This design comes from an exercise in tuning for small area, a short achievable clock period and few clock cycles on the open sky130 flow, not from production work. RTL that was checked went through simulation tests only; none was proved equivalent to the original. Not every run is shown, and edits may drop behaviour that the tests do not exercise. The RTL of run 4 was laid out without a check of its function.

==> flow/config.mk <==
export PLATFORM = sky130hd
export DESIGN_NAME = mvm
export DESIGN_NICKNAME = mvm
export VERILOG_FILES = /design/flow/design.v
export SDC_FILE = /design/flow/constraint.sdc
export NUM_CORES = 4
export LEC_CHECK = 0
export ABC_CLOCK_PERIOD_IN_PS = 2800
export CAP_MARGIN = 20
export CORE_MARGIN = 2
export CORE_UTILIZATION = 42
export SETUP_SLACK_MARGIN = 2.75
export SLEW_MARGIN = 20
export SYNTH_HIERARCHICAL = 1
export SYNTH_MINIMUM_KEEP_SIZE = 0
export TNS_END_PERCENT = 100
==> flow/constraint.sdc <==
create_clock -name core_clock -period 5.5 [get_ports {clk}]
set_input_delay 1.1000 -clock core_clock [delete_from_list [all_inputs] [get_ports {clk}]]
set_output_delay 1.1000 -clock core_clock [all_outputs]
set_load 0.01 [all_outputs]
==> flow/design.v <==
module mem #(
  parameter DATAW = 64,
  parameter DEPTH = 8,
  parameter ADDRW = $clog2(DEPTH)
)(
  input  logic             clk,
  input  logic [DATAW-1:0] wdata,
  input  logic [ADDRW-1:0] waddr,
  input  logic             wen,
  input  logic [DEPTH-1:0] rsel,
  output logic [DATAW-1:0] rdata
);
  logic [DATAW-1:0] mem_array [0:DEPTH-1];
  always_ff @(posedge clk)
    if (wen) mem_array[waddr] <= wdata;
  always_comb begin
    rdata = '0;
    for (int i = 0; i < DEPTH; i++)
      rdata = rdata | (mem_array[i] & {DATAW{rsel[i]}});
  end
endmodule
module ctrl (
  input  logic       clk,
  input  logic       rst,
  input  logic       start,
  input  logic [1:0] vec_start_addr,
  input  logic [2:0] vec_num_words,
  input  logic [2:0] mat_start_addr,
  input  logic [3:0] mat_num_rows_per_olane,
  output logic [3:0] vec_rsel,    
  output logic [7:0] mat_rsel,    
  output logic       issue,
  output logic       first,
  output logic       last,
  output logic       busy
);
  logic [3:0] vs;       
  logic [3:0] vsel;     
  logic [7:0] msel;     
  logic [2:0] wm1;      
  logic [2:0] col;      
  logic [3:0] rows;     
  logic       act;
  wire accept  = start & ~busy;
  wire row_end = (col == wm1);
  wire job_end = row_end & (rows == 4'd0);
  wire [3:0] s_vsel = 4'd1 << vec_start_addr;
  wire [7:0] s_msel = 8'd1 << mat_start_addr;
  wire [2:0] s_wm1  = vec_num_words - 3'd1;
  wire [3:0] s_rm1  = mat_num_rows_per_olane - 4'd1;
  wire       s_rend = (s_wm1 == 3'd0);
  always_comb begin
    if (accept) begin
      issue    = 1'b1;
      vec_rsel = s_vsel;
      mat_rsel = s_msel;
      first    = 1'b1;
      last     = s_rend;
    end else begin
      issue    = act;
      vec_rsel = vsel;
      mat_rsel = msel;
      first    = (col == 3'd0);
      last     = row_end;
    end
  end
  logic       act_n;
  logic [2:0] col_n, wm1_n;
  logic [3:0] rows_n, vs_n, vsel_n;
  logic [7:0] msel_n;
  always_comb begin
    act_n  = act;
    col_n  = col;
    rows_n = rows;
    wm1_n  = wm1;
    vs_n   = vs;
    vsel_n = vsel;
    msel_n = msel;
    if (accept) begin
      wm1_n  = s_wm1;
      vs_n   = s_vsel;
      msel_n = {s_msel[6:0], s_msel[7]};
      if (s_rend) begin
        col_n  = 3'd0;
        rows_n = s_rm1 - 4'd1;
        act_n  = (s_rm1 != 4'd0);
        vsel_n = s_vsel;
      end else begin
        col_n  = 3'd1;
        rows_n = s_rm1;
        act_n  = 1'b1;
        vsel_n = {s_vsel[2:0], s_vsel[3]};
      end
    end else if (act) begin
      msel_n = {msel[6:0], msel[7]};
      if (row_end) begin
        col_n  = 3'd0;
        rows_n = rows - 4'd1;
        act_n  = ~job_end;
        vsel_n = vs;
      end else begin
        col_n  = col + 3'd1;
        vsel_n = {vsel[2:0], vsel[3]};
      end
    end
  end
  always_ff @(posedge clk) begin
    if (rst) begin
      act  <= 1'b0;
      busy <= 1'b0;
    end else begin
      act  <= act_n;
      busy <= accept | act_n;
    end
    col  <= col_n;
    rows <= rows_n;
    wm1  <= wm1_n;
    vs   <= vs_n;
    vsel <= vsel_n;
    msel <= msel_n;
  end
endmodule
module dot8 (
  input  logic        clk,
  input  logic        first,    
  input  logic [95:0] a,    
  input  logic [63:0] b,
  output logic [31:0] result
);
  logic [18:0] xn, yn, dot;
  logic [31:0] acc;
  logic first_q;
  logic p1;
  logic p2;
  logic p3;
  logic p4;
  logic p5;
  logic p6;
  logic p7;
  logic p8;
  logic p9;
  logic p10;
  logic p11;
  logic p12;
  logic p13;
  logic p14;
  logic p15;
  logic p16;
  logic p17;
  logic p18;
  logic p19;
  logic p20;
  logic p21;
  logic p22;
  logic p23;
  logic p24;
  logic p25;
  logic p26;
  logic p27;
  logic p28;
  logic p29;
  logic p30;
  logic p31;
  logic p32;
  logic p33;
  logic p34;
  logic p35;
  logic p36;
  logic p37;
  logic p38;
  logic p39;
  logic p40;
  logic p41;
  logic p42;
  logic p43;
  logic p44;
  logic p45;
  logic p46;
  logic p47;
  logic p48;
  logic p49;
  logic p50;
  logic p51;
  logic p52;
  logic p53;
  logic p54;
  logic p55;
  logic p56;
  logic p57;
  logic p58;
  logic p59;
  logic p60;
  logic p61;
  logic p62;
  logic p63;
  logic p64;
  logic p65;
  logic p66;
  logic p67;
  logic p68;
  logic p69;
  logic p70;
  logic p71;
  logic p72;
  logic p73;
  logic p74;
  logic p75;
  logic p76;
  logic p77;
  logic p78;
  logic p79;
  logic p80;
  logic p81;
  logic p82;
  logic p83;
  logic p84;
  logic p85;
  logic p86;
  logic p87;
  logic p88;
  logic p89;
  logic p90;
  logic p91;
  logic p92;
  logic p93;
  logic p94;
  logic p95;
  logic p96;
  logic p97;
  logic p98;
  logic p99;
  logic p100;
  logic p101;
  logic p102;
  logic p103;
  logic p104;
  logic p105;
  logic p106;
  logic p107;
  logic p108;
  logic p109;
  logic p110;
  logic p111;
  logic p112;
  logic p113;
  logic p114;
  logic p115;
  logic p116;
  logic p117;
  logic p118;
  logic p119;
  logic p120;
  logic p121;
  logic p122;
  logic p123;
  logic p124;
  logic p125;
  logic p126;
  logic p127;
  logic p128;
  logic p129;
  logic p130;
  logic p131;
  logic p132;
  logic p133;
  logic p134;
  logic p135;
  logic p136;
  logic p137;
  logic p138;
  logic p139;
  logic p140;
  logic p141;
  logic p142;
  logic p143;
  logic p144;
  logic p145;
  logic p146;
  logic p147;
  logic p148;
  logic p149;
  logic p150;
  logic p151;
  logic p152;
  logic p153;
  logic p154;
  logic p155;
  logic p156;
  logic p157;
  logic p158;
  logic p159;
  logic p160;
  logic p161;
  logic p162;
  logic p163;
  logic p164;
  logic p165;
  logic p166;
  logic p167;
  logic p168;
  logic p169;
  logic p170;
  logic p171;
  logic p172;
  logic p173;
  logic p174;
  logic p175;
  logic p176;
  logic p177;
  logic p178;
  logic p179;
  logic p180;
  logic p181;
  logic p182;
  logic p183;
  logic p184;
  logic p185;
  logic p186;
  logic p187;
  logic p188;
  logic p189;
  logic p190;
  logic p191;
  logic p192;
  logic p193;
  logic p194;
  logic p195;
  logic p196;
  logic p197;
  logic p198;
  logic p199;
  logic p200;
  logic p201;
  logic p202;
  logic p203;
  logic p204;
  logic p205;
  logic p206;
  logic p207;
  logic p208;
  logic p209;
  logic p210;
  logic p211;
  logic p212;
  logic p213;
  logic p214;
  logic p215;
  logic p216;
  logic p217;
  logic p218;
  logic p219;
  logic p220;
  logic p221;
  logic p222;
  logic p223;
  logic p224;
  logic p225;
  logic p226;
  logic p227;
  logic p228;
  logic p229;
  logic p230;
  logic p231;
  logic p232;
  logic p233;
  logic p234;
  logic p235;
  logic p236;
  logic p237;
  logic p238;
  logic p239;
  logic p240;
  logic p241;
  logic p242;
  logic p243;
  logic p244;
  logic p245;
  logic p246;
  logic p247;
  logic p248;
  logic p249;
  logic p250;
  logic p251;
  logic p252;
  logic p253;
  logic p254;
  logic p255;
  logic p256;
  logic p257;
  logic p258;
  logic p259;
  logic p260;
  logic p261;
  logic p262;
  logic p263;
  logic p264;
  logic p265;
  logic p266;
  logic p267;
  logic p268;
  logic p269;
  logic p270;
  logic p271;
  logic p272;
  logic p273;
  logic p274;
  logic p275;
  logic p276;
  logic p277;
  logic p278;
  logic p279;
  logic p280;
  logic p281;
  logic p282;
  logic p283;
  logic p284;
  logic p285;
  logic p286;
  logic p287;
  logic p288;
  logic p289;
  logic p290;
  logic p291;
  logic p292;
  logic p293;
  logic p294;
  logic p295;
  logic p296;
  logic p297;
  logic p298;
  logic p299;
  logic p300;
  logic p301;
  logic p302;
  logic p303;
  logic p304;
  logic p305;
  logic p306;
  logic p307;
  logic p308;
  logic p309;
  logic p310;
  logic p311;
  logic p312;
  logic p313;
  logic p314;
  logic p315;
  logic p316;
  logic p317;
  logic p318;
  logic p319;
  logic p320;
  logic s321;
  logic c322;
  logic s323;
  logic c324;
  logic s325;
  logic c326;
  logic s327;
  logic c328;
  logic s329;
  logic c330;
  logic s331;
  logic c332;
  logic s333;
  logic c334;
  logic s335;
  logic c336;
  logic s337;
  logic c338;
  logic s339;
  logic c340;
  logic s341;
  logic c342;
  logic s343;
  logic c344;
  logic s345;
  logic c346;
  logic s347;
  logic c348;
  logic s349;
  logic c350;
  logic s351;
  logic c352;
  logic s353;
  logic c354;
  logic s355;
  logic c356;
  logic s357;
  logic c358;
  logic s359;
  logic c360;
  logic s361;
  logic c362;
  logic s363;
  logic c364;
  logic s365;
  logic c366;
  logic s367;
  logic c368;
  logic s369;
  logic c370;
  logic s371;
  logic c372;
  logic s373;
  logic c374;
  logic s375;
  logic c376;
  logic s377;
  logic c378;
  logic s379;
  logic c380;
  logic s381;
  logic c382;
  logic s383;
  logic c384;
  logic s385;
  logic c386;
  logic s387;
  logic c388;
  logic s389;
  logic c390;
  logic s391;
  logic c392;
  logic s393;
  logic c394;
  logic s395;
  logic c396;
  logic s397;
  logic c398;
  logic s399;
  logic c400;
  logic s401;
  logic c402;
  logic s403;
  logic c404;
  logic s405;
  logic c406;
  logic s407;
  logic c408;
  logic s409;
  logic c410;
  logic s411;
  logic c412;
  logic s413;
  logic c414;
  logic s415;
  logic c416;
  logic s417;
  logic c418;
  logic s419;
  logic c420;
  logic s421;
  logic c422;
  logic s423;
  logic c424;
  logic s425;
  logic c426;
  logic s427;
  logic c428;
  logic s429;
  logic c430;
  logic s431;
  logic c432;
  logic s433;
  logic c434;
  logic s435;
  logic c436;
  logic s437;
  logic c438;
  logic s439;
  logic c440;
  logic s441;
  logic c442;
  logic s443;
  logic c444;
  logic s445;
  logic c446;
  logic s447;
  logic c448;
  logic s449;
  logic c450;
  logic s451;
  logic c452;
  logic s453;
  logic c454;
  logic s455;
  logic c456;
  logic s457;
  logic c458;
  logic s459;
  logic c460;
  logic s461;
  logic c462;
  logic s463;
  logic c464;
  logic s465;
  logic c466;
  logic s467;
  logic c468;
  logic s469;
  logic c470;
  logic s471;
  logic c472;
  logic s473;
  logic c474;
  logic s475;
  logic c476;
  logic s477;
  logic c478;
  logic s479;
  logic c480;
  logic s481;
  logic c482;
  logic s483;
  logic c484;
  logic s485;
  logic c486;
  logic s487;
  logic c488;
  logic s489;
  logic c490;
  logic s491;
  logic c492;
  logic s493;
  logic c494;
  logic s495;
  logic c496;
  logic s497;
  logic c498;
  logic s499;
  logic c500;
  logic s501;
  logic c502;
  logic s503;
  logic c504;
  logic s505;
  logic c506;
  logic s507;
  logic c508;
  logic s509;
  logic c510;
  logic s511;
  logic c512;
  logic s513;
  logic c514;
  logic s515;
  logic c516;
  logic s517;
  logic c518;
  logic s519;
  logic c520;
  logic s521;
  logic c522;
  logic s523;
  logic c524;
  logic s525;
  logic c526;
  logic s527;
  logic c528;
  logic s529;
  logic c530;
  logic s531;
  logic c532;
  logic s533;
  logic c534;
  logic s535;
  logic c536;
  logic s537;
  logic c538;
  logic s539;
  logic c540;
  logic s541;
  logic c542;
  logic s543;
  logic c544;
  logic s545;
  logic c546;
  logic s547;
  logic c548;
  logic s549;
  logic c550;
  logic s551;
  logic c552;
  logic s553;
  logic c554;
  logic s555;
  logic c556;
  logic s557;
  logic c558;
  logic s559;
  logic c560;
  logic s561;
  logic c562;
  logic s563;
  logic c564;
  logic s565;
  logic c566;
  logic s567;
  logic c568;
  logic s569;
  logic c570;
  logic s571;
  logic c572;
  logic s573;
  logic c574;
  logic s575;
  logic c576;
  logic s577;
  logic c578;
  logic s579;
  logic c580;
  logic s581;
  logic c582;
  logic s583;
  logic c584;
  logic s585;
  logic c586;
  logic s587;
  logic c588;
  logic s589;
  logic c590;
  logic s591;
  logic c592;
  logic s593;
  logic c594;
  logic s595;
  logic c596;
  logic s597;
  logic c598;
  logic s599;
  logic c600;
  logic s601;
  logic c602;
  logic s603;
  logic c604;
  logic s605;
  logic c606;
  logic s607;
  logic c608;
  logic s609;
  logic c610;
  logic s611;
  logic c612;
  logic s613;
  logic c614;
  logic s615;
  logic c616;
  logic s617;
  logic c618;
  logic s619;
  logic c620;
  logic s621;
  logic c622;
  logic s623;
  logic c624;
  logic s625;
  logic c626;
  logic s627;
  logic c628;
  logic s629;
  logic c630;
  logic s631;
  logic c632;
  logic s633;
  logic c634;
  logic s635;
  logic c636;
  logic s637;
  logic c638;
  logic s639;
  logic c640;
  logic s641;
  logic c642;
  logic s643;
  logic c644;
  logic s645;
  logic c646;
  logic s647;
  logic c648;
  logic s649;
  logic c650;
  logic s651;
  logic c652;
  logic s653;
  logic c654;
  logic s655;
  logic c656;
  logic s657;
  logic c658;
  logic s659;
  logic c660;
  logic s661;
  logic c662;
  logic s663;
  logic c664;
  logic s665;
  logic c666;
  logic s667;
  logic c668;
  logic s669;
  logic c670;
  logic s671;
  logic c672;
  logic s673;
  logic c674;
  logic s675;
  logic c676;
  logic s677;
  logic c678;
  logic s679;
  logic c680;
  logic s681;
  logic c682;
  logic s683;
  logic c684;
  logic s685;
  logic c686;
  logic s687;
  logic c688;
  logic s689;
  logic c690;
  logic s691;
  logic c692;
  logic s693;
  logic c694;
  logic s695;
  logic c696;
  logic s697;
  logic c698;
  logic s699;
  logic c700;
  logic s701;
  logic c702;
  logic s703;
  logic c704;
  logic s705;
  logic c706;
  logic s707;
  logic c708;
  logic s709;
  logic c710;
  logic s711;
  logic c712;
  logic s713;
  logic c714;
  logic s715;
  logic c716;
  logic s717;
  logic c718;
  logic s719;
  logic c720;
  logic s721;
  logic c722;
  logic s723;
  logic c724;
  logic s725;
  logic c726;
  logic s727;
  logic c728;
  logic s729;
  logic c730;
  logic s731;
  logic c732;
  logic s733;
  logic c734;
  logic s735;
  logic c736;
  logic s737;
  logic c738;
  logic s739;
  logic c740;
  logic s741;
  logic c742;
  logic s743;
  logic c744;
  logic s745;
  logic c746;
  logic s747;
  logic c748;
  logic s749;
  logic c750;
  logic s751;
  logic c752;
  logic r753;
  logic r754;
  logic r755;
  logic r756;
  logic r757;
  logic r758;
  logic r759;
  logic r760;
  logic r761;
  logic r762;
  logic r763;
  logic r764;
  logic r765;
  logic r766;
  logic r767;
  logic r768;
  logic r769;
  logic r770;
  logic r771;
  logic r772;
  logic r773;
  logic r774;
  logic r775;
  logic r776;
  logic r777;
  logic r778;
  logic r779;
  logic r780;
  logic r781;
  logic r782;
  logic r783;
  logic r784;
  logic r785;
  logic r786;
  logic r787;
  logic r788;
  logic r789;
  logic r790;
  logic r791;
  logic r792;
  logic r793;
  logic r794;
  logic r795;
  logic r796;
  logic r797;
  logic r798;
  logic r799;
  logic r800;
  logic r801;
  logic r802;
  logic r803;
  logic r804;
  logic r805;
  logic r806;
  logic r807;
  logic r808;
  logic r809;
  logic r810;
  logic r811;
  logic r812;
  logic r813;
  logic r814;
  logic r815;
  logic r816;
  logic r817;
  logic r818;
  logic r819;
  logic r820;
  logic r821;
  logic r822;
  logic r823;
  logic r824;
  logic r825;
  logic r826;
  logic r827;
  logic r828;
  logic r829;
  logic r830;
  logic r831;
  logic r832;
  logic r833;
  logic r834;
  logic r835;
  logic r836;
  logic r837;
  logic r838;
  logic r839;
  logic r840;
  logic r841;
  logic r842;
  logic r843;
  logic r844;
  logic r845;
  logic r846;
  logic r847;
  logic r848;
  logic r849;
  logic r850;
  logic r851;
  logic r852;
  logic r853;
  logic r854;
  logic r855;
  logic r856;
  logic r857;
  logic r858;
  logic r859;
  logic s860;
  logic c861;
  logic s862;
  logic c863;
  logic s864;
  logic c865;
  logic s866;
  logic c867;
  logic s868;
  logic c869;
  logic s870;
  logic c871;
  logic s872;
  logic c873;
  logic s874;
  logic c875;
  logic s876;
  logic c877;
  logic s878;
  logic c879;
  logic s880;
  logic c881;
  logic s882;
  logic c883;
  logic s884;
  logic c885;
  logic s886;
  logic c887;
  logic s888;
  logic c889;
  logic s890;
  logic c891;
  logic s892;
  logic c893;
  logic s894;
  logic c895;
  logic s896;
  logic c897;
  logic s898;
  logic c899;
  logic s900;
  logic c901;
  logic s902;
  logic c903;
  logic s904;
  logic c905;
  logic s906;
  logic c907;
  logic s908;
  logic c909;
  logic s910;
  logic c911;
  logic s912;
  logic c913;
  logic s914;
  logic c915;
  logic s916;
  logic c917;
  logic s918;
  logic c919;
  logic s920;
  logic c921;
  logic s922;
  logic c923;
  logic s924;
  logic c925;
  logic s926;
  logic c927;
  logic s928;
  logic c929;
  logic s930;
  logic c931;
  logic s932;
  logic c933;
  logic s934;
  logic c935;
  logic s936;
  logic c937;
  logic s938;
  logic c939;
  logic s940;
  logic c941;
  logic s942;
  logic c943;
  logic s944;
  logic c945;
  logic s946;
  logic c947;
  logic s948;
  logic c949;
  logic s950;
  logic c951;
  logic s952;
  logic c953;
  logic s954;
  logic c955;
  logic s956;
  logic c957;
  logic s958;
  logic c959;
  logic s960;
  logic c961;
  logic s962;
  logic c963;
  logic s964;
  logic c965;
  logic s966;
  logic c967;
  logic s968;
  logic c969;
  logic s970;
  logic c971;
  logic s972;
  logic c973;
  logic s974;
  logic c975;
  logic s976;
  logic c977;
  logic s978;
  logic c979;
  logic s980;
  logic c981;
  logic s982;
  logic c983;
  logic s984;
  logic c985;
  logic s986;
  logic c987;
  logic s988;
  logic c989;
  logic s990;
  logic c991;
  logic s992;
  logic c993;
  logic s994;
  logic c995;
  logic s996;
  logic c997;
  logic s998;
  logic c999;
  logic s1000;
  logic c1001;
  logic r1002;
  logic r1003;
  logic r1004;
  logic r1005;
  logic r1006;
  logic r1007;
  logic r1008;
  logic r1009;
  logic r1010;
  logic r1011;
  logic r1012;
  logic r1013;
  logic r1014;
  logic r1015;
  logic r1016;
  logic r1017;
  logic r1018;
  logic r1019;
  logic r1020;
  logic r1021;
  logic r1022;
  logic r1023;
  logic r1024;
  logic r1025;
  logic r1026;
  logic r1027;
  logic r1028;
  logic r1029;
  logic r1030;
  logic r1031;
  logic r1032;
  logic r1033;
  logic r1034;
  logic r1035;
  logic r1036;
  logic r1037;
  logic r1038;
  logic r1039;
  logic r1040;
  logic r1041;
  logic r1042;
  logic r1043;
  logic r1044;
  logic r1045;
  logic r1046;
  logic r1047;
  logic s1048;
  logic c1049;
  logic s1050;
  logic c1051;
  logic s1052;
  logic c1053;
  logic s1054;
  logic c1055;
  logic s1056;
  logic c1057;
  logic s1058;
  logic c1059;
  logic s1060;
  logic c1061;
  logic s1062;
  logic c1063;
  logic s1064;
  logic c1065;
  logic s1066;
  logic c1067;
  logic s1068;
  logic c1069;
  logic s1070;
  logic c1071;
  logic s1072;
  logic c1073;
  logic s1074;
  logic c1075;
  assign p1 = ~((a[0] & b[0]) ^ a[2]);
  assign p2 = ~(((a[0] & b[1]) | (a[1] & b[0])) ^ a[2]);
  assign p3 = ~(((a[0] & b[2]) | (a[1] & b[1])) ^ a[2]);
  assign p4 = ~(((a[0] & b[3]) | (a[1] & b[2])) ^ a[2]);
  assign p5 = ~(((a[0] & b[4]) | (a[1] & b[3])) ^ a[2]);
  assign p6 = ~(((a[0] & b[5]) | (a[1] & b[4])) ^ a[2]);
  assign p7 = ~(((a[0] & b[6]) | (a[1] & b[5])) ^ a[2]);
  assign p8 = ~(((a[0] & b[7]) | (a[1] & b[6])) ^ a[2]);
  assign p9 = ((a[0] & b[7]) | (a[1] & b[7])) ^ a[2];
  assign p10 = ~a[2];
  assign p11 = ~((a[3] & b[0]) ^ a[5]);
  assign p12 = ~(((a[3] & b[1]) | (a[4] & b[0])) ^ a[5]);
  assign p13 = ~(((a[3] & b[2]) | (a[4] & b[1])) ^ a[5]);
  assign p14 = ~(((a[3] & b[3]) | (a[4] & b[2])) ^ a[5]);
  assign p15 = ~(((a[3] & b[4]) | (a[4] & b[3])) ^ a[5]);
  assign p16 = ~(((a[3] & b[5]) | (a[4] & b[4])) ^ a[5]);
  assign p17 = ~(((a[3] & b[6]) | (a[4] & b[5])) ^ a[5]);
  assign p18 = ~(((a[3] & b[7]) | (a[4] & b[6])) ^ a[5]);
  assign p19 = ((a[3] & b[7]) | (a[4] & b[7])) ^ a[5];
  assign p20 = ~a[5];
  assign p21 = ~((a[6] & b[0]) ^ a[8]);
  assign p22 = ~(((a[6] & b[1]) | (a[7] & b[0])) ^ a[8]);
  assign p23 = ~(((a[6] & b[2]) | (a[7] & b[1])) ^ a[8]);
  assign p24 = ~(((a[6] & b[3]) | (a[7] & b[2])) ^ a[8]);
  assign p25 = ~(((a[6] & b[4]) | (a[7] & b[3])) ^ a[8]);
  assign p26 = ~(((a[6] & b[5]) | (a[7] & b[4])) ^ a[8]);
  assign p27 = ~(((a[6] & b[6]) | (a[7] & b[5])) ^ a[8]);
  assign p28 = ~(((a[6] & b[7]) | (a[7] & b[6])) ^ a[8]);
  assign p29 = ((a[6] & b[7]) | (a[7] & b[7])) ^ a[8];
  assign p30 = ~a[8];
  assign p31 = ~((a[9] & b[0]) ^ a[11]);
  assign p32 = ~(((a[9] & b[1]) | (a[10] & b[0])) ^ a[11]);
  assign p33 = ~(((a[9] & b[2]) | (a[10] & b[1])) ^ a[11]);
  assign p34 = ~(((a[9] & b[3]) | (a[10] & b[2])) ^ a[11]);
  assign p35 = ~(((a[9] & b[4]) | (a[10] & b[3])) ^ a[11]);
  assign p36 = ~(((a[9] & b[5]) | (a[10] & b[4])) ^ a[11]);
  assign p37 = ~(((a[9] & b[6]) | (a[10] & b[5])) ^ a[11]);
  assign p38 = ~(((a[9] & b[7]) | (a[10] & b[6])) ^ a[11]);
  assign p39 = ((a[9] & b[7]) | (a[10] & b[7])) ^ a[11];
  assign p40 = ~a[11];
  assign p41 = ~((a[12] & b[8]) ^ a[14]);
  assign p42 = ~(((a[12] & b[9]) | (a[13] & b[8])) ^ a[14]);
  assign p43 = ~(((a[12] & b[10]) | (a[13] & b[9])) ^ a[14]);
  assign p44 = ~(((a[12] & b[11]) | (a[13] & b[10])) ^ a[14]);
  assign p45 = ~(((a[12] & b[12]) | (a[13] & b[11])) ^ a[14]);
  assign p46 = ~(((a[12] & b[13]) | (a[13] & b[12])) ^ a[14]);
  assign p47 = ~(((a[12] & b[14]) | (a[13] & b[13])) ^ a[14]);
  assign p48 = ~(((a[12] & b[15]) | (a[13] & b[14])) ^ a[14]);
  assign p49 = ((a[12] & b[15]) | (a[13] & b[15])) ^ a[14];
  assign p50 = ~a[14];
  assign p51 = ~((a[15] & b[8]) ^ a[17]);
  assign p52 = ~(((a[15] & b[9]) | (a[16] & b[8])) ^ a[17]);
  assign p53 = ~(((a[15] & b[10]) | (a[16] & b[9])) ^ a[17]);
  assign p54 = ~(((a[15] & b[11]) | (a[16] & b[10])) ^ a[17]);
  assign p55 = ~(((a[15] & b[12]) | (a[16] & b[11])) ^ a[17]);
  assign p56 = ~(((a[15] & b[13]) | (a[16] & b[12])) ^ a[17]);
  assign p57 = ~(((a[15] & b[14]) | (a[16] & b[13])) ^ a[17]);
  assign p58 = ~(((a[15] & b[15]) | (a[16] & b[14])) ^ a[17]);
  assign p59 = ((a[15] & b[15]) | (a[16] & b[15])) ^ a[17];
  assign p60 = ~a[17];
  assign p61 = ~((a[18] & b[8]) ^ a[20]);
  assign p62 = ~(((a[18] & b[9]) | (a[19] & b[8])) ^ a[20]);
  assign p63 = ~(((a[18] & b[10]) | (a[19] & b[9])) ^ a[20]);
  assign p64 = ~(((a[18] & b[11]) | (a[19] & b[10])) ^ a[20]);
  assign p65 = ~(((a[18] & b[12]) | (a[19] & b[11])) ^ a[20]);
  assign p66 = ~(((a[18] & b[13]) | (a[19] & b[12])) ^ a[20]);
  assign p67 = ~(((a[18] & b[14]) | (a[19] & b[13])) ^ a[20]);
  assign p68 = ~(((a[18] & b[15]) | (a[19] & b[14])) ^ a[20]);
  assign p69 = ((a[18] & b[15]) | (a[19] & b[15])) ^ a[20];
  assign p70 = ~a[20];
  assign p71 = ~((a[21] & b[8]) ^ a[23]);
  assign p72 = ~(((a[21] & b[9]) | (a[22] & b[8])) ^ a[23]);
  assign p73 = ~(((a[21] & b[10]) | (a[22] & b[9])) ^ a[23]);
  assign p74 = ~(((a[21] & b[11]) | (a[22] & b[10])) ^ a[23]);
  assign p75 = ~(((a[21] & b[12]) | (a[22] & b[11])) ^ a[23]);
  assign p76 = ~(((a[21] & b[13]) | (a[22] & b[12])) ^ a[23]);
  assign p77 = ~(((a[21] & b[14]) | (a[22] & b[13])) ^ a[23]);
  assign p78 = ~(((a[21] & b[15]) | (a[22] & b[14])) ^ a[23]);
  assign p79 = ((a[21] & b[15]) | (a[22] & b[15])) ^ a[23];
  assign p80 = ~a[23];
  assign p81 = ~((a[24] & b[16]) ^ a[26]);
  assign p82 = ~(((a[24] & b[17]) | (a[25] & b[16])) ^ a[26]);
  assign p83 = ~(((a[24] & b[18]) | (a[25] & b[17])) ^ a[26]);
  assign p84 = ~(((a[24] & b[19]) | (a[25] & b[18])) ^ a[26]);
  assign p85 = ~(((a[24] & b[20]) | (a[25] & b[19])) ^ a[26]);
  assign p86 = ~(((a[24] & b[21]) | (a[25] & b[20])) ^ a[26]);
  assign p87 = ~(((a[24] & b[22]) | (a[25] & b[21])) ^ a[26]);
  assign p88 = ~(((a[24] & b[23]) | (a[25] & b[22])) ^ a[26]);
  assign p89 = ((a[24] & b[23]) | (a[25] & b[23])) ^ a[26];
  assign p90 = ~a[26];
  assign p91 = ~((a[27] & b[16]) ^ a[29]);
  assign p92 = ~(((a[27] & b[17]) | (a[28] & b[16])) ^ a[29]);
  assign p93 = ~(((a[27] & b[18]) | (a[28] & b[17])) ^ a[29]);
  assign p94 = ~(((a[27] & b[19]) | (a[28] & b[18])) ^ a[29]);
  assign p95 = ~(((a[27] & b[20]) | (a[28] & b[19])) ^ a[29]);
  assign p96 = ~(((a[27] & b[21]) | (a[28] & b[20])) ^ a[29]);
  assign p97 = ~(((a[27] & b[22]) | (a[28] & b[21])) ^ a[29]);
  assign p98 = ~(((a[27] & b[23]) | (a[28] & b[22])) ^ a[29]);
  assign p99 = ((a[27] & b[23]) | (a[28] & b[23])) ^ a[29];
  assign p100 = ~a[29];
  assign p101 = ~((a[30] & b[16]) ^ a[32]);
  assign p102 = ~(((a[30] & b[17]) | (a[31] & b[16])) ^ a[32]);
  assign p103 = ~(((a[30] & b[18]) | (a[31] & b[17])) ^ a[32]);
  assign p104 = ~(((a[30] & b[19]) | (a[31] & b[18])) ^ a[32]);
  assign p105 = ~(((a[30] & b[20]) | (a[31] & b[19])) ^ a[32]);
  assign p106 = ~(((a[30] & b[21]) | (a[31] & b[20])) ^ a[32]);
  assign p107 = ~(((a[30] & b[22]) | (a[31] & b[21])) ^ a[32]);
  assign p108 = ~(((a[30] & b[23]) | (a[31] & b[22])) ^ a[32]);
  assign p109 = ((a[30] & b[23]) | (a[31] & b[23])) ^ a[32];
  assign p110 = ~a[32];
  assign p111 = ~((a[33] & b[16]) ^ a[35]);
  assign p112 = ~(((a[33] & b[17]) | (a[34] & b[16])) ^ a[35]);
  assign p113 = ~(((a[33] & b[18]) | (a[34] & b[17])) ^ a[35]);
  assign p114 = ~(((a[33] & b[19]) | (a[34] & b[18])) ^ a[35]);
  assign p115 = ~(((a[33] & b[20]) | (a[34] & b[19])) ^ a[35]);
  assign p116 = ~(((a[33] & b[21]) | (a[34] & b[20])) ^ a[35]);
  assign p117 = ~(((a[33] & b[22]) | (a[34] & b[21])) ^ a[35]);
  assign p118 = ~(((a[33] & b[23]) | (a[34] & b[22])) ^ a[35]);
  assign p119 = ((a[33] & b[23]) | (a[34] & b[23])) ^ a[35];
  assign p120 = ~a[35];
  assign p121 = ~((a[36] & b[24]) ^ a[38]);
  assign p122 = ~(((a[36] & b[25]) | (a[37] & b[24])) ^ a[38]);
  assign p123 = ~(((a[36] & b[26]) | (a[37] & b[25])) ^ a[38]);
  assign p124 = ~(((a[36] & b[27]) | (a[37] & b[26])) ^ a[38]);
  assign p125 = ~(((a[36] & b[28]) | (a[37] & b[27])) ^ a[38]);
  assign p126 = ~(((a[36] & b[29]) | (a[37] & b[28])) ^ a[38]);
  assign p127 = ~(((a[36] & b[30]) | (a[37] & b[29])) ^ a[38]);
  assign p128 = ~(((a[36] & b[31]) | (a[37] & b[30])) ^ a[38]);
  assign p129 = ((a[36] & b[31]) | (a[37] & b[31])) ^ a[38];
  assign p130 = ~a[38];
  assign p131 = ~((a[39] & b[24]) ^ a[41]);
  assign p132 = ~(((a[39] & b[25]) | (a[40] & b[24])) ^ a[41]);
  assign p133 = ~(((a[39] & b[26]) | (a[40] & b[25])) ^ a[41]);
  assign p134 = ~(((a[39] & b[27]) | (a[40] & b[26])) ^ a[41]);
  assign p135 = ~(((a[39] & b[28]) | (a[40] & b[27])) ^ a[41]);
  assign p136 = ~(((a[39] & b[29]) | (a[40] & b[28])) ^ a[41]);
  assign p137 = ~(((a[39] & b[30]) | (a[40] & b[29])) ^ a[41]);
  assign p138 = ~(((a[39] & b[31]) | (a[40] & b[30])) ^ a[41]);
  assign p139 = ((a[39] & b[31]) | (a[40] & b[31])) ^ a[41];
  assign p140 = ~a[41];
  assign p141 = ~((a[42] & b[24]) ^ a[44]);
  assign p142 = ~(((a[42] & b[25]) | (a[43] & b[24])) ^ a[44]);
  assign p143 = ~(((a[42] & b[26]) | (a[43] & b[25])) ^ a[44]);
  assign p144 = ~(((a[42] & b[27]) | (a[43] & b[26])) ^ a[44]);
  assign p145 = ~(((a[42] & b[28]) | (a[43] & b[27])) ^ a[44]);
  assign p146 = ~(((a[42] & b[29]) | (a[43] & b[28])) ^ a[44]);
  assign p147 = ~(((a[42] & b[30]) | (a[43] & b[29])) ^ a[44]);
  assign p148 = ~(((a[42] & b[31]) | (a[43] & b[30])) ^ a[44]);
  assign p149 = ((a[42] & b[31]) | (a[43] & b[31])) ^ a[44];
  assign p150 = ~a[44];
  assign p151 = ~((a[45] & b[24]) ^ a[47]);
  assign p152 = ~(((a[45] & b[25]) | (a[46] & b[24])) ^ a[47]);
  assign p153 = ~(((a[45] & b[26]) | (a[46] & b[25])) ^ a[47]);
  assign p154 = ~(((a[45] & b[27]) | (a[46] & b[26])) ^ a[47]);
  assign p155 = ~(((a[45] & b[28]) | (a[46] & b[27])) ^ a[47]);
  assign p156 = ~(((a[45] & b[29]) | (a[46] & b[28])) ^ a[47]);
  assign p157 = ~(((a[45] & b[30]) | (a[46] & b[29])) ^ a[47]);
  assign p158 = ~(((a[45] & b[31]) | (a[46] & b[30])) ^ a[47]);
  assign p159 = ((a[45] & b[31]) | (a[46] & b[31])) ^ a[47];
  assign p160 = ~a[47];
  assign p161 = ~((a[48] & b[32]) ^ a[50]);
  assign p162 = ~(((a[48] & b[33]) | (a[49] & b[32])) ^ a[50]);
  assign p163 = ~(((a[48] & b[34]) | (a[49] & b[33])) ^ a[50]);
  assign p164 = ~(((a[48] & b[35]) | (a[49] & b[34])) ^ a[50]);
  assign p165 = ~(((a[48] & b[36]) | (a[49] & b[35])) ^ a[50]);
  assign p166 = ~(((a[48] & b[37]) | (a[49] & b[36])) ^ a[50]);
  assign p167 = ~(((a[48] & b[38]) | (a[49] & b[37])) ^ a[50]);
  assign p168 = ~(((a[48] & b[39]) | (a[49] & b[38])) ^ a[50]);
  assign p169 = ((a[48] & b[39]) | (a[49] & b[39])) ^ a[50];
  assign p170 = ~a[50];
  assign p171 = ~((a[51] & b[32]) ^ a[53]);
  assign p172 = ~(((a[51] & b[33]) | (a[52] & b[32])) ^ a[53]);
  assign p173 = ~(((a[51] & b[34]) | (a[52] & b[33])) ^ a[53]);
  assign p174 = ~(((a[51] & b[35]) | (a[52] & b[34])) ^ a[53]);
  assign p175 = ~(((a[51] & b[36]) | (a[52] & b[35])) ^ a[53]);
  assign p176 = ~(((a[51] & b[37]) | (a[52] & b[36])) ^ a[53]);
  assign p177 = ~(((a[51] & b[38]) | (a[52] & b[37])) ^ a[53]);
  assign p178 = ~(((a[51] & b[39]) | (a[52] & b[38])) ^ a[53]);
  assign p179 = ((a[51] & b[39]) | (a[52] & b[39])) ^ a[53];
  assign p180 = ~a[53];
  assign p181 = ~((a[54] & b[32]) ^ a[56]);
  assign p182 = ~(((a[54] & b[33]) | (a[55] & b[32])) ^ a[56]);
  assign p183 = ~(((a[54] & b[34]) | (a[55] & b[33])) ^ a[56]);
  assign p184 = ~(((a[54] & b[35]) | (a[55] & b[34])) ^ a[56]);
  assign p185 = ~(((a[54] & b[36]) | (a[55] & b[35])) ^ a[56]);
  assign p186 = ~(((a[54] & b[37]) | (a[55] & b[36])) ^ a[56]);
  assign p187 = ~(((a[54] & b[38]) | (a[55] & b[37])) ^ a[56]);
  assign p188 = ~(((a[54] & b[39]) | (a[55] & b[38])) ^ a[56]);
  assign p189 = ((a[54] & b[39]) | (a[55] & b[39])) ^ a[56];
  assign p190 = ~a[56];
  assign p191 = ~((a[57] & b[32]) ^ a[59]);
  assign p192 = ~(((a[57] & b[33]) | (a[58] & b[32])) ^ a[59]);
  assign p193 = ~(((a[57] & b[34]) | (a[58] & b[33])) ^ a[59]);
  assign p194 = ~(((a[57] & b[35]) | (a[58] & b[34])) ^ a[59]);
  assign p195 = ~(((a[57] & b[36]) | (a[58] & b[35])) ^ a[59]);
  assign p196 = ~(((a[57] & b[37]) | (a[58] & b[36])) ^ a[59]);
  assign p197 = ~(((a[57] & b[38]) | (a[58] & b[37])) ^ a[59]);
  assign p198 = ~(((a[57] & b[39]) | (a[58] & b[38])) ^ a[59]);
  assign p199 = ((a[57] & b[39]) | (a[58] & b[39])) ^ a[59];
  assign p200 = ~a[59];
  assign p201 = ~((a[60] & b[40]) ^ a[62]);
  assign p202 = ~(((a[60] & b[41]) | (a[61] & b[40])) ^ a[62]);
  assign p203 = ~(((a[60] & b[42]) | (a[61] & b[41])) ^ a[62]);
  assign p204 = ~(((a[60] & b[43]) | (a[61] & b[42])) ^ a[62]);
  assign p205 = ~(((a[60] & b[44]) | (a[61] & b[43])) ^ a[62]);
  assign p206 = ~(((a[60] & b[45]) | (a[61] & b[44])) ^ a[62]);
  assign p207 = ~(((a[60] & b[46]) | (a[61] & b[45])) ^ a[62]);
  assign p208 = ~(((a[60] & b[47]) | (a[61] & b[46])) ^ a[62]);
  assign p209 = ((a[60] & b[47]) | (a[61] & b[47])) ^ a[62];
  assign p210 = ~a[62];
  assign p211 = ~((a[63] & b[40]) ^ a[65]);
  assign p212 = ~(((a[63] & b[41]) | (a[64] & b[40])) ^ a[65]);
  assign p213 = ~(((a[63] & b[42]) | (a[64] & b[41])) ^ a[65]);
  assign p214 = ~(((a[63] & b[43]) | (a[64] & b[42])) ^ a[65]);
  assign p215 = ~(((a[63] & b[44]) | (a[64] & b[43])) ^ a[65]);
  assign p216 = ~(((a[63] & b[45]) | (a[64] & b[44])) ^ a[65]);
  assign p217 = ~(((a[63] & b[46]) | (a[64] & b[45])) ^ a[65]);
  assign p218 = ~(((a[63] & b[47]) | (a[64] & b[46])) ^ a[65]);
  assign p219 = ((a[63] & b[47]) | (a[64] & b[47])) ^ a[65];
  assign p220 = ~a[65];
  assign p221 = ~((a[66] & b[40]) ^ a[68]);
  assign p222 = ~(((a[66] & b[41]) | (a[67] & b[40])) ^ a[68]);
  assign p223 = ~(((a[66] & b[42]) | (a[67] & b[41])) ^ a[68]);
  assign p224 = ~(((a[66] & b[43]) | (a[67] & b[42])) ^ a[68]);
  assign p225 = ~(((a[66] & b[44]) | (a[67] & b[43])) ^ a[68]);
  assign p226 = ~(((a[66] & b[45]) | (a[67] & b[44])) ^ a[68]);
  assign p227 = ~(((a[66] & b[46]) | (a[67] & b[45])) ^ a[68]);
  assign p228 = ~(((a[66] & b[47]) | (a[67] & b[46])) ^ a[68]);
  assign p229 = ((a[66] & b[47]) | (a[67] & b[47])) ^ a[68];
  assign p230 = ~a[68];
  assign p231 = ~((a[69] & b[40]) ^ a[71]);
  assign p232 = ~(((a[69] & b[41]) | (a[70] & b[40])) ^ a[71]);
  assign p233 = ~(((a[69] & b[42]) | (a[70] & b[41])) ^ a[71]);
  assign p234 = ~(((a[69] & b[43]) | (a[70] & b[42])) ^ a[71]);
  assign p235 = ~(((a[69] & b[44]) | (a[70] & b[43])) ^ a[71]);
  assign p236 = ~(((a[69] & b[45]) | (a[70] & b[44])) ^ a[71]);
  assign p237 = ~(((a[69] & b[46]) | (a[70] & b[45])) ^ a[71]);
  assign p238 = ~(((a[69] & b[47]) | (a[70] & b[46])) ^ a[71]);
  assign p239 = ((a[69] & b[47]) | (a[70] & b[47])) ^ a[71];
  assign p240 = ~a[71];
  assign p241 = ~((a[72] & b[48]) ^ a[74]);
  assign p242 = ~(((a[72] & b[49]) | (a[73] & b[48])) ^ a[74]);
  assign p243 = ~(((a[72] & b[50]) | (a[73] & b[49])) ^ a[74]);
  assign p244 = ~(((a[72] & b[51]) | (a[73] & b[50])) ^ a[74]);
  assign p245 = ~(((a[72] & b[52]) | (a[73] & b[51])) ^ a[74]);
  assign p246 = ~(((a[72] & b[53]) | (a[73] & b[52])) ^ a[74]);
  assign p247 = ~(((a[72] & b[54]) | (a[73] & b[53])) ^ a[74]);
  assign p248 = ~(((a[72] & b[55]) | (a[73] & b[54])) ^ a[74]);
  assign p249 = ((a[72] & b[55]) | (a[73] & b[55])) ^ a[74];
  assign p250 = ~a[74];
  assign p251 = ~((a[75] & b[48]) ^ a[77]);
  assign p252 = ~(((a[75] & b[49]) | (a[76] & b[48])) ^ a[77]);
  assign p253 = ~(((a[75] & b[50]) | (a[76] & b[49])) ^ a[77]);
  assign p254 = ~(((a[75] & b[51]) | (a[76] & b[50])) ^ a[77]);
  assign p255 = ~(((a[75] & b[52]) | (a[76] & b[51])) ^ a[77]);
  assign p256 = ~(((a[75] & b[53]) | (a[76] & b[52])) ^ a[77]);
  assign p257 = ~(((a[75] & b[54]) | (a[76] & b[53])) ^ a[77]);
  assign p258 = ~(((a[75] & b[55]) | (a[76] & b[54])) ^ a[77]);
  assign p259 = ((a[75] & b[55]) | (a[76] & b[55])) ^ a[77];
  assign p260 = ~a[77];
  assign p261 = ~((a[78] & b[48]) ^ a[80]);
  assign p262 = ~(((a[78] & b[49]) | (a[79] & b[48])) ^ a[80]);
  assign p263 = ~(((a[78] & b[50]) | (a[79] & b[49])) ^ a[80]);
  assign p264 = ~(((a[78] & b[51]) | (a[79] & b[50])) ^ a[80]);
  assign p265 = ~(((a[78] & b[52]) | (a[79] & b[51])) ^ a[80]);
  assign p266 = ~(((a[78] & b[53]) | (a[79] & b[52])) ^ a[80]);
  assign p267 = ~(((a[78] & b[54]) | (a[79] & b[53])) ^ a[80]);
  assign p268 = ~(((a[78] & b[55]) | (a[79] & b[54])) ^ a[80]);
  assign p269 = ((a[78] & b[55]) | (a[79] & b[55])) ^ a[80];
  assign p270 = ~a[80];
  assign p271 = ~((a[81] & b[48]) ^ a[83]);
  assign p272 = ~(((a[81] & b[49]) | (a[82] & b[48])) ^ a[83]);
  assign p273 = ~(((a[81] & b[50]) | (a[82] & b[49])) ^ a[83]);
  assign p274 = ~(((a[81] & b[51]) | (a[82] & b[50])) ^ a[83]);
  assign p275 = ~(((a[81] & b[52]) | (a[82] & b[51])) ^ a[83]);
  assign p276 = ~(((a[81] & b[53]) | (a[82] & b[52])) ^ a[83]);
  assign p277 = ~(((a[81] & b[54]) | (a[82] & b[53])) ^ a[83]);
  assign p278 = ~(((a[81] & b[55]) | (a[82] & b[54])) ^ a[83]);
  assign p279 = ((a[81] & b[55]) | (a[82] & b[55])) ^ a[83];
  assign p280 = ~a[83];
  assign p281 = ~((a[84] & b[56]) ^ a[86]);
  assign p282 = ~(((a[84] & b[57]) | (a[85] & b[56])) ^ a[86]);
  assign p283 = ~(((a[84] & b[58]) | (a[85] & b[57])) ^ a[86]);
  assign p284 = ~(((a[84] & b[59]) | (a[85] & b[58])) ^ a[86]);
  assign p285 = ~(((a[84] & b[60]) | (a[85] & b[59])) ^ a[86]);
  assign p286 = ~(((a[84] & b[61]) | (a[85] & b[60])) ^ a[86]);
  assign p287 = ~(((a[84] & b[62]) | (a[85] & b[61])) ^ a[86]);
  assign p288 = ~(((a[84] & b[63]) | (a[85] & b[62])) ^ a[86]);
  assign p289 = ((a[84] & b[63]) | (a[85] & b[63])) ^ a[86];
  assign p290 = ~a[86];
  assign p291 = ~((a[87] & b[56]) ^ a[89]);
  assign p292 = ~(((a[87] & b[57]) | (a[88] & b[56])) ^ a[89]);
  assign p293 = ~(((a[87] & b[58]) | (a[88] & b[57])) ^ a[89]);
  assign p294 = ~(((a[87] & b[59]) | (a[88] & b[58])) ^ a[89]);
  assign p295 = ~(((a[87] & b[60]) | (a[88] & b[59])) ^ a[89]);
  assign p296 = ~(((a[87] & b[61]) | (a[88] & b[60])) ^ a[89]);
  assign p297 = ~(((a[87] & b[62]) | (a[88] & b[61])) ^ a[89]);
  assign p298 = ~(((a[87] & b[63]) | (a[88] & b[62])) ^ a[89]);
  assign p299 = ((a[87] & b[63]) | (a[88] & b[63])) ^ a[89];
  assign p300 = ~a[89];
  assign p301 = ~((a[90] & b[56]) ^ a[92]);
  assign p302 = ~(((a[90] & b[57]) | (a[91] & b[56])) ^ a[92]);
  assign p303 = ~(((a[90] & b[58]) | (a[91] & b[57])) ^ a[92]);
  assign p304 = ~(((a[90] & b[59]) | (a[91] & b[58])) ^ a[92]);
  assign p305 = ~(((a[90] & b[60]) | (a[91] & b[59])) ^ a[92]);
  assign p306 = ~(((a[90] & b[61]) | (a[91] & b[60])) ^ a[92]);
  assign p307 = ~(((a[90] & b[62]) | (a[91] & b[61])) ^ a[92]);
  assign p308 = ~(((a[90] & b[63]) | (a[91] & b[62])) ^ a[92]);
  assign p309 = ((a[90] & b[63]) | (a[91] & b[63])) ^ a[92];
  assign p310 = ~a[92];
  assign p311 = ~((a[93] & b[56]) ^ a[95]);
  assign p312 = ~(((a[93] & b[57]) | (a[94] & b[56])) ^ a[95]);
  assign p313 = ~(((a[93] & b[58]) | (a[94] & b[57])) ^ a[95]);
  assign p314 = ~(((a[93] & b[59]) | (a[94] & b[58])) ^ a[95]);
  assign p315 = ~(((a[93] & b[60]) | (a[94] & b[59])) ^ a[95]);
  assign p316 = ~(((a[93] & b[61]) | (a[94] & b[60])) ^ a[95]);
  assign p317 = ~(((a[93] & b[62]) | (a[94] & b[61])) ^ a[95]);
  assign p318 = ~(((a[93] & b[63]) | (a[94] & b[62])) ^ a[95]);
  assign p319 = ((a[93] & b[63]) | (a[94] & b[63])) ^ a[95];
  assign p320 = ~a[95];
  fa u_s321 (.a(p1), .b(p10), .c(p41), .s(s321), .co(c322));
  fa u_s323 (.a(p50), .b(p81), .c(p90), .s(s323), .co(c324));
  fa u_s325 (.a(p121), .b(p130), .c(p161), .s(s325), .co(c326));
  fa u_s327 (.a(p170), .b(p201), .c(p210), .s(s327), .co(c328));
  fa u_s329 (.a(p241), .b(p250), .c(p281), .s(s329), .co(c330));
  fa u_s331 (.a(p2), .b(p42), .c(p82), .s(s331), .co(c332));
  fa u_s333 (.a(p122), .b(p162), .c(p202), .s(s333), .co(c334));
  fa u_s335 (.a(p3), .b(p11), .c(p20), .s(s335), .co(c336));
  fa u_s337 (.a(p43), .b(p51), .c(p60), .s(s337), .co(c338));
  fa u_s339 (.a(p83), .b(p91), .c(p100), .s(s339), .co(c340));
  fa u_s341 (.a(p123), .b(p131), .c(p140), .s(s341), .co(c342));
  fa u_s343 (.a(p163), .b(p171), .c(p180), .s(s343), .co(c344));
  fa u_s345 (.a(p203), .b(p211), .c(p220), .s(s345), .co(c346));
  fa u_s347 (.a(p243), .b(p251), .c(p260), .s(s347), .co(c348));
  fa u_s349 (.a(p283), .b(p291), .c(p300), .s(s349), .co(c350));
  fa u_s351 (.a(p4), .b(p12), .c(p44), .s(s351), .co(c352));
  fa u_s353 (.a(p52), .b(p84), .c(p92), .s(s353), .co(c354));
  fa u_s355 (.a(p124), .b(p132), .c(p164), .s(s355), .co(c356));
  fa u_s357 (.a(p172), .b(p204), .c(p212), .s(s357), .co(c358));
  fa u_s359 (.a(p244), .b(p252), .c(p284), .s(s359), .co(c360));
  fa u_s361 (.a(p5), .b(p13), .c(p21), .s(s361), .co(c362));
  fa u_s363 (.a(p30), .b(p45), .c(p53), .s(s363), .co(c364));
  fa u_s365 (.a(p61), .b(p70), .c(p85), .s(s365), .co(c366));
  fa u_s367 (.a(p93), .b(p101), .c(p110), .s(s367), .co(c368));
  fa u_s369 (.a(p125), .b(p133), .c(p141), .s(s369), .co(c370));
  fa u_s371 (.a(p150), .b(p165), .c(p173), .s(s371), .co(c372));
  fa u_s373 (.a(p181), .b(p190), .c(p205), .s(s373), .co(c374));
  fa u_s375 (.a(p213), .b(p221), .c(p230), .s(s375), .co(c376));
  fa u_s377 (.a(p245), .b(p253), .c(p261), .s(s377), .co(c378));
  fa u_s379 (.a(p270), .b(p285), .c(p293), .s(s379), .co(c380));
  fa u_s381 (.a(p6), .b(p14), .c(p22), .s(s381), .co(c382));
  fa u_s383 (.a(p46), .b(p54), .c(p62), .s(s383), .co(c384));
  fa u_s385 (.a(p86), .b(p94), .c(p102), .s(s385), .co(c386));
  fa u_s387 (.a(p126), .b(p134), .c(p142), .s(s387), .co(c388));
  fa u_s389 (.a(p166), .b(p174), .c(p182), .s(s389), .co(c390));
  fa u_s391 (.a(p206), .b(p214), .c(p222), .s(s391), .co(c392));
  fa u_s393 (.a(p246), .b(p254), .c(p262), .s(s393), .co(c394));
  fa u_s395 (.a(p286), .b(p294), .c(p302), .s(s395), .co(c396));
  fa u_s397 (.a(p7), .b(p15), .c(p23), .s(s397), .co(c398));
  fa u_s399 (.a(p31), .b(p40), .c(p47), .s(s399), .co(c400));
  fa u_s401 (.a(p55), .b(p63), .c(p71), .s(s401), .co(c402));
  fa u_s403 (.a(p80), .b(p87), .c(p95), .s(s403), .co(c404));
  fa u_s405 (.a(p103), .b(p111), .c(p120), .s(s405), .co(c406));
  fa u_s407 (.a(p127), .b(p135), .c(p143), .s(s407), .co(c408));
  fa u_s409 (.a(p151), .b(p160), .c(p167), .s(s409), .co(c410));
  fa u_s411 (.a(p175), .b(p183), .c(p191), .s(s411), .co(c412));
  fa u_s413 (.a(p200), .b(p207), .c(p215), .s(s413), .co(c414));
  fa u_s415 (.a(p223), .b(p231), .c(p240), .s(s415), .co(c416));
  fa u_s417 (.a(p247), .b(p255), .c(p263), .s(s417), .co(c418));
  fa u_s419 (.a(p271), .b(p280), .c(p287), .s(s419), .co(c420));
  fa u_s421 (.a(p295), .b(p303), .c(p311), .s(s421), .co(c422));
  fa u_s423 (.a(p8), .b(p16), .c(p24), .s(s423), .co(c424));
  fa u_s425 (.a(p32), .b(p48), .c(p56), .s(s425), .co(c426));
  fa u_s427 (.a(p64), .b(p72), .c(p88), .s(s427), .co(c428));
  fa u_s429 (.a(p96), .b(p104), .c(p112), .s(s429), .co(c430));
  fa u_s431 (.a(p128), .b(p136), .c(p144), .s(s431), .co(c432));
  fa u_s433 (.a(p152), .b(p168), .c(p176), .s(s433), .co(c434));
  fa u_s435 (.a(p184), .b(p192), .c(p208), .s(s435), .co(c436));
  fa u_s437 (.a(p216), .b(p224), .c(p232), .s(s437), .co(c438));
  fa u_s439 (.a(p248), .b(p256), .c(p264), .s(s439), .co(c440));
  fa u_s441 (.a(p272), .b(p288), .c(p296), .s(s441), .co(c442));
  fa u_s443 (.a(p9), .b(p17), .c(p25), .s(s443), .co(c444));
  fa u_s445 (.a(p33), .b(p49), .c(p57), .s(s445), .co(c446));
  fa u_s447 (.a(p65), .b(p73), .c(p89), .s(s447), .co(c448));
  fa u_s449 (.a(p97), .b(p105), .c(p113), .s(s449), .co(c450));
  fa u_s451 (.a(p129), .b(p137), .c(p145), .s(s451), .co(c452));
  fa u_s453 (.a(p153), .b(p169), .c(p177), .s(s453), .co(c454));
  fa u_s455 (.a(p185), .b(p193), .c(p209), .s(s455), .co(c456));
  fa u_s457 (.a(p217), .b(p225), .c(p233), .s(s457), .co(c458));
  fa u_s459 (.a(p249), .b(p257), .c(p265), .s(s459), .co(c460));
  fa u_s461 (.a(p273), .b(p289), .c(p297), .s(s461), .co(c462));
  fa u_s463 (.a(p18), .b(p26), .c(p34), .s(s463), .co(c464));
  fa u_s465 (.a(p58), .b(p66), .c(p74), .s(s465), .co(c466));
  fa u_s467 (.a(p98), .b(p106), .c(p114), .s(s467), .co(c468));
  fa u_s469 (.a(p138), .b(p146), .c(p154), .s(s469), .co(c470));
  fa u_s471 (.a(p178), .b(p186), .c(p194), .s(s471), .co(c472));
  fa u_s473 (.a(p218), .b(p226), .c(p234), .s(s473), .co(c474));
  fa u_s475 (.a(p258), .b(p266), .c(p274), .s(s475), .co(c476));
  fa u_s477 (.a(p298), .b(p306), .c(p314), .s(s477), .co(c478));
  fa u_s479 (.a(p19), .b(p27), .c(p35), .s(s479), .co(c480));
  fa u_s481 (.a(p59), .b(p67), .c(p75), .s(s481), .co(c482));
  fa u_s483 (.a(p99), .b(p107), .c(p115), .s(s483), .co(c484));
  fa u_s485 (.a(p139), .b(p147), .c(p155), .s(s485), .co(c486));
  fa u_s487 (.a(p179), .b(p187), .c(p195), .s(s487), .co(c488));
  fa u_s489 (.a(p219), .b(p227), .c(p235), .s(s489), .co(c490));
  fa u_s491 (.a(p259), .b(p267), .c(p275), .s(s491), .co(c492));
  fa u_s493 (.a(p299), .b(p307), .c(p315), .s(s493), .co(c494));
  fa u_s495 (.a(p28), .b(p36), .c(p68), .s(s495), .co(c496));
  fa u_s497 (.a(p76), .b(p108), .c(p116), .s(s497), .co(c498));
  fa u_s499 (.a(p148), .b(p156), .c(p188), .s(s499), .co(c500));
  fa u_s501 (.a(p196), .b(p228), .c(p236), .s(s501), .co(c502));
  fa u_s503 (.a(p268), .b(p276), .c(p308), .s(s503), .co(c504));
  fa u_s505 (.a(p29), .b(p37), .c(p69), .s(s505), .co(c506));
  fa u_s507 (.a(p77), .b(p109), .c(p117), .s(s507), .co(c508));
  fa u_s509 (.a(p149), .b(p157), .c(p189), .s(s509), .co(c510));
  fa u_s511 (.a(p197), .b(p229), .c(p237), .s(s511), .co(c512));
  fa u_s513 (.a(p269), .b(p277), .c(p309), .s(s513), .co(c514));
  fa u_s515 (.a(p38), .b(p78), .c(p118), .s(s515), .co(c516));
  fa u_s517 (.a(p158), .b(p198), .c(p238), .s(s517), .co(c518));
  fa u_s519 (.a(p39), .b(p79), .c(p119), .s(s519), .co(c520));
  fa u_s521 (.a(p159), .b(p199), .c(p239), .s(s521), .co(c522));
  assign s523 = p279 ^ p319 ^ 1'b0;
  assign c524 = (p279 & p319) | (p279 & 1'b0) | (p319 & 1'b0);
  fa u_s525 (.a(p290), .b(s321), .c(s323), .s(s525), .co(c526));
  fa u_s527 (.a(s325), .b(s327), .c(s329), .s(s527), .co(c528));
  fa u_s529 (.a(p242), .b(p282), .c(s331), .s(s529), .co(c530));
  fa u_s531 (.a(s333), .b(c322), .c(c324), .s(s531), .co(c532));
  fa u_s533 (.a(c326), .b(c328), .c(c330), .s(s533), .co(c534));
  fa u_s535 (.a(s335), .b(s337), .c(s339), .s(s535), .co(c536));
  fa u_s537 (.a(s341), .b(s343), .c(s345), .s(s537), .co(c538));
  fa u_s539 (.a(s347), .b(s349), .c(c332), .s(s539), .co(c540));
  fa u_s541 (.a(p292), .b(s351), .c(s353), .s(s541), .co(c542));
  fa u_s543 (.a(s355), .b(s357), .c(s359), .s(s543), .co(c544));
  fa u_s545 (.a(c336), .b(c338), .c(c340), .s(s545), .co(c546));
  fa u_s547 (.a(c342), .b(c344), .c(c346), .s(s547), .co(c548));
  fa u_s549 (.a(p301), .b(p310), .c(s361), .s(s549), .co(c550));
  fa u_s551 (.a(s363), .b(s365), .c(s367), .s(s551), .co(c552));
  fa u_s553 (.a(s369), .b(s371), .c(s373), .s(s553), .co(c554));
  fa u_s555 (.a(s375), .b(s377), .c(s379), .s(s555), .co(c556));
  fa u_s557 (.a(c352), .b(c354), .c(c356), .s(s557), .co(c558));
  fa u_s559 (.a(s381), .b(s383), .c(s385), .s(s559), .co(c560));
  fa u_s561 (.a(s387), .b(s389), .c(s391), .s(s561), .co(c562));
  fa u_s563 (.a(s393), .b(s395), .c(c362), .s(s563), .co(c564));
  fa u_s565 (.a(c364), .b(c366), .c(c368), .s(s565), .co(c566));
  fa u_s567 (.a(c370), .b(c372), .c(c374), .s(s567), .co(c568));
  fa u_s569 (.a(c376), .b(c378), .c(c380), .s(s569), .co(c570));
  fa u_s571 (.a(p320), .b(s397), .c(s399), .s(s571), .co(c572));
  fa u_s573 (.a(s401), .b(s403), .c(s405), .s(s573), .co(c574));
  fa u_s575 (.a(s407), .b(s409), .c(s411), .s(s575), .co(c576));
  fa u_s577 (.a(s413), .b(s415), .c(s417), .s(s577), .co(c578));
  fa u_s579 (.a(s419), .b(s421), .c(c382), .s(s579), .co(c580));
  fa u_s581 (.a(c384), .b(c386), .c(c388), .s(s581), .co(c582));
  fa u_s583 (.a(c390), .b(c392), .c(c394), .s(s583), .co(c584));
  fa u_s585 (.a(p304), .b(p312), .c(s423), .s(s585), .co(c586));
  fa u_s587 (.a(s425), .b(s427), .c(s429), .s(s587), .co(c588));
  fa u_s589 (.a(s431), .b(s433), .c(s435), .s(s589), .co(c590));
  fa u_s591 (.a(s437), .b(s439), .c(s441), .s(s591), .co(c592));
  fa u_s593 (.a(c398), .b(c400), .c(c402), .s(s593), .co(c594));
  fa u_s595 (.a(c404), .b(c406), .c(c408), .s(s595), .co(c596));
  fa u_s597 (.a(c410), .b(c412), .c(c414), .s(s597), .co(c598));
  fa u_s599 (.a(c416), .b(c418), .c(c420), .s(s599), .co(c600));
  fa u_s601 (.a(p305), .b(p313), .c(s443), .s(s601), .co(c602));
  fa u_s603 (.a(s445), .b(s447), .c(s449), .s(s603), .co(c604));
  fa u_s605 (.a(s451), .b(s453), .c(s455), .s(s605), .co(c606));
  fa u_s607 (.a(s457), .b(s459), .c(s461), .s(s607), .co(c608));
  fa u_s609 (.a(c424), .b(c426), .c(c428), .s(s609), .co(c610));
  fa u_s611 (.a(c430), .b(c432), .c(c434), .s(s611), .co(c612));
  fa u_s613 (.a(c436), .b(c438), .c(c440), .s(s613), .co(c614));
  fa u_s615 (.a(s463), .b(s465), .c(s467), .s(s615), .co(c616));
  fa u_s617 (.a(s469), .b(s471), .c(s473), .s(s617), .co(c618));
  fa u_s619 (.a(s475), .b(s477), .c(c444), .s(s619), .co(c620));
  fa u_s621 (.a(c446), .b(c448), .c(c450), .s(s621), .co(c622));
  fa u_s623 (.a(c452), .b(c454), .c(c456), .s(s623), .co(c624));
  fa u_s625 (.a(c458), .b(c460), .c(c462), .s(s625), .co(c626));
  fa u_s627 (.a(s479), .b(s481), .c(s483), .s(s627), .co(c628));
  fa u_s629 (.a(s485), .b(s487), .c(s489), .s(s629), .co(c630));
  fa u_s631 (.a(s491), .b(s493), .c(c464), .s(s631), .co(c632));
  fa u_s633 (.a(c466), .b(c468), .c(c470), .s(s633), .co(c634));
  fa u_s635 (.a(c472), .b(c474), .c(c476), .s(s635), .co(c636));
  assign s637 = p316 ^ 1'b0 ^ s495;
  assign c638 = (p316 & 1'b0) | (p316 & s495) | (1'b0 & s495);
  fa u_s639 (.a(s497), .b(s499), .c(s501), .s(s639), .co(c640));
  fa u_s641 (.a(s503), .b(c480), .c(c482), .s(s641), .co(c642));
  fa u_s643 (.a(c484), .b(c486), .c(c488), .s(s643), .co(c644));
  fa u_s645 (.a(c490), .b(c492), .c(c494), .s(s645), .co(c646));
  assign s647 = p317 ^ 1'b0 ^ s505;
  assign c648 = (p317 & 1'b0) | (p317 & s505) | (1'b0 & s505);
  fa u_s649 (.a(s507), .b(s509), .c(s511), .s(s649), .co(c650));
  fa u_s651 (.a(s513), .b(c496), .c(c498), .s(s651), .co(c652));
  fa u_s653 (.a(c500), .b(c502), .c(c504), .s(s653), .co(c654));
  fa u_s655 (.a(p278), .b(p318), .c(s515), .s(s655), .co(c656));
  fa u_s657 (.a(s517), .b(c506), .c(c508), .s(s657), .co(c658));
  fa u_s659 (.a(c510), .b(c512), .c(c514), .s(s659), .co(c660));
  fa u_s661 (.a(s519), .b(s521), .c(s523), .s(s661), .co(c662));
  fa u_s663 (.a(c520), .b(c522), .c(c524), .s(s663), .co(c664));
  fa u_s665 (.a(s529), .b(s531), .c(s533), .s(s665), .co(c666));
  fa u_s667 (.a(c334), .b(s535), .c(s537), .s(s667), .co(c668));
  fa u_s669 (.a(s539), .b(c530), .c(c532), .s(s669), .co(c670));
  fa u_s671 (.a(c348), .b(c350), .c(s541), .s(s671), .co(c672));
  fa u_s673 (.a(s543), .b(s545), .c(s547), .s(s673), .co(c674));
  fa u_s675 (.a(c536), .b(c538), .c(c540), .s(s675), .co(c676));
  fa u_s677 (.a(c358), .b(c360), .c(s549), .s(s677), .co(c678));
  fa u_s679 (.a(s551), .b(s553), .c(s555), .s(s679), .co(c680));
  fa u_s681 (.a(s557), .b(c542), .c(c544), .s(s681), .co(c682));
  fa u_s683 (.a(s559), .b(s561), .c(s563), .s(s683), .co(c684));
  fa u_s685 (.a(s565), .b(s567), .c(s569), .s(s685), .co(c686));
  fa u_s687 (.a(c550), .b(c552), .c(c554), .s(s687), .co(c688));
  fa u_s689 (.a(c396), .b(s571), .c(s573), .s(s689), .co(c690));
  fa u_s691 (.a(s575), .b(s577), .c(s579), .s(s691), .co(c692));
  fa u_s693 (.a(s581), .b(s583), .c(c560), .s(s693), .co(c694));
  fa u_s695 (.a(c562), .b(c564), .c(c566), .s(s695), .co(c696));
  fa u_s697 (.a(c422), .b(s585), .c(s587), .s(s697), .co(c698));
  fa u_s699 (.a(s589), .b(s591), .c(s593), .s(s699), .co(c700));
  fa u_s701 (.a(s595), .b(s597), .c(s599), .s(s701), .co(c702));
  fa u_s703 (.a(c572), .b(c574), .c(c576), .s(s703), .co(c704));
  fa u_s705 (.a(c578), .b(c580), .c(c582), .s(s705), .co(c706));
  fa u_s707 (.a(c442), .b(s601), .c(s603), .s(s707), .co(c708));
  fa u_s709 (.a(s605), .b(s607), .c(s609), .s(s709), .co(c710));
  fa u_s711 (.a(s611), .b(s613), .c(c586), .s(s711), .co(c712));
  fa u_s713 (.a(c588), .b(c590), .c(c592), .s(s713), .co(c714));
  fa u_s715 (.a(c594), .b(c596), .c(c598), .s(s715), .co(c716));
  fa u_s717 (.a(s615), .b(s617), .c(s619), .s(s717), .co(c718));
  fa u_s719 (.a(s621), .b(s623), .c(s625), .s(s719), .co(c720));
  fa u_s721 (.a(c602), .b(c604), .c(c606), .s(s721), .co(c722));
  fa u_s723 (.a(c608), .b(c610), .c(c612), .s(s723), .co(c724));
  fa u_s725 (.a(c478), .b(s627), .c(s629), .s(s725), .co(c726));
  fa u_s727 (.a(s631), .b(s633), .c(s635), .s(s727), .co(c728));
  fa u_s729 (.a(c616), .b(c618), .c(c620), .s(s729), .co(c730));
  fa u_s731 (.a(c622), .b(c624), .c(c626), .s(s731), .co(c732));
  fa u_s733 (.a(s637), .b(s639), .c(s641), .s(s733), .co(c734));
  fa u_s735 (.a(s643), .b(s645), .c(c628), .s(s735), .co(c736));
  fa u_s737 (.a(c630), .b(c632), .c(c634), .s(s737), .co(c738));
  fa u_s739 (.a(s647), .b(s649), .c(s651), .s(s739), .co(c740));
  fa u_s741 (.a(s653), .b(c638), .c(c640), .s(s741), .co(c742));
  fa u_s743 (.a(c642), .b(c644), .c(c646), .s(s743), .co(c744));
  fa u_s745 (.a(s655), .b(s657), .c(s659), .s(s745), .co(c746));
  fa u_s747 (.a(c648), .b(c650), .c(c652), .s(s747), .co(c748));
  fa u_s749 (.a(c516), .b(c518), .c(s661), .s(s749), .co(c750));
  fa u_s751 (.a(c656), .b(c658), .c(c660), .s(s751), .co(c752));
  fa u_s860 (.a(r755), .b(r756), .c(r757), .s(s860), .co(c861));
  fa u_s862 (.a(r758), .b(r759), .c(r760), .s(s862), .co(c863));
  fa u_s864 (.a(r762), .b(r763), .c(r764), .s(s864), .co(c865));
  fa u_s866 (.a(r767), .b(r768), .c(r769), .s(s866), .co(c867));
  fa u_s868 (.a(r770), .b(r771), .c(r772), .s(s868), .co(c869));
  fa u_s870 (.a(r775), .b(r776), .c(r777), .s(s870), .co(c871));
  fa u_s872 (.a(r778), .b(r779), .c(r780), .s(s872), .co(c873));
  fa u_s874 (.a(r783), .b(r784), .c(r785), .s(s874), .co(c875));
  fa u_s876 (.a(r786), .b(r787), .c(r788), .s(s876), .co(c877));
  fa u_s878 (.a(r789), .b(r790), .c(r791), .s(s878), .co(c879));
  fa u_s880 (.a(r792), .b(r793), .c(r794), .s(s880), .co(c881));
  fa u_s882 (.a(r795), .b(r796), .c(r797), .s(s882), .co(c883));
  fa u_s884 (.a(r798), .b(r799), .c(r800), .s(s884), .co(c885));
  fa u_s886 (.a(r802), .b(r803), .c(r804), .s(s886), .co(c887));
  fa u_s888 (.a(r805), .b(r806), .c(r807), .s(s888), .co(c889));
  fa u_s890 (.a(r808), .b(r809), .c(r810), .s(s890), .co(c891));
  fa u_s892 (.a(r813), .b(r814), .c(r815), .s(s892), .co(c893));
  fa u_s894 (.a(r816), .b(r817), .c(r818), .s(s894), .co(c895));
  fa u_s896 (.a(r819), .b(r820), .c(r821), .s(s896), .co(c897));
  fa u_s898 (.a(r823), .b(r824), .c(r825), .s(s898), .co(c899));
  fa u_s900 (.a(r826), .b(r827), .c(r828), .s(s900), .co(c901));
  fa u_s902 (.a(r831), .b(r832), .c(r833), .s(s902), .co(c903));
  fa u_s904 (.a(r834), .b(r835), .c(r836), .s(s904), .co(c905));
  fa u_s906 (.a(r839), .b(r840), .c(r841), .s(s906), .co(c907));
  fa u_s908 (.a(r842), .b(r843), .c(r844), .s(s908), .co(c909));
  fa u_s910 (.a(r845), .b(r846), .c(r847), .s(s910), .co(c911));
  fa u_s912 (.a(r848), .b(r849), .c(r850), .s(s912), .co(c913));
  fa u_s914 (.a(r851), .b(r852), .c(r853), .s(s914), .co(c915));
  fa u_s916 (.a(r855), .b(r856), .c(r857), .s(s916), .co(c917));
  fa u_s918 (.a(r761), .b(s862), .c(c861), .s(s918), .co(c919));
  fa u_s920 (.a(r765), .b(r766), .c(s864), .s(s920), .co(c921));
  fa u_s922 (.a(r773), .b(r774), .c(s866), .s(s922), .co(c923));
  fa u_s924 (.a(r781), .b(r782), .c(s870), .s(s924), .co(c925));
  fa u_s926 (.a(s872), .b(c867), .c(c869), .s(s926), .co(c927));
  fa u_s928 (.a(s874), .b(s876), .c(s878), .s(s928), .co(c929));
  fa u_s930 (.a(r801), .b(s880), .c(s882), .s(s930), .co(c931));
  fa u_s932 (.a(s884), .b(c875), .c(c877), .s(s932), .co(c933));
  fa u_s934 (.a(r811), .b(r812), .c(s886), .s(s934), .co(c935));
  fa u_s936 (.a(s888), .b(s890), .c(c881), .s(s936), .co(c937));
  fa u_s938 (.a(r822), .b(s892), .c(s894), .s(s938), .co(c939));
  fa u_s940 (.a(s896), .b(c887), .c(c889), .s(s940), .co(c941));
  fa u_s942 (.a(r829), .b(r830), .c(s898), .s(s942), .co(c943));
  fa u_s944 (.a(s900), .b(c893), .c(c895), .s(s944), .co(c945));
  fa u_s946 (.a(r837), .b(r838), .c(s902), .s(s946), .co(c947));
  fa u_s948 (.a(s904), .b(c899), .c(c901), .s(s948), .co(c949));
  fa u_s950 (.a(s906), .b(s908), .c(c903), .s(s950), .co(c951));
  fa u_s952 (.a(s910), .b(s912), .c(c907), .s(s952), .co(c953));
  fa u_s954 (.a(r854), .b(s914), .c(c911), .s(s954), .co(c955));
  fa u_s956 (.a(r858), .b(s916), .c(c915), .s(s956), .co(c957));
  assign s958 = 1'b0 ^ r859 ^ c917;
  assign c959 = (1'b0 & r859) | (1'b0 & c917) | (r859 & c917);
  assign s960 = ~(c871 ^ c873);
  assign c961 = c871 | c873;
  assign s962 = ~(c879 ^ s930);
  assign c963 = c879 | s930;
  fa u_s964 (.a(c883), .b(c885), .c(s934), .s(s964), .co(c965));
  assign s966 = ~(s936 ^ c931);
  assign c967 = s936 | c931;
  fa u_s968 (.a(c891), .b(s938), .c(s940), .s(s968), .co(c969));
  assign s970 = ~(c935 ^ c937);
  assign c971 = c935 | c937;
  fa u_s972 (.a(c897), .b(s942), .c(s944), .s(s972), .co(c973));
  assign s974 = ~(c939 ^ c941);
  assign c975 = c939 | c941;
  fa u_s976 (.a(s946), .b(s948), .c(c943), .s(s976), .co(c977));
  assign s978 = ~(c905 ^ s950);
  assign c979 = c905 | s950;
  assign s980 = ~(s868 ^ c865);
  assign c981 = s868 | c865;
  assign s982 = ~(s924 ^ s926);
  assign c983 = s924 | s926;
  fa u_s984 (.a(s928), .b(c925), .c(c927), .s(s984), .co(c985));
  fa u_s986 (.a(s932), .b(c929), .c(s962), .s(s986), .co(c987));
  fa u_s988 (.a(c933), .b(s964), .c(s966), .s(s988), .co(c989));
  fa u_s990 (.a(s968), .b(s970), .c(c965), .s(s990), .co(c991));
  fa u_s992 (.a(s972), .b(s974), .c(c969), .s(s992), .co(c993));
  fa u_s994 (.a(c945), .b(s976), .c(c973), .s(s994), .co(c995));
  fa u_s996 (.a(c947), .b(c949), .c(s978), .s(s996), .co(c997));
  fa u_s998 (.a(c909), .b(s952), .c(c951), .s(s998), .co(c999));
  assign s1000 = ~(c913 ^ s954);
  assign c1001 = c913 | s954;
  assign s1048 = ~(r1006 ^ r1007);
  assign c1049 = r1006 | r1007;
  fa u_s1050 (.a(r1009), .b(r1010), .c(r1011), .s(s1050), .co(c1051));
  fa u_s1052 (.a(r1012), .b(r1013), .c(r1014), .s(s1052), .co(c1053));
  fa u_s1054 (.a(r1015), .b(r1016), .c(r1017), .s(s1054), .co(c1055));
  fa u_s1056 (.a(r1018), .b(r1019), .c(r1020), .s(s1056), .co(c1057));
  fa u_s1058 (.a(r1021), .b(r1022), .c(r1023), .s(s1058), .co(c1059));
  fa u_s1060 (.a(r1024), .b(r1025), .c(r1026), .s(s1060), .co(c1061));
  fa u_s1062 (.a(r1027), .b(r1028), .c(r1029), .s(s1062), .co(c1063));
  fa u_s1064 (.a(r1030), .b(r1031), .c(r1032), .s(s1064), .co(c1065));
  fa u_s1066 (.a(r1033), .b(r1034), .c(r1035), .s(s1066), .co(c1067));
  fa u_s1068 (.a(r1036), .b(r1037), .c(r1038), .s(s1068), .co(c1069));
  fa u_s1070 (.a(r1039), .b(r1040), .c(r1041), .s(s1070), .co(c1071));
  fa u_s1072 (.a(r1042), .b(r1043), .c(r1044), .s(s1072), .co(c1073));
  assign s1074 = ~(r1045 ^ r1046);
  assign c1075 = r1045 | r1046;
  always_ff @(posedge clk) begin
    r753 <= s525;
    r754 <= s527;
    r755 <= c526;
    r756 <= c528;
    r757 <= s665;
    r758 <= c534;
    r759 <= s667;
    r760 <= s669;
    r761 <= c666;
    r762 <= s671;
    r763 <= s673;
    r764 <= s675;
    r765 <= c668;
    r766 <= c670;
    r767 <= c546;
    r768 <= c548;
    r769 <= s677;
    r770 <= s679;
    r771 <= s681;
    r772 <= c672;
    r773 <= c674;
    r774 <= c676;
    r775 <= c556;
    r776 <= c558;
    r777 <= s683;
    r778 <= s685;
    r779 <= s687;
    r780 <= c678;
    r781 <= c680;
    r782 <= c682;
    r783 <= c568;
    r784 <= c570;
    r785 <= s689;
    r786 <= s691;
    r787 <= s693;
    r788 <= s695;
    r789 <= c684;
    r790 <= c686;
    r791 <= c688;
    r792 <= c584;
    r793 <= s697;
    r794 <= s699;
    r795 <= s701;
    r796 <= s703;
    r797 <= s705;
    r798 <= c690;
    r799 <= c692;
    r800 <= c694;
    r801 <= c696;
    r802 <= c600;
    r803 <= s707;
    r804 <= s709;
    r805 <= s711;
    r806 <= s713;
    r807 <= s715;
    r808 <= c698;
    r809 <= c700;
    r810 <= c702;
    r811 <= c704;
    r812 <= c706;
    r813 <= c614;
    r814 <= s717;
    r815 <= s719;
    r816 <= s721;
    r817 <= s723;
    r818 <= c708;
    r819 <= c710;
    r820 <= c712;
    r821 <= c714;
    r822 <= c716;
    r823 <= s725;
    r824 <= s727;
    r825 <= s729;
    r826 <= s731;
    r827 <= c718;
    r828 <= c720;
    r829 <= c722;
    r830 <= c724;
    r831 <= c636;
    r832 <= s733;
    r833 <= s735;
    r834 <= s737;
    r835 <= c726;
    r836 <= c728;
    r837 <= c730;
    r838 <= c732;
    r839 <= s739;
    r840 <= s741;
    r841 <= s743;
    r842 <= c734;
    r843 <= c736;
    r844 <= c738;
    r845 <= c654;
    r846 <= s745;
    r847 <= s747;
    r848 <= c740;
    r849 <= c742;
    r850 <= c744;
    r851 <= s749;
    r852 <= s751;
    r853 <= c746;
    r854 <= c748;
    r855 <= s663;
    r856 <= c662;
    r857 <= c750;
    r858 <= c752;
    r859 <= c664;
    r1002 <= r753;
    r1003 <= r754;
    r1004 <= s860;
    r1005 <= s918;
    r1006 <= c863;
    r1007 <= s920;
    r1008 <= c919;
    r1009 <= s922;
    r1010 <= c921;
    r1011 <= s980;
    r1012 <= c923;
    r1013 <= s982;
    r1014 <= c981;
    r1015 <= s960;
    r1016 <= s984;
    r1017 <= c983;
    r1018 <= c961;
    r1019 <= s986;
    r1020 <= c985;
    r1021 <= c963;
    r1022 <= s988;
    r1023 <= c987;
    r1024 <= c967;
    r1025 <= s990;
    r1026 <= c989;
    r1027 <= c971;
    r1028 <= s992;
    r1029 <= c991;
    r1030 <= c975;
    r1031 <= s994;
    r1032 <= c993;
    r1033 <= c977;
    r1034 <= s996;
    r1035 <= c995;
    r1036 <= c979;
    r1037 <= s998;
    r1038 <= c997;
    r1039 <= c953;
    r1040 <= s1000;
    r1041 <= c999;
    r1042 <= s956;
    r1043 <= c955;
    r1044 <= c1001;
    r1045 <= s958;
    r1046 <= c957;
    r1047 <= c959;
  end
  assign xn = {1'b0, r1047, s1074, s1072, s1070, s1068, s1066, s1064, s1062, s1060, s1058, s1056, s1054, s1052, s1050, r1008, r1005, r1004, r1002};
  assign yn = {1'b1, c1075, c1073, c1071, c1069, c1067, c1065, c1063, c1061, c1059, c1057, c1055, c1053, c1051, c1049, s1048, 1'b1, 1'b1, r1003};
  always_ff @(posedge clk) begin
    dot     <= ~xn + ~yn;
    first_q <= first;
    acc     <= (first_q ? 32'd0 : acc) + {{13{dot[18]}}, dot};
  end
  assign result = acc;
endmodule
module fa (
  input  logic a,
  input  logic b,
  input  logic c,
  output logic s,
  output logic co
);
  assign s  = a ^ b ^ c;
  assign co = (a & b) | (a & c) | (b & c);
endmodule
module ha (
  input  logic a,
  input  logic b,
  output logic s,
  output logic co
);
  assign s  = a ^ b;
  assign co = a & b;
endmodule
module mvm #(
  parameter IWIDTH = 8,
  parameter OWIDTH = 32,
  parameter MEM_DATAW = IWIDTH * 8,
  parameter VEC_MEM_DEPTH = 4,
  parameter VEC_ADDRW = $clog2(VEC_MEM_DEPTH),
  parameter MAT_MEM_DEPTH = 8,
  parameter MAT_ADDRW = $clog2(MAT_MEM_DEPTH),
  parameter NUM_OLANES = 4
)(
  input  logic                   clk,
  input  logic                   rst,
  input  logic [MEM_DATAW-1:0]   i_vec_wdata,
  input  logic [VEC_ADDRW-1:0]   i_vec_waddr,
  input  logic                   i_vec_wen,
  input  logic [MEM_DATAW-1:0]   i_mat_wdata,
  input  logic [MAT_ADDRW-1:0]   i_mat_waddr,
  input  logic [NUM_OLANES-1:0]  i_mat_wen,
  input  logic                   i_start,
  input  logic [VEC_ADDRW-1:0]   i_vec_start_addr,
  input  logic [VEC_ADDRW:0]     i_vec_num_words,
  input  logic [MAT_ADDRW-1:0]   i_mat_start_addr,
  input  logic [MAT_ADDRW:0]     i_mat_num_rows_per_olane,
  output logic                   o_busy,
  output logic [NUM_OLANES*OWIDTH-1:0] o_result,
  output logic                   o_valid
);
  logic [VEC_MEM_DEPTH-1:0] vec_rsel;
  logic [MAT_MEM_DEPTH-1:0] mat_rsel;
  logic issue, first, last;
  ctrl ctrl_inst (
    .clk(clk), .rst(rst), .start(i_start),
    .vec_start_addr(i_vec_start_addr), .vec_num_words(i_vec_num_words),
    .mat_start_addr(i_mat_start_addr), .mat_num_rows_per_olane(i_mat_num_rows_per_olane),
    .vec_rsel(vec_rsel), .mat_rsel(mat_rsel),
    .issue(issue), .first(first), .last(last), .busy(o_busy)
  );
  logic [4:1] v_r, first_r, last_r;
  always_ff @(posedge clk) begin
    if (rst) begin
      v_r     <= '0;
      o_valid <= 1'b0;
    end else begin
      v_r     <= {v_r[3:1], issue};
      o_valid <= v_r[4] & last_r[4];
    end
    first_r <= {first_r[3:1], first};
    last_r  <= {last_r[3:1], last};
  end
  logic [MEM_DATAW-1:0] vec_rd;
  mem #(.DATAW(MEM_DATAW), .DEPTH(VEC_MEM_DEPTH)) vec_mem_inst (
    .clk(clk), .wdata(i_vec_wdata), .waddr(i_vec_waddr), .wen(i_vec_wen),
    .rsel(vec_rsel), .rdata(vec_rd)
  );
  logic [95:0] vec_enc;
  always_comb begin
    for (int e = 0; e < 8; e++) begin
      for (int d = 0; d < 4; d++) begin
        logic hi, mid, lo;
        hi  = vec_rd[8*e + 2*d + 1];
        mid = vec_rd[8*e + 2*d];
        lo  = (d == 0) ? 1'b0 : vec_rd[8*e + 2*d - 1];
        vec_enc[3*(4*e+d)]     = mid ^ lo;
        vec_enc[3*(4*e+d) + 1] = (hi & ~mid & ~lo) | (~hi & mid & lo);
        vec_enc[3*(4*e+d) + 2] = hi;
      end
    end
  end
  logic [95:0] vec_booth [2];
  genvar p;
  generate
    for (p = 0; p < 2; p = p + 1) begin : VPAIR
      vreg #(.W(96)) booth_reg_inst (.clk(clk), .d(vec_enc), .q(vec_booth[p]));
    end
  endgenerate
  genvar k;
  generate
    for (k = 0; k < NUM_OLANES; k = k + 1) begin : OLANE
      logic [MEM_DATAW-1:0] mat_rd, mat_data;
      mem #(.DATAW(MEM_DATAW), .DEPTH(MAT_MEM_DEPTH)) mat_mem_inst (
        .clk(clk), .wdata(i_mat_wdata), .waddr(i_mat_waddr), .wen(i_mat_wen[k]),
        .rsel(mat_rsel), .rdata(mat_rd)
      );
      always_ff @(posedge clk) mat_data <= mat_rd;
      dot8 dot8_inst (
        .clk(clk), .first(first_r[3]), .a(vec_booth[k/2]), .b(mat_data),
        .result(o_result[k*OWIDTH +: OWIDTH])
      );
    end
  endgenerate
endmodule
module vreg #(
  parameter W = 1
)(
  input  logic         clk,
  input  logic [W-1:0] d,
  output logic [W-1:0] q
);
  always_ff @(posedge clk) q <= d;
endmodule
==> flow/flow/run.sh <==
#!/bin/bash
# The standard layout, with plain buffers (sky130_fd_sc_hd__buf_4, which the
# resizer may resize) on the ports instead of the resizer's default pick,
# a delay cell. Everything else is standard.sh unchanged.
set -euo pipefail
bash standard.sh "BUFFER_PORTS_ARGS=-buffer_cell sky130_fd_sc_hd__buf_4" finish > standard.log 2>&1
==> flow/standard.sh <==
#!/bin/bash
# synth_recipe.tcl (not shown) runs the flow's synth.tcl, then flattens the netlist and writes it again
# the make line also repeats each setting of config.mk as NAME=value (left out here)
make -C /OpenROAD-flow-scripts/flow DESIGN_CONFIG=/design/flow/config.mk WORK_HOME=/design/flow/orfs CLKGATE_MAP_FILE= SYNTH_SCRIPT=/design/flow/synth_recipe.tcl "${@:-finish}"
==> run_1/flops_by_reg.png <==
Drawn at 1 px/µm. Other sequential cells in the stronger gray, the rest of the logic in the fainter gray.
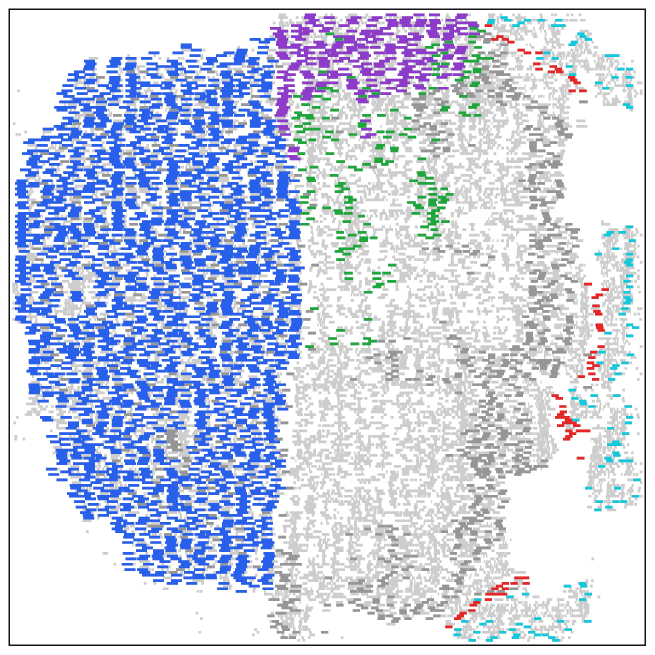
color	netlist name	sequential cells
cyan	`OLANE.dot8_inst.acc`	128
red	`OLANE.dot8_inst.dot`	76
purple	`vec_mem_inst.mem_array`	256
blue	`OLANE.mat_mem_inst.mem_array`	2048
green	`VPAIR.booth_reg_inst.q`	192
not colored	912
Seq/total area: 0.505

==> run_1/clocks.png <==
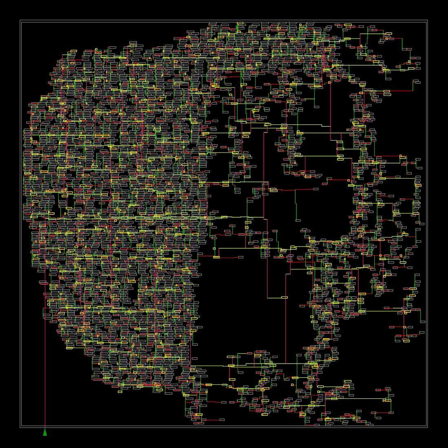
Clock Latency Late Sink: 1010 ps
Post-Route Skew: 109 ps

==> run_1/clk_routes.png <==
Drawn at 1 px/µm.
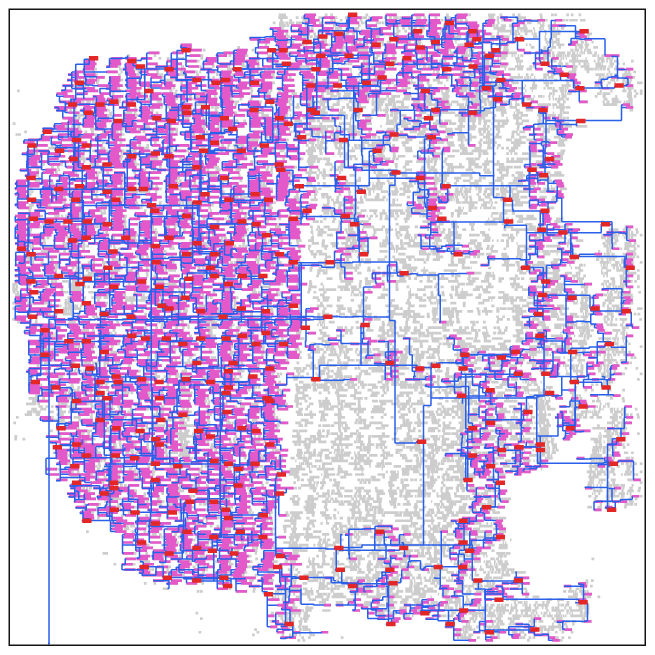
[blue] clock wires | length: 42.5 mm
[red] clock drivers | count: 371
[magenta] flip-flops | count: 3612
flops lie	spread over the die
routed clock nets	372

==> impl_metrics.toml, run 1 <==
[worst_setup_path]
max_stage_delay_ps = 630
end_kind = "flop"
required_ps = 6300
cp_max_fo = 6
cpMostUsedCell = "fa_2"
critical_path_class = "reg2reg"

[logic_synthesis]
ys_warn_count = 13
synth_nets = 13200
syn_inst = 11600
synth-edff-count = 2330
seq_area_frac_synth = 0.573
synthArstFlopShare = 0
synthFlopType = "edfxtp_1"

[sta]
maxSlewHeadroom = 0.278
fin_setup_tns_ps = 0
tightest_slew_ps = 1080
drv_slew = 0
finalHoldViolCount = 0

[placement]
dp.cells = 16500
gp_congestion = 1.01

[clock_tree]
cts_buffers = 371
path_clk_slew_ps = 60
clock_path_buffers = 4

[floorplanning]
start_util = 0.422
die_w_um = 635

[global_route]
grt_pass1_wl_um = 803000
grt_max_degree = 93

[route]
vias = 105000
via_per_inst = 6.00
avgRoutedWirePerCell_um = 33.8

[run_status]
outcome = "timing/DRC/antenna clean"

[hold_path]
hold_class = "in2reg"

[layout]
final_layout_size_suffix_gt1_frac = 0.192
fin_cells = 17500
Testbench counts for the RTL of run 1, summed over its fixed seeds: cycles 5,340.
[run 1: stage by stage]
stage / instance area (µm²) / hold WS (ps) / worst slack, ps
after floorplan: 167000 / 310 / 2110
after global placement: 173000 / 312 / 1130
after detailed placement: 173000 / 315 / 1160
after CTS: 189000 / 246 / 2570
after global routing: 192000 / 291 / 2650
final: 192000 / 309 / 2610
[run 1: layer usage]
layer	track usage	vias up	part of all wire
li1	-	43300	-
met1	0.387	54100	0.40
met2	0.431	6290	0.44
met3	0.0702	1128	0.11
met4	0.125	16	0.055
met5	0	-	0.00041
[run 1: state kept, by name, summed over array words and instances (netlist names), 8 cells and up]
signal / cells
OLANE.mat_data: 256
ctrl_inst.msel: 8
vec_mem_inst.mem_array: 256
OLANE.dot8_inst.dot: 76
OLANE.dot8_inst.acc: 128
OLANE.mat_mem_inst.mem_array: 2048
VPAIR.booth_reg_inst.q: 192
[run 1: worst register-to-register path: cells and delay by family (launching register included)]
family / cells / cell delay, ps
buffers and inverters: 2 / 340
DFF: 1 / 360
xor gates and xnor gates: 1 / 170
AOI/OAI and AO/OA: 1 / 200
adders and majority gates: 3 / 1620
[run 1: cell type report]
type                       instances  area (µm²)  share of cell area
sequential                      3612       97000               0.505
multi-input combinational       6763       67400               0.351
clock buffer                     480       10200              0.0529
timing repair buffer             662        6630              0.0345
tap                             5242        6560              0.0342
clock inverter                   212        2460              0.0128
inverter                         463        1790             0.00930
antenna                           40         100            0.000521
[run 1: timing repair]
item | CTS | global route
hold buffers | 0 | 0
resized for setup | 845 | 400
buffers inserted | 102 | 111
pin swaps | 85 | 227
gates cloned | 13 | 3
setup endpoints to repair | 722 | 445
[run 1: logic make-up (layout without fill, tap and decap cells)]
logic type | count (synthesis) | count (layout) | synth area share
adders and majority gates | 1409 | 1409 | 0.157
and+or+nand+nor | 1165 | 1165 | 0.0369
buffers and inverters | 1231 | 1817 | 0.0386
AOI/OAI and AO/OA | 2809 | 2820 | 0.123
muxes | 17 | 17 | 0.00105
DFF | 3612 | 3612 | 0.573
xor gates and xnor gates | 1352 | 1352 | 0.0709
other | 0 | 40 | 0
[run 1: synth_stat cells (29+ instances only)]
cell type | instances | share of area
fa_1 | 1148 | 0.14
a21oi_1 | 190 | 0.0057
nand4_1 | 268 | 0.010
a22oi_1 | 2042 | 0.092
buf_2 | 30 | 0.00090
nor2b_1 | 145 | 0.0054
dfxtp_1 | 1282 | 0.15
nand2b_1 | 49 | 0.0018
nand2_1 | 342 | 0.0077
xnor2_1 | 1265 | 0.066
ha_1 | 261 | 0.020
clkbuf_1 | 502 | 0.011
nor3_1 | 59 | 0.0018
inv_1 | 329 | 0.0074
a21o_1 | 92 | 0.0041
and3_1 | 29 | 0.0011
xor2_1 | 87 | 0.0046
nand3_1 | 56 | 0.0017
o21ai_0 | 228 | 0.0068
nor2_1 | 107 | 0.0024
edfxtp_1 | 2330 | 0.42
inv_2 | 129 | 0.0029
buf_6 | 200 | 0.013
[run 1: per-module statistics from Yosys (local to each module, per instance), a selection]
module / cells / copies in the design / flip-flops and latches / cell area (µm²)
ctrl: 140 / 1 / 28 / 1600
dot8: 1414 / 4 / 205 / 12400
fa: 1 / 1144 / 0 / 20.0
mvm: 378 / 1 / 268 / 6110
[run 1: final timing paths]
path	startpoint	to	slack [ps]	depth (start not counted)
setup / recovery	VPAIR[0].booth_reg_inst.q[43]	OLANE[1].dot8_inst.r794	2610	7
hold / removal	i_vec_wdata[44]	vec_mem_inst.mem_array[0][44]	310	1
setup reg to reg	VPAIR[0].booth_reg_inst.q[43]	OLANE[1].dot8_inst.r794	2610	7
hold reg to reg	first_r[0]	first_r[1]	310	0
==> run 1 -> run 2 <==
--- a/flow/config.mk
+++ b/flow/config.mk
@@ -8,7 +8,10 @@
 export ABC_CLOCK_PERIOD_IN_PS = 2800
 export CAP_MARGIN = 20
 export CORE_MARGIN = 2
-export CORE_UTILIZATION = 42
+export CORE_UTILIZATION = 50
+export CTS_BUF_LIST = sky130_fd_sc_hd__clkbuf_8
+export CTS_CLUSTER_DIAMETER = 50
+export CTS_CLUSTER_SIZE = 20
 export SETUP_SLACK_MARGIN = 2.75
 export SLEW_MARGIN = 20
 export SYNTH_HIERARCHICAL = 1
==> run_2/flops_by_reg.png <==
Drawn at 1 px/µm. Other sequential cells in the stronger gray, the rest of the logic in the fainter gray.
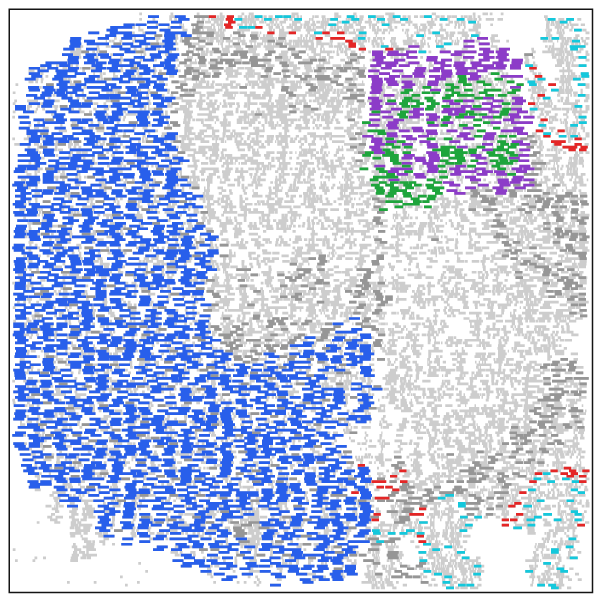
color	netlist name	sequential cells
cyan	`OLANE.dot8_inst.acc`	128
blue	`OLANE.mat_mem_inst.mem_array`	2048
green	`VPAIR.booth_reg_inst.q`	192
purple	`vec_mem_inst.mem_array`	256
red	`OLANE.dot8_inst.dot`	76
final core utilization: 0.561

==> run 2 against run 1 <==
  * Still clean
  * Wire length shrank 0.38%
  * Count of clock-buffer cells in the layout shrank 104
  * Core utilization grew 7.6 points
  * Largest cell class unchanged
==> impl_metrics.toml, run 2 <==
[logic_synthesis]
synthFlopType = "edfxtp_1"
syn_inst = 11600
ys_warn_count = 13
synthArstFlopShare = 0
yosys.area.top_type_share = 0.419

[run_status]
outcome = "timing/DRC/antenna clean"

[worst_setup_path]
critical_path.reg2reg.startpoint = "VPAIR[1].booth_reg_inst.q[0]"
critical_path_class = "reg2reg"
critPathLaunch = "VPAIR[1].booth_reg_inst.q[0]"
cp_max_fo = 7

[floorplanning]
die_w_um = 582

[sta]
drv_slew = 0
tightest_slew_ps = 1160
maxSlewHeadroom = 0.228
finalWorstSetupSlack_ps = 2680
fin_setup_tns_ps = 0

[layout]
fin_cells = 16500
final_area_um2 = 187000

[placement]
dp.cells = 15700
place_ws_ps = 1260

[route]
via_per_inst = 6.34

[hold_path]
hold_class = "in2reg"
worstHoldStart = "i_vec_wdata[28]"

[clock_tree]
path_clk_slew_ps = 110
cts_hold_buf = 0
==> run_2/wires.png <==
Drawn at 1 px/µm. Only two layers are drawn.
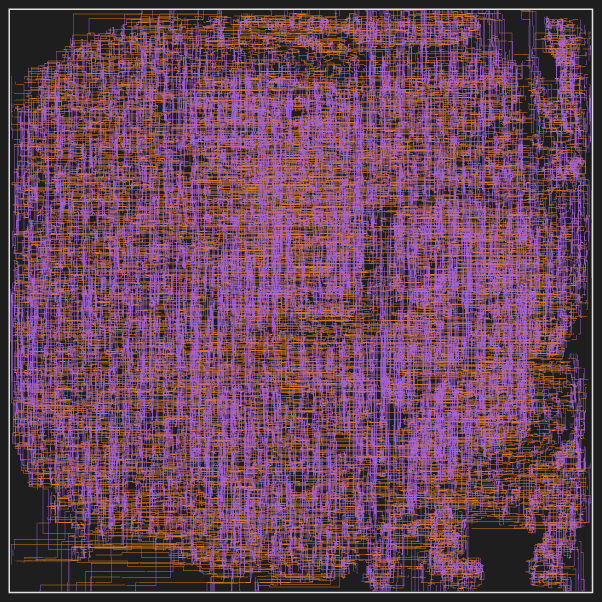
color	layer	wire length
purple	metal 2	261 mm
orange	metal 1	227 mm
WL per Instance: 35.6 µm
DRT Wirelength: 589000 µm
GRT Total Usage: 0.340
Via Count: 105000

-- run 2: changes by cell type in the layout (fill, tap and decap cells not counted), moves of 54 or more --
cell	change
buf_4	-156
buf_6	+118
clkbuf_1	-67
clkbuf_16	-375
clkbuf_8	+339
clkinv_2	-54
dfxtp_1	-115
dfxtp_2	+108
fa_1	+58
fa_2	-58
xnor2_1	+54
-- run 2: cells by family after synthesis --
kind of cell,after synthesis,synth area share
xor+xnor,1352,0.0709
fa+ha+maj,1409,0.157
compound gates,2809,0.123
simple gates,1165,0.0369
buf+inv,1231,0.0386
flops,3612,0.573
mux,17,0.00105
-- run 2: layer usage --
layer,track usage,wire (µm),vias to the layer above
li1,-,-,43100
met1,0.459,227000,54200
met2,0.517,261000,6312
met3,0.0782,63100,1207
met4,0.169,36900,6
met5,0,84,-
-- run 2: path summary, 6_finish.rpt --
kind	to	slack, ps	depth (start not counted)
setup / recovery	OLANE[3].dot8_inst.r803	2680	6
hold / removal	vec_mem_inst.mem_array[1][28]	160	1
setup reg to reg	OLANE[3].dot8_inst.r803	2680	6
hold reg to reg	last_r[4]	330	0
-- run 2: area by class of cell --
type / count / area (µm²)
clock buffer: 376 / 5170
sequential: 3612 / 97100
clock inverter: 285 / 3170
tap: 4387 / 5490
multi-input combinational: 6761 / 66700
fill: 26500 / 146000
antenna: 12 / 30.0
inverter: 463 / 1760
timing repair buffer: 644 / 7140
-- run 2: worst max-delay path, cell delays in order, from the launching register on --
cell and delay (ps):
dfxtp_4 580, buf_12 210, o21ai_0 120, xnor2_1 190, fa_1 600, fa_2 490
fa_1 530
-- run 2: modules after synthesis, one instance, submodules excluded, excerpt --
| module | copies in the design | flops+latches | cells |
|---|---|---|---|
| dot8 | 4 | 205 | 1414 |
| mvm | 1 | 268 | 378 |
| ctrl | 1 | 28 | 140 |
| fa | 1144 | 0 | 1 |
-- run 2: per-stage QoR --
step                hold slack, ps
finish                         158
detailed placement             312
floorplan                      310
CTS                           36.5
global placement               311
global route                   106
-- run 2: what timing repair did --
item / 4_1_cts / 5_1_grt
pin swaps: 35 / 191
gates resized for setup: 1044 / 312
setup endpoints to repair: 986 / 237
gates cloned: 9 / 3
buffers inserted: 78 / 112
==> run 2 -> run 3 <==
--- a/flow/config.mk
+++ b/flow/config.mk
@@ -10,10 +10,8 @@
 export CORE_MARGIN = 2
 export CORE_UTILIZATION = 50
 export CTS_BUF_LIST = sky130_fd_sc_hd__clkbuf_8
-export CTS_CLUSTER_DIAMETER = 50
-export CTS_CLUSTER_SIZE = 20
-export SETUP_SLACK_MARGIN = 2.75
+export SETUP_SLACK_MARGIN = 2.8
 export SLEW_MARGIN = 20
 export SYNTH_HIERARCHICAL = 1
 export SYNTH_MINIMUM_KEEP_SIZE = 0
-export TNS_END_PERCENT = 100
+export TNS_END_PERCENT = 30
==> run_3/wires.png <==
Drawn at 1 px/µm. Only two layers are drawn.
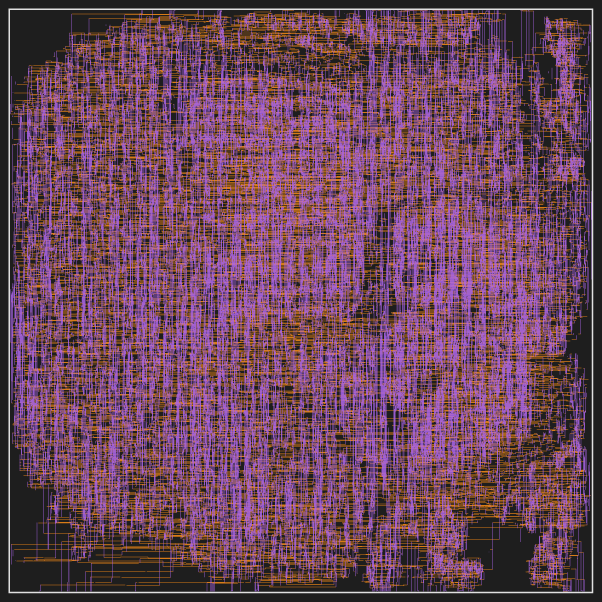
color	layer	wire length
orange	metal 1	229 mm
purple	metal 2	264 mm
DRT Wirelength: 592000 µm
GRT Total Usage: 0.341
Via Count: 106000
WL per Instance: 34.9 µm

==> run 3 against run 2 <==
  * Still clean on timing, DRC and antenna
  * Hold slack got worse by 64 ps
  * Design area increased by 1.6%
  * Global-route usage increased by 0.13 points
  * Non-clock buffer count decreased by 3
  * Via count increased by 1.3%
  * Critical path depth increased by 1
  * First-iteration DRC count decreased by 1.9%
  * Sequential share of layout area decreased by 0.93 points
  * Largest cell class unchanged
==> impl_metrics.toml, run 3 <==
[hold_path]
min_delay_worst_endpoint = "vec_mem_inst.mem_array[3][42]"
hold_class = "in2reg"
worstHoldPathCells = 1

[logic_synthesis]
synthArstFlopShare = 0
seq_area_frac_synth = 0.573
synth.most_common_cell = "edfxtp_1"
synth_nets = 13200
synth-edff-count = 2330
synth_commonest_cells = "edfxtp_1, a22oi_1, dfxtp_1, xnor2_1, fa_1"
synth_top_area_cell = "edfxtp_1"
synthFlopType = "edfxtp_1"
yosys-top-cells-area = "edfxtp_1, dfxtp_1, fa_1"

[layout]
regMostFlops = "OLANE.mat_mem_inst.mem_array"
fill_cells = 26300
final_layout_size_suffix_gt1_frac = 0.194
reg_top3 = "OLANE.mat_mem_inst.mem_array x2048, OLANE.mat_data x256, vec_mem_inst.mem_array x256"
utilization = 0.570
largest_reg_flops = 2048

[route]
wl_met1_um = 229000
wl_met3_um = 62200
highest_layer = "met5"
wl_met2_um = 264000

[worst_setup_path]
cp_max_fo = 10
critical_path_class = "reg2reg"
end_kind = "flop"
reg2regPathDepth = 7
r2r-end = "OLANE[1].dot8_inst.r804"
r2r_slack_ps = 2650

[placement]
place_ws_ps = 1260
gp_congestion = 1.02

[global_route]
grt_max_degree = 87

[clock_tree]
cts_buffers = 588
clock_path_buffers = 4

[floorplanning]
start_util = 0.502

[sta]
finalWorstSetupSlack_ps = 2650
drv_slew = 0
finalHoldViolCount = 0
maxSlewHeadroom = 0.197

[run_status]
outcome = "timing/DRC/antenna clean"
==> run_3/clk_routes.png <==
Drawn at 1 px/µm.
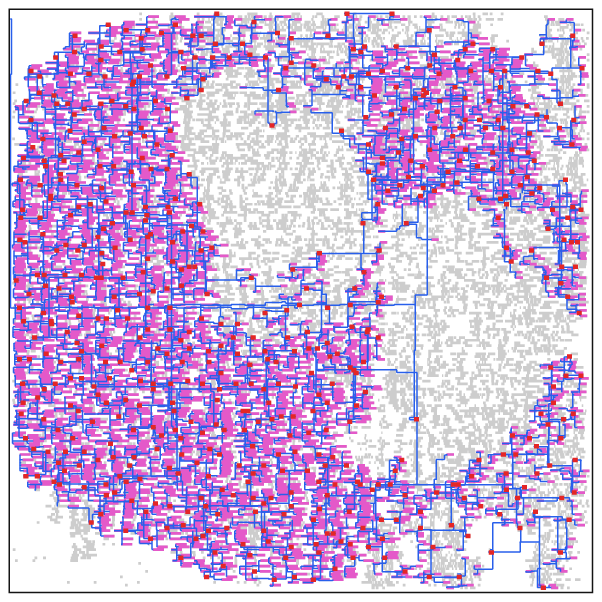
[blue] clock wires | length: 43.7 mm
[red] clock drivers | count: 588
[magenta] flip-flops | count: 3612
routed clock nets	589
Post-Route Skew: 104 ps
Clock Latency Late Sink: 1220 ps

[run 3: worst max-delay path by stage]
stage                     cells past startpoint                           from                                     to  slack [ps]
after floorplan                               2                 i_mat_waddr[1]  OLANE[0].mat_mem_inst.mem_array[5][0]        2110
after global placement                       10                        i_start          VPAIR[1].booth_reg_inst.q[91]        1310
after detailed placement                     10                        i_start          VPAIR[0].booth_reg_inst.q[91]        1260
after CTS                                     1      OLANE[3].dot8_inst.acc[1]                           o_result[97]        2610
after global routing                         11       OLANE[2].dot8_inst.r1009             OLANE[2].dot8_inst.dot[14]        2650
final                                         7  VPAIR[0].booth_reg_inst.q[87]                OLANE[1].dot8_inst.r804        2650
[run 3: metal layers]
layer,up-vias,track usage
li1,43800,-
met1,54800,0.455
met2,6402,0.514
met3,1216,0.0881
met4,8,0.179
met5,-,0
[run 3: cell families after synthesis]
logic type / after synthesis / synth area share
AO/OA/AOI/OAI: 2809 / 0.123
AND/OR/NAND/NOR: 1165 / 0.0369
flip-flops: 3612 / 0.573
buffers and inverters: 1231 / 0.0386
multiplexers: 17 / 0.00105
adder cells (fa/ha/maj): 1409 / 0.157
XOR/XNOR: 1352 / 0.0709
[run 3: layout make-up]
type	instances	area [µm²]	area share
Timing Repair Buffer	641	6600	0.0348
Inverter	463	1760	0.00929
Multi-Input combinational cell	6761	66800	0.352
Sequential cell	3612	97000	0.511
Antenna cell	9	22.5	0.000119
Clock buffer	677	9320	0.0491
Tap cell	4387	5490	0.0289
Clock inverter	409	2700	0.0142
[run 3: critical path: stages (launching register included)]
cell and delay [ps]:
dfxtp_2 390, buf_12 170, buf_6 230, a22oi_1 140
xnor2_1 250, fa_1 470, fa_2 610, fa_1 430
[run 3: through the flow]
| step | instance area [µm²] | hold slack [ps] | instances |
|---|---|---|---|
| 2_1_floorplan | 167000 | 310 | 11600 |
| 3_3_place_gp | 172000 | 311 | 15700 |
| 3_5_place_dp | 172000 | 312 | 15700 |
| 4_1_cts | 188000 | 0.669 | 16900 |
| 5_1_grt | 190000 | 57.7 | 17000 |
| 6_report | 190000 | 93.9 | 17000 |
[run 3: timing repair]
| action | 4_1_cts | 5_1_grt |
|---|---|---|
| pin swaps | 128 | 99 |
| endpoints found under the hold margin | 27 | 0 |
| resized for setup | 950 | 177 |
| endpoints found under the setup margin | 1019 | 643 |
| cloned | 3 | 8 |
| setup buffers | 117 | 63 |
| hold buffers | 8 | 0 |
[run 3: Yosys stat by module (local to each module, per instance), a selection]
| module | times used | cells inside | area (µm²) |
|---|---|---|---|
| dot8 | 4 | 1414 | 12400 |
| mvm | 1 | 378 | 6110 |
| ctrl | 1 | 140 | 1600 |
| fa | 1144 | 1 | 20.0 |
## Run 4: large edit since run 3, in outline
flow/design.v: 2126 -> 3448 lines; modules unchanged: 0
  mem: edited, 21 -> 18 lines
  ctrl: edited, 101 -> 70 lines
  dot8: edited, 1885 -> 3274 lines
  accum: new, 15 lines
  mvm: edited, 91 -> 71 lines
  removed: fa, ha, vreg
==> module mvm as of run 4 <==
module mvm #(
  parameter IWIDTH = 8,
  parameter OWIDTH = 32,
  parameter MEM_DATAW = IWIDTH * 8,
  parameter VEC_MEM_DEPTH = 4,
  parameter VEC_ADDRW = $clog2(VEC_MEM_DEPTH),
  parameter MAT_MEM_DEPTH = 8,
  parameter MAT_ADDRW = $clog2(MAT_MEM_DEPTH),
  parameter NUM_OLANES = 4
)(
  input  logic                   clk,
  input  logic                   rst,
  input  logic [MEM_DATAW-1:0]   i_vec_wdata,
  input  logic [VEC_ADDRW-1:0]   i_vec_waddr,
  input  logic                   i_vec_wen,
  input  logic [MEM_DATAW-1:0]   i_mat_wdata,
  input  logic [MAT_ADDRW-1:0]   i_mat_waddr,
  input  logic [NUM_OLANES-1:0]  i_mat_wen,
  input  logic                   i_start,
  input  logic [VEC_ADDRW-1:0]   i_vec_start_addr,
  input  logic [VEC_ADDRW:0]     i_vec_num_words,
  input  logic [MAT_ADDRW-1:0]   i_mat_start_addr,
  input  logic [MAT_ADDRW:0]     i_mat_num_rows_per_olane,
  output logic                   o_busy,
  output logic [NUM_OLANES*OWIDTH-1:0] o_result,
  output logic                   o_valid
);
  logic [VEC_ADDRW-1:0] vec_raddr;
  logic [MAT_ADDRW-1:0] mat_raddr;
  logic issue, first, last;
  ctrl ctrl_inst (
    .clk(clk), .rst(rst), .start(i_start),
    .vec_start_addr(i_vec_start_addr), .vec_num_words(i_vec_num_words),
    .mat_start_addr(i_mat_start_addr), .mat_num_rows_per_olane(i_mat_num_rows_per_olane),
    .vec_raddr(vec_raddr), .mat_raddr(mat_raddr),
    .issue(issue), .first(first), .last(last), .busy(o_busy)
  );
  logic [3:1] v_r, first_r, last_r;
  always_ff @(posedge clk) begin
    if (rst) begin
      v_r     <= '0;
      o_valid <= 1'b0;
    end else begin
      v_r     <= {v_r[2:1], issue};
      o_valid <= v_r[3] & last_r[3];
    end
    first_r <= {first_r[2:1], first};
    last_r  <= {last_r[2:1], last};
  end
  logic [MEM_DATAW-1:0] vec_data;
  mem #(.DATAW(MEM_DATAW), .DEPTH(VEC_MEM_DEPTH)) vec_mem_inst (
    .clk(clk), .wdata(i_vec_wdata), .waddr(i_vec_waddr), .wen(i_vec_wen),
    .raddr(vec_raddr), .rdata(vec_data)
  );
  genvar k;
  generate
    for (k = 0; k < NUM_OLANES; k = k + 1) begin : OLANE
      logic [MEM_DATAW-1:0] mat_data;
      logic [31:0] x, y;
      mem #(.DATAW(MEM_DATAW), .DEPTH(MAT_MEM_DEPTH)) mat_mem_inst (
        .clk(clk), .wdata(i_mat_wdata), .waddr(i_mat_waddr), .wen(i_mat_wen[k]),
        .raddr(mat_raddr), .rdata(mat_data)
      );
      dot8 dot8_inst (.clk(clk), .a(vec_data), .b(mat_data), .x(x), .y(y));
      accum accum_inst (
        .clk(clk), .first(first_r[3]), .x(x), .y(y),
        .result(o_result[k*OWIDTH +: OWIDTH])
      );
    end
  endgenerate
endmodule
==> module mem as of run 4 <==
module mem #(
  parameter DATAW = 64,
  parameter DEPTH = 8,
  parameter ADDRW = $clog2(DEPTH)
)(
  input  logic             clk,
  input  logic [DATAW-1:0] wdata,
  input  logic [ADDRW-1:0] waddr,
  input  logic             wen,
  input  logic [ADDRW-1:0] raddr,
  output logic [DATAW-1:0] rdata
);
  logic [DATAW-1:0] mem_array [0:DEPTH-1];
  always_ff @(posedge clk) begin
    if (wen) mem_array[waddr] <= wdata;
    rdata <= mem_array[raddr];
  end
endmodule
==> module accum as of run 4 <==
module accum (
  input  logic        clk,
  input  logic        first,
  input  logic [31:0] x,
  input  logic [31:0] y,
  output logic [31:0] result
);
  logic [31:0] acc;
  wire  [31:0] a = first ? 32'd0 : acc;
  wire  [31:0] s = a ^ x ^ y;
  wire  [31:0] c = (a & x) | (a & y) | (x & y);
  always_ff @(posedge clk)
    acc <= s + {c[30:0], 1'b0};
  assign result = acc;
endmodule
==> flow/run.sh (new file) <==
#!/bin/bash
# synth_recipe.tcl (not shown) runs the flow's synth.tcl, then flattens the netlist and writes it again
# the make line also repeats each setting of config.mk as NAME=value (left out here)
make -C /OpenROAD-flow-scripts/flow DESIGN_CONFIG=/design/flow/config.mk WORK_HOME=/design/flow/orfs CLKGATE_MAP_FILE= SYNTH_SCRIPT=/design/flow/synth_recipe.tcl finish
==> flow/config.mk (replaced) <==
export PLATFORM = sky130hd
export DESIGN_NAME = mvm
export DESIGN_NICKNAME = mvm
export VERILOG_FILES = /design/flow/design.v
export SDC_FILE = /design/flow/constraint.sdc
export NUM_CORES = 4
export LEC_CHECK = 0
export CAP_MARGIN = 20
export CORE_MARGIN = 2
export CORE_UTILIZATION = 40
export SLEW_MARGIN = 20
removed: flow/flow/run.sh
removed: flow/standard.sh
==> run_4/clocks.png <==
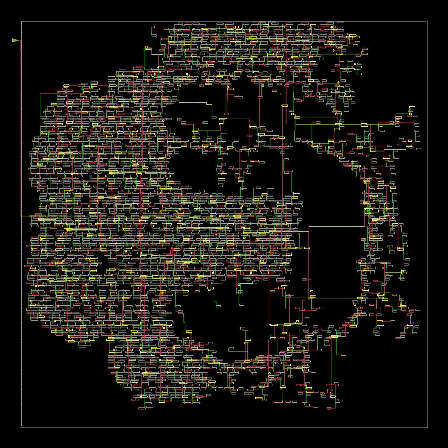
Post-Route Skew: 77.4 ps
sequential cell count: 3369
Clock Latency Late Sink: 990 ps
Num CTS Buffers: 358

==> run 4 against run 3 <==
  * Count of clock-buffer cells in the layout fell by 163
  * Global-route usage decreased by 11 points
  * Cell count up 8.7%
  * First-iteration DRC count is 29% lower
==> impl_metrics.toml, run 4 <==
[layout]
final_layout_size_suffix_gt1_frac = 0.133
regMostFlops = "OLANE.mat_mem_inst.mem_array"
largest_reg_flops = 2048
reg_top3 = "OLANE.mat_mem_inst.mem_array x2048, OLANE.mat_mem_inst.rdata x256, vec_mem_inst.mem_array x256"

[clock_tree]
cts_setup_buffers = 0
path_clk_slew_ps = 60
cts_hold_buf = 0
clock_path_buffers = 4
cts_resized = 0

[logic_synthesis]
synth-xor-area-share = 0.00635
ys_warn_count = 6
synth_top_area_cell = "edfxtp_1"
synth.most_common_cell = "edfxtp_1"
syn_inst = 11900
synthAdderAreaFrac = 0.240
synth.mux.area_fraction = 0.0914
yosys-top-cells-area = "edfxtp_1, fa_1, dfxtp_1"
synth_compound_area_frac = 0.0127
yosys.area_share.simple = 0.0722
yosys.area.top_type_share = 0.399
seq_area_frac_synth = 0.521
synth_nets = 14200
synthFlopType = "edfxtp_1"
synth_top_family_by_area = "adder cells"
synth-edff-count = 2311
synthArstFlopShare = 0
synth_commonest_cells = "edfxtp_1, inv_1, fa_1, nand2_1, dfxtp_1"

[worst_setup_path]
cp_max_fo = 37
required_ps = 6310
critical_path_class = "reg2reg"
end_kind = "flop"

[route]
avgRoutedWirePerCell_um = 27.3
via_per_inst = 5.18

[global_route]
grt_max_degree = 92
grt_pass1_wl_um = 718000

[placement]
place_ws_ps = 1140
gp_congestion = 0.903

[sta]
drv_slew = 0
finalHoldViolCount = 0
fin_setup_tns_ps = 0

[run_status]
outcome = "timing/DRC/antenna clean"

[hold_path]
hold_class = "reg2reg"
==> run_4/wires.png <==
Drawn at 1 px/µm. Only two layers are drawn.
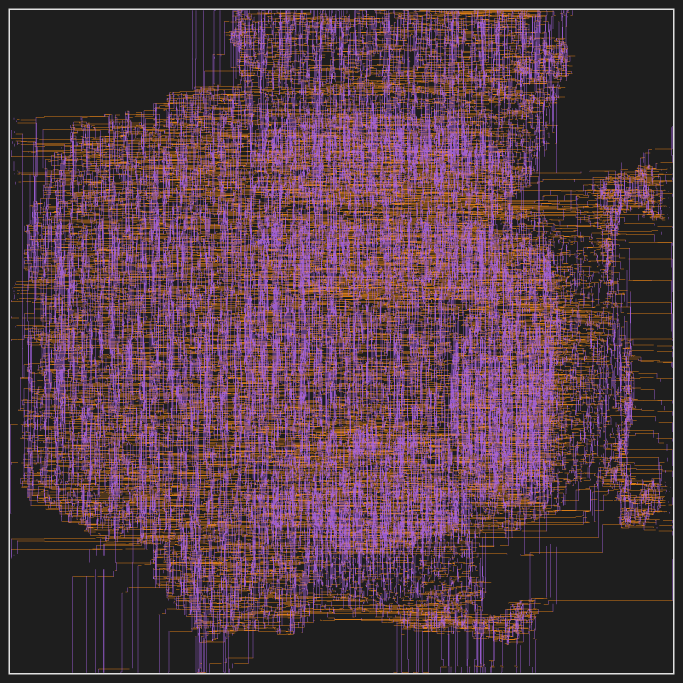
color	layer	wire length
orange	metal 1	208 mm
purple	metal 2	227 mm
DRT Wirelength: 502000 µm
GRT Total Usage: 0.228
Via Count: 95500

-- run 4: kinds of logic after synthesis --
logic type | after synthesis
flip-flops | 3369
adder cells (fa/ha/maj) | 2147
AND/OR/NAND/NOR | 2481
AO/OA/AOI/OAI | 338
XOR/XNOR | 126
buffers and inverters | 2580
multiplexers | 834
-- run 4: critical path, cell delays in order, from the launching register on --
cell	delay, ps
dfxtp_4	700
buf_4	430
nand2b_1	170
fa_1	400
inv_1	70
ha_1	300
a21o_1	190
a21o_1	180
a21oi_1	230
nand2b_1	80
o31ai_1	450
o21ai_0	250
a31oi_1	320
mux2i_1	240
nand3_1	90
-- run 4: cell type report --
cell class / instances / area (µm²)
clock buffers: 514 / 10100
fillers: 38100 / 236000
multi-input cells: 5926 / 73700
repair buffers: 513 / 5220
diodes: 32 / 80.1
clock inverters: 157 / 1910
well taps: 5734 / 7170
flip-flops and latches: 3369 / 90600
inverters: 2186 / 8210
-- run 4: routing by layer --
layer  track usage  part of all wire
met1         0.317              0.41
met2         0.353              0.45
met5       0.00109           0.00082
met3        0.0567             0.098
met4        0.0727             0.035
-- run 4: final timing paths --
| kind | slack, ps | to | cells past startpoint | start |
|---|---|---|---|---|
| max | 1190 | OLANE[1].accum_inst.acc[30] | 14 | first_r[3] |
| min reg2reg | 300 | OLANE[0].dot8_inst.r1600 | 0 | OLANE[0].dot8_inst.r1312 |
| max reg2reg | 1190 | OLANE[1].accum_inst.acc[30] | 14 | first_r[3] |
| min | 300 | OLANE[0].dot8_inst.r1600 | 0 | OLANE[0].dot8_inst.r1312 |
-- run 4: through the flow --
| step | area (µm²) | std cells | hold WS, ps | utilization |
|---|---|---|---|---|
| after CTS | 197000 | 18400 | 303 | 0.454 |
| after floorplan | 174000 | 11900 | 310 | - |
| after global placement | 185000 | 17700 | 312 | 0.427 |
| after detailed placement | 185000 | 17700 | 312 | 0.427 |
| final | 197000 | 18400 | 301 | 0.455 |
| after global routing | 197000 | 18400 | 322 | 0.454 |

==> afterwards: timing with drivers on the ports <==
In the flow no input, the clock included, has a driving cell. The finished layouts below were timed again as built, in two steps. Step 1: set_driving_cell puts a clkbuf_16 on clk and a buf_2 on each other input, an assumption about the parent block. Step 2 times the ports against the registers' clock, not the clock port: input delays grow and output delays shrink by t, the midpoint of the rising clock arrivals with the driver on. a / b / c = no drivers / after step 1 / after step 2; a / b = the first two.
| run | t (ns) | setup WS [ns] | latest minus earliest clock arrival (ns) |
|---|---|---|---|
| run 1 | 1.079 | 2.610 / 2.610 / 1.896 | 0.115 / 0.115 |
| run 2 | 1.212 | 2.683 / 2.640 / 1.882 | 0.095 / 0.095 |
| run 3 | 1.278 | 2.647 / 2.604 / 1.692 | 0.121 / 0.120 |
| run 4 | 1.059 | 1.192 / 1.192 / 1.192 | 0.079 / 0.080 |
After both steps setup and hold are still met in every run listed. The setup slack of run 3, which loses most, moves by -0.043 ns with the drivers and by -0.955 ns with both steps.
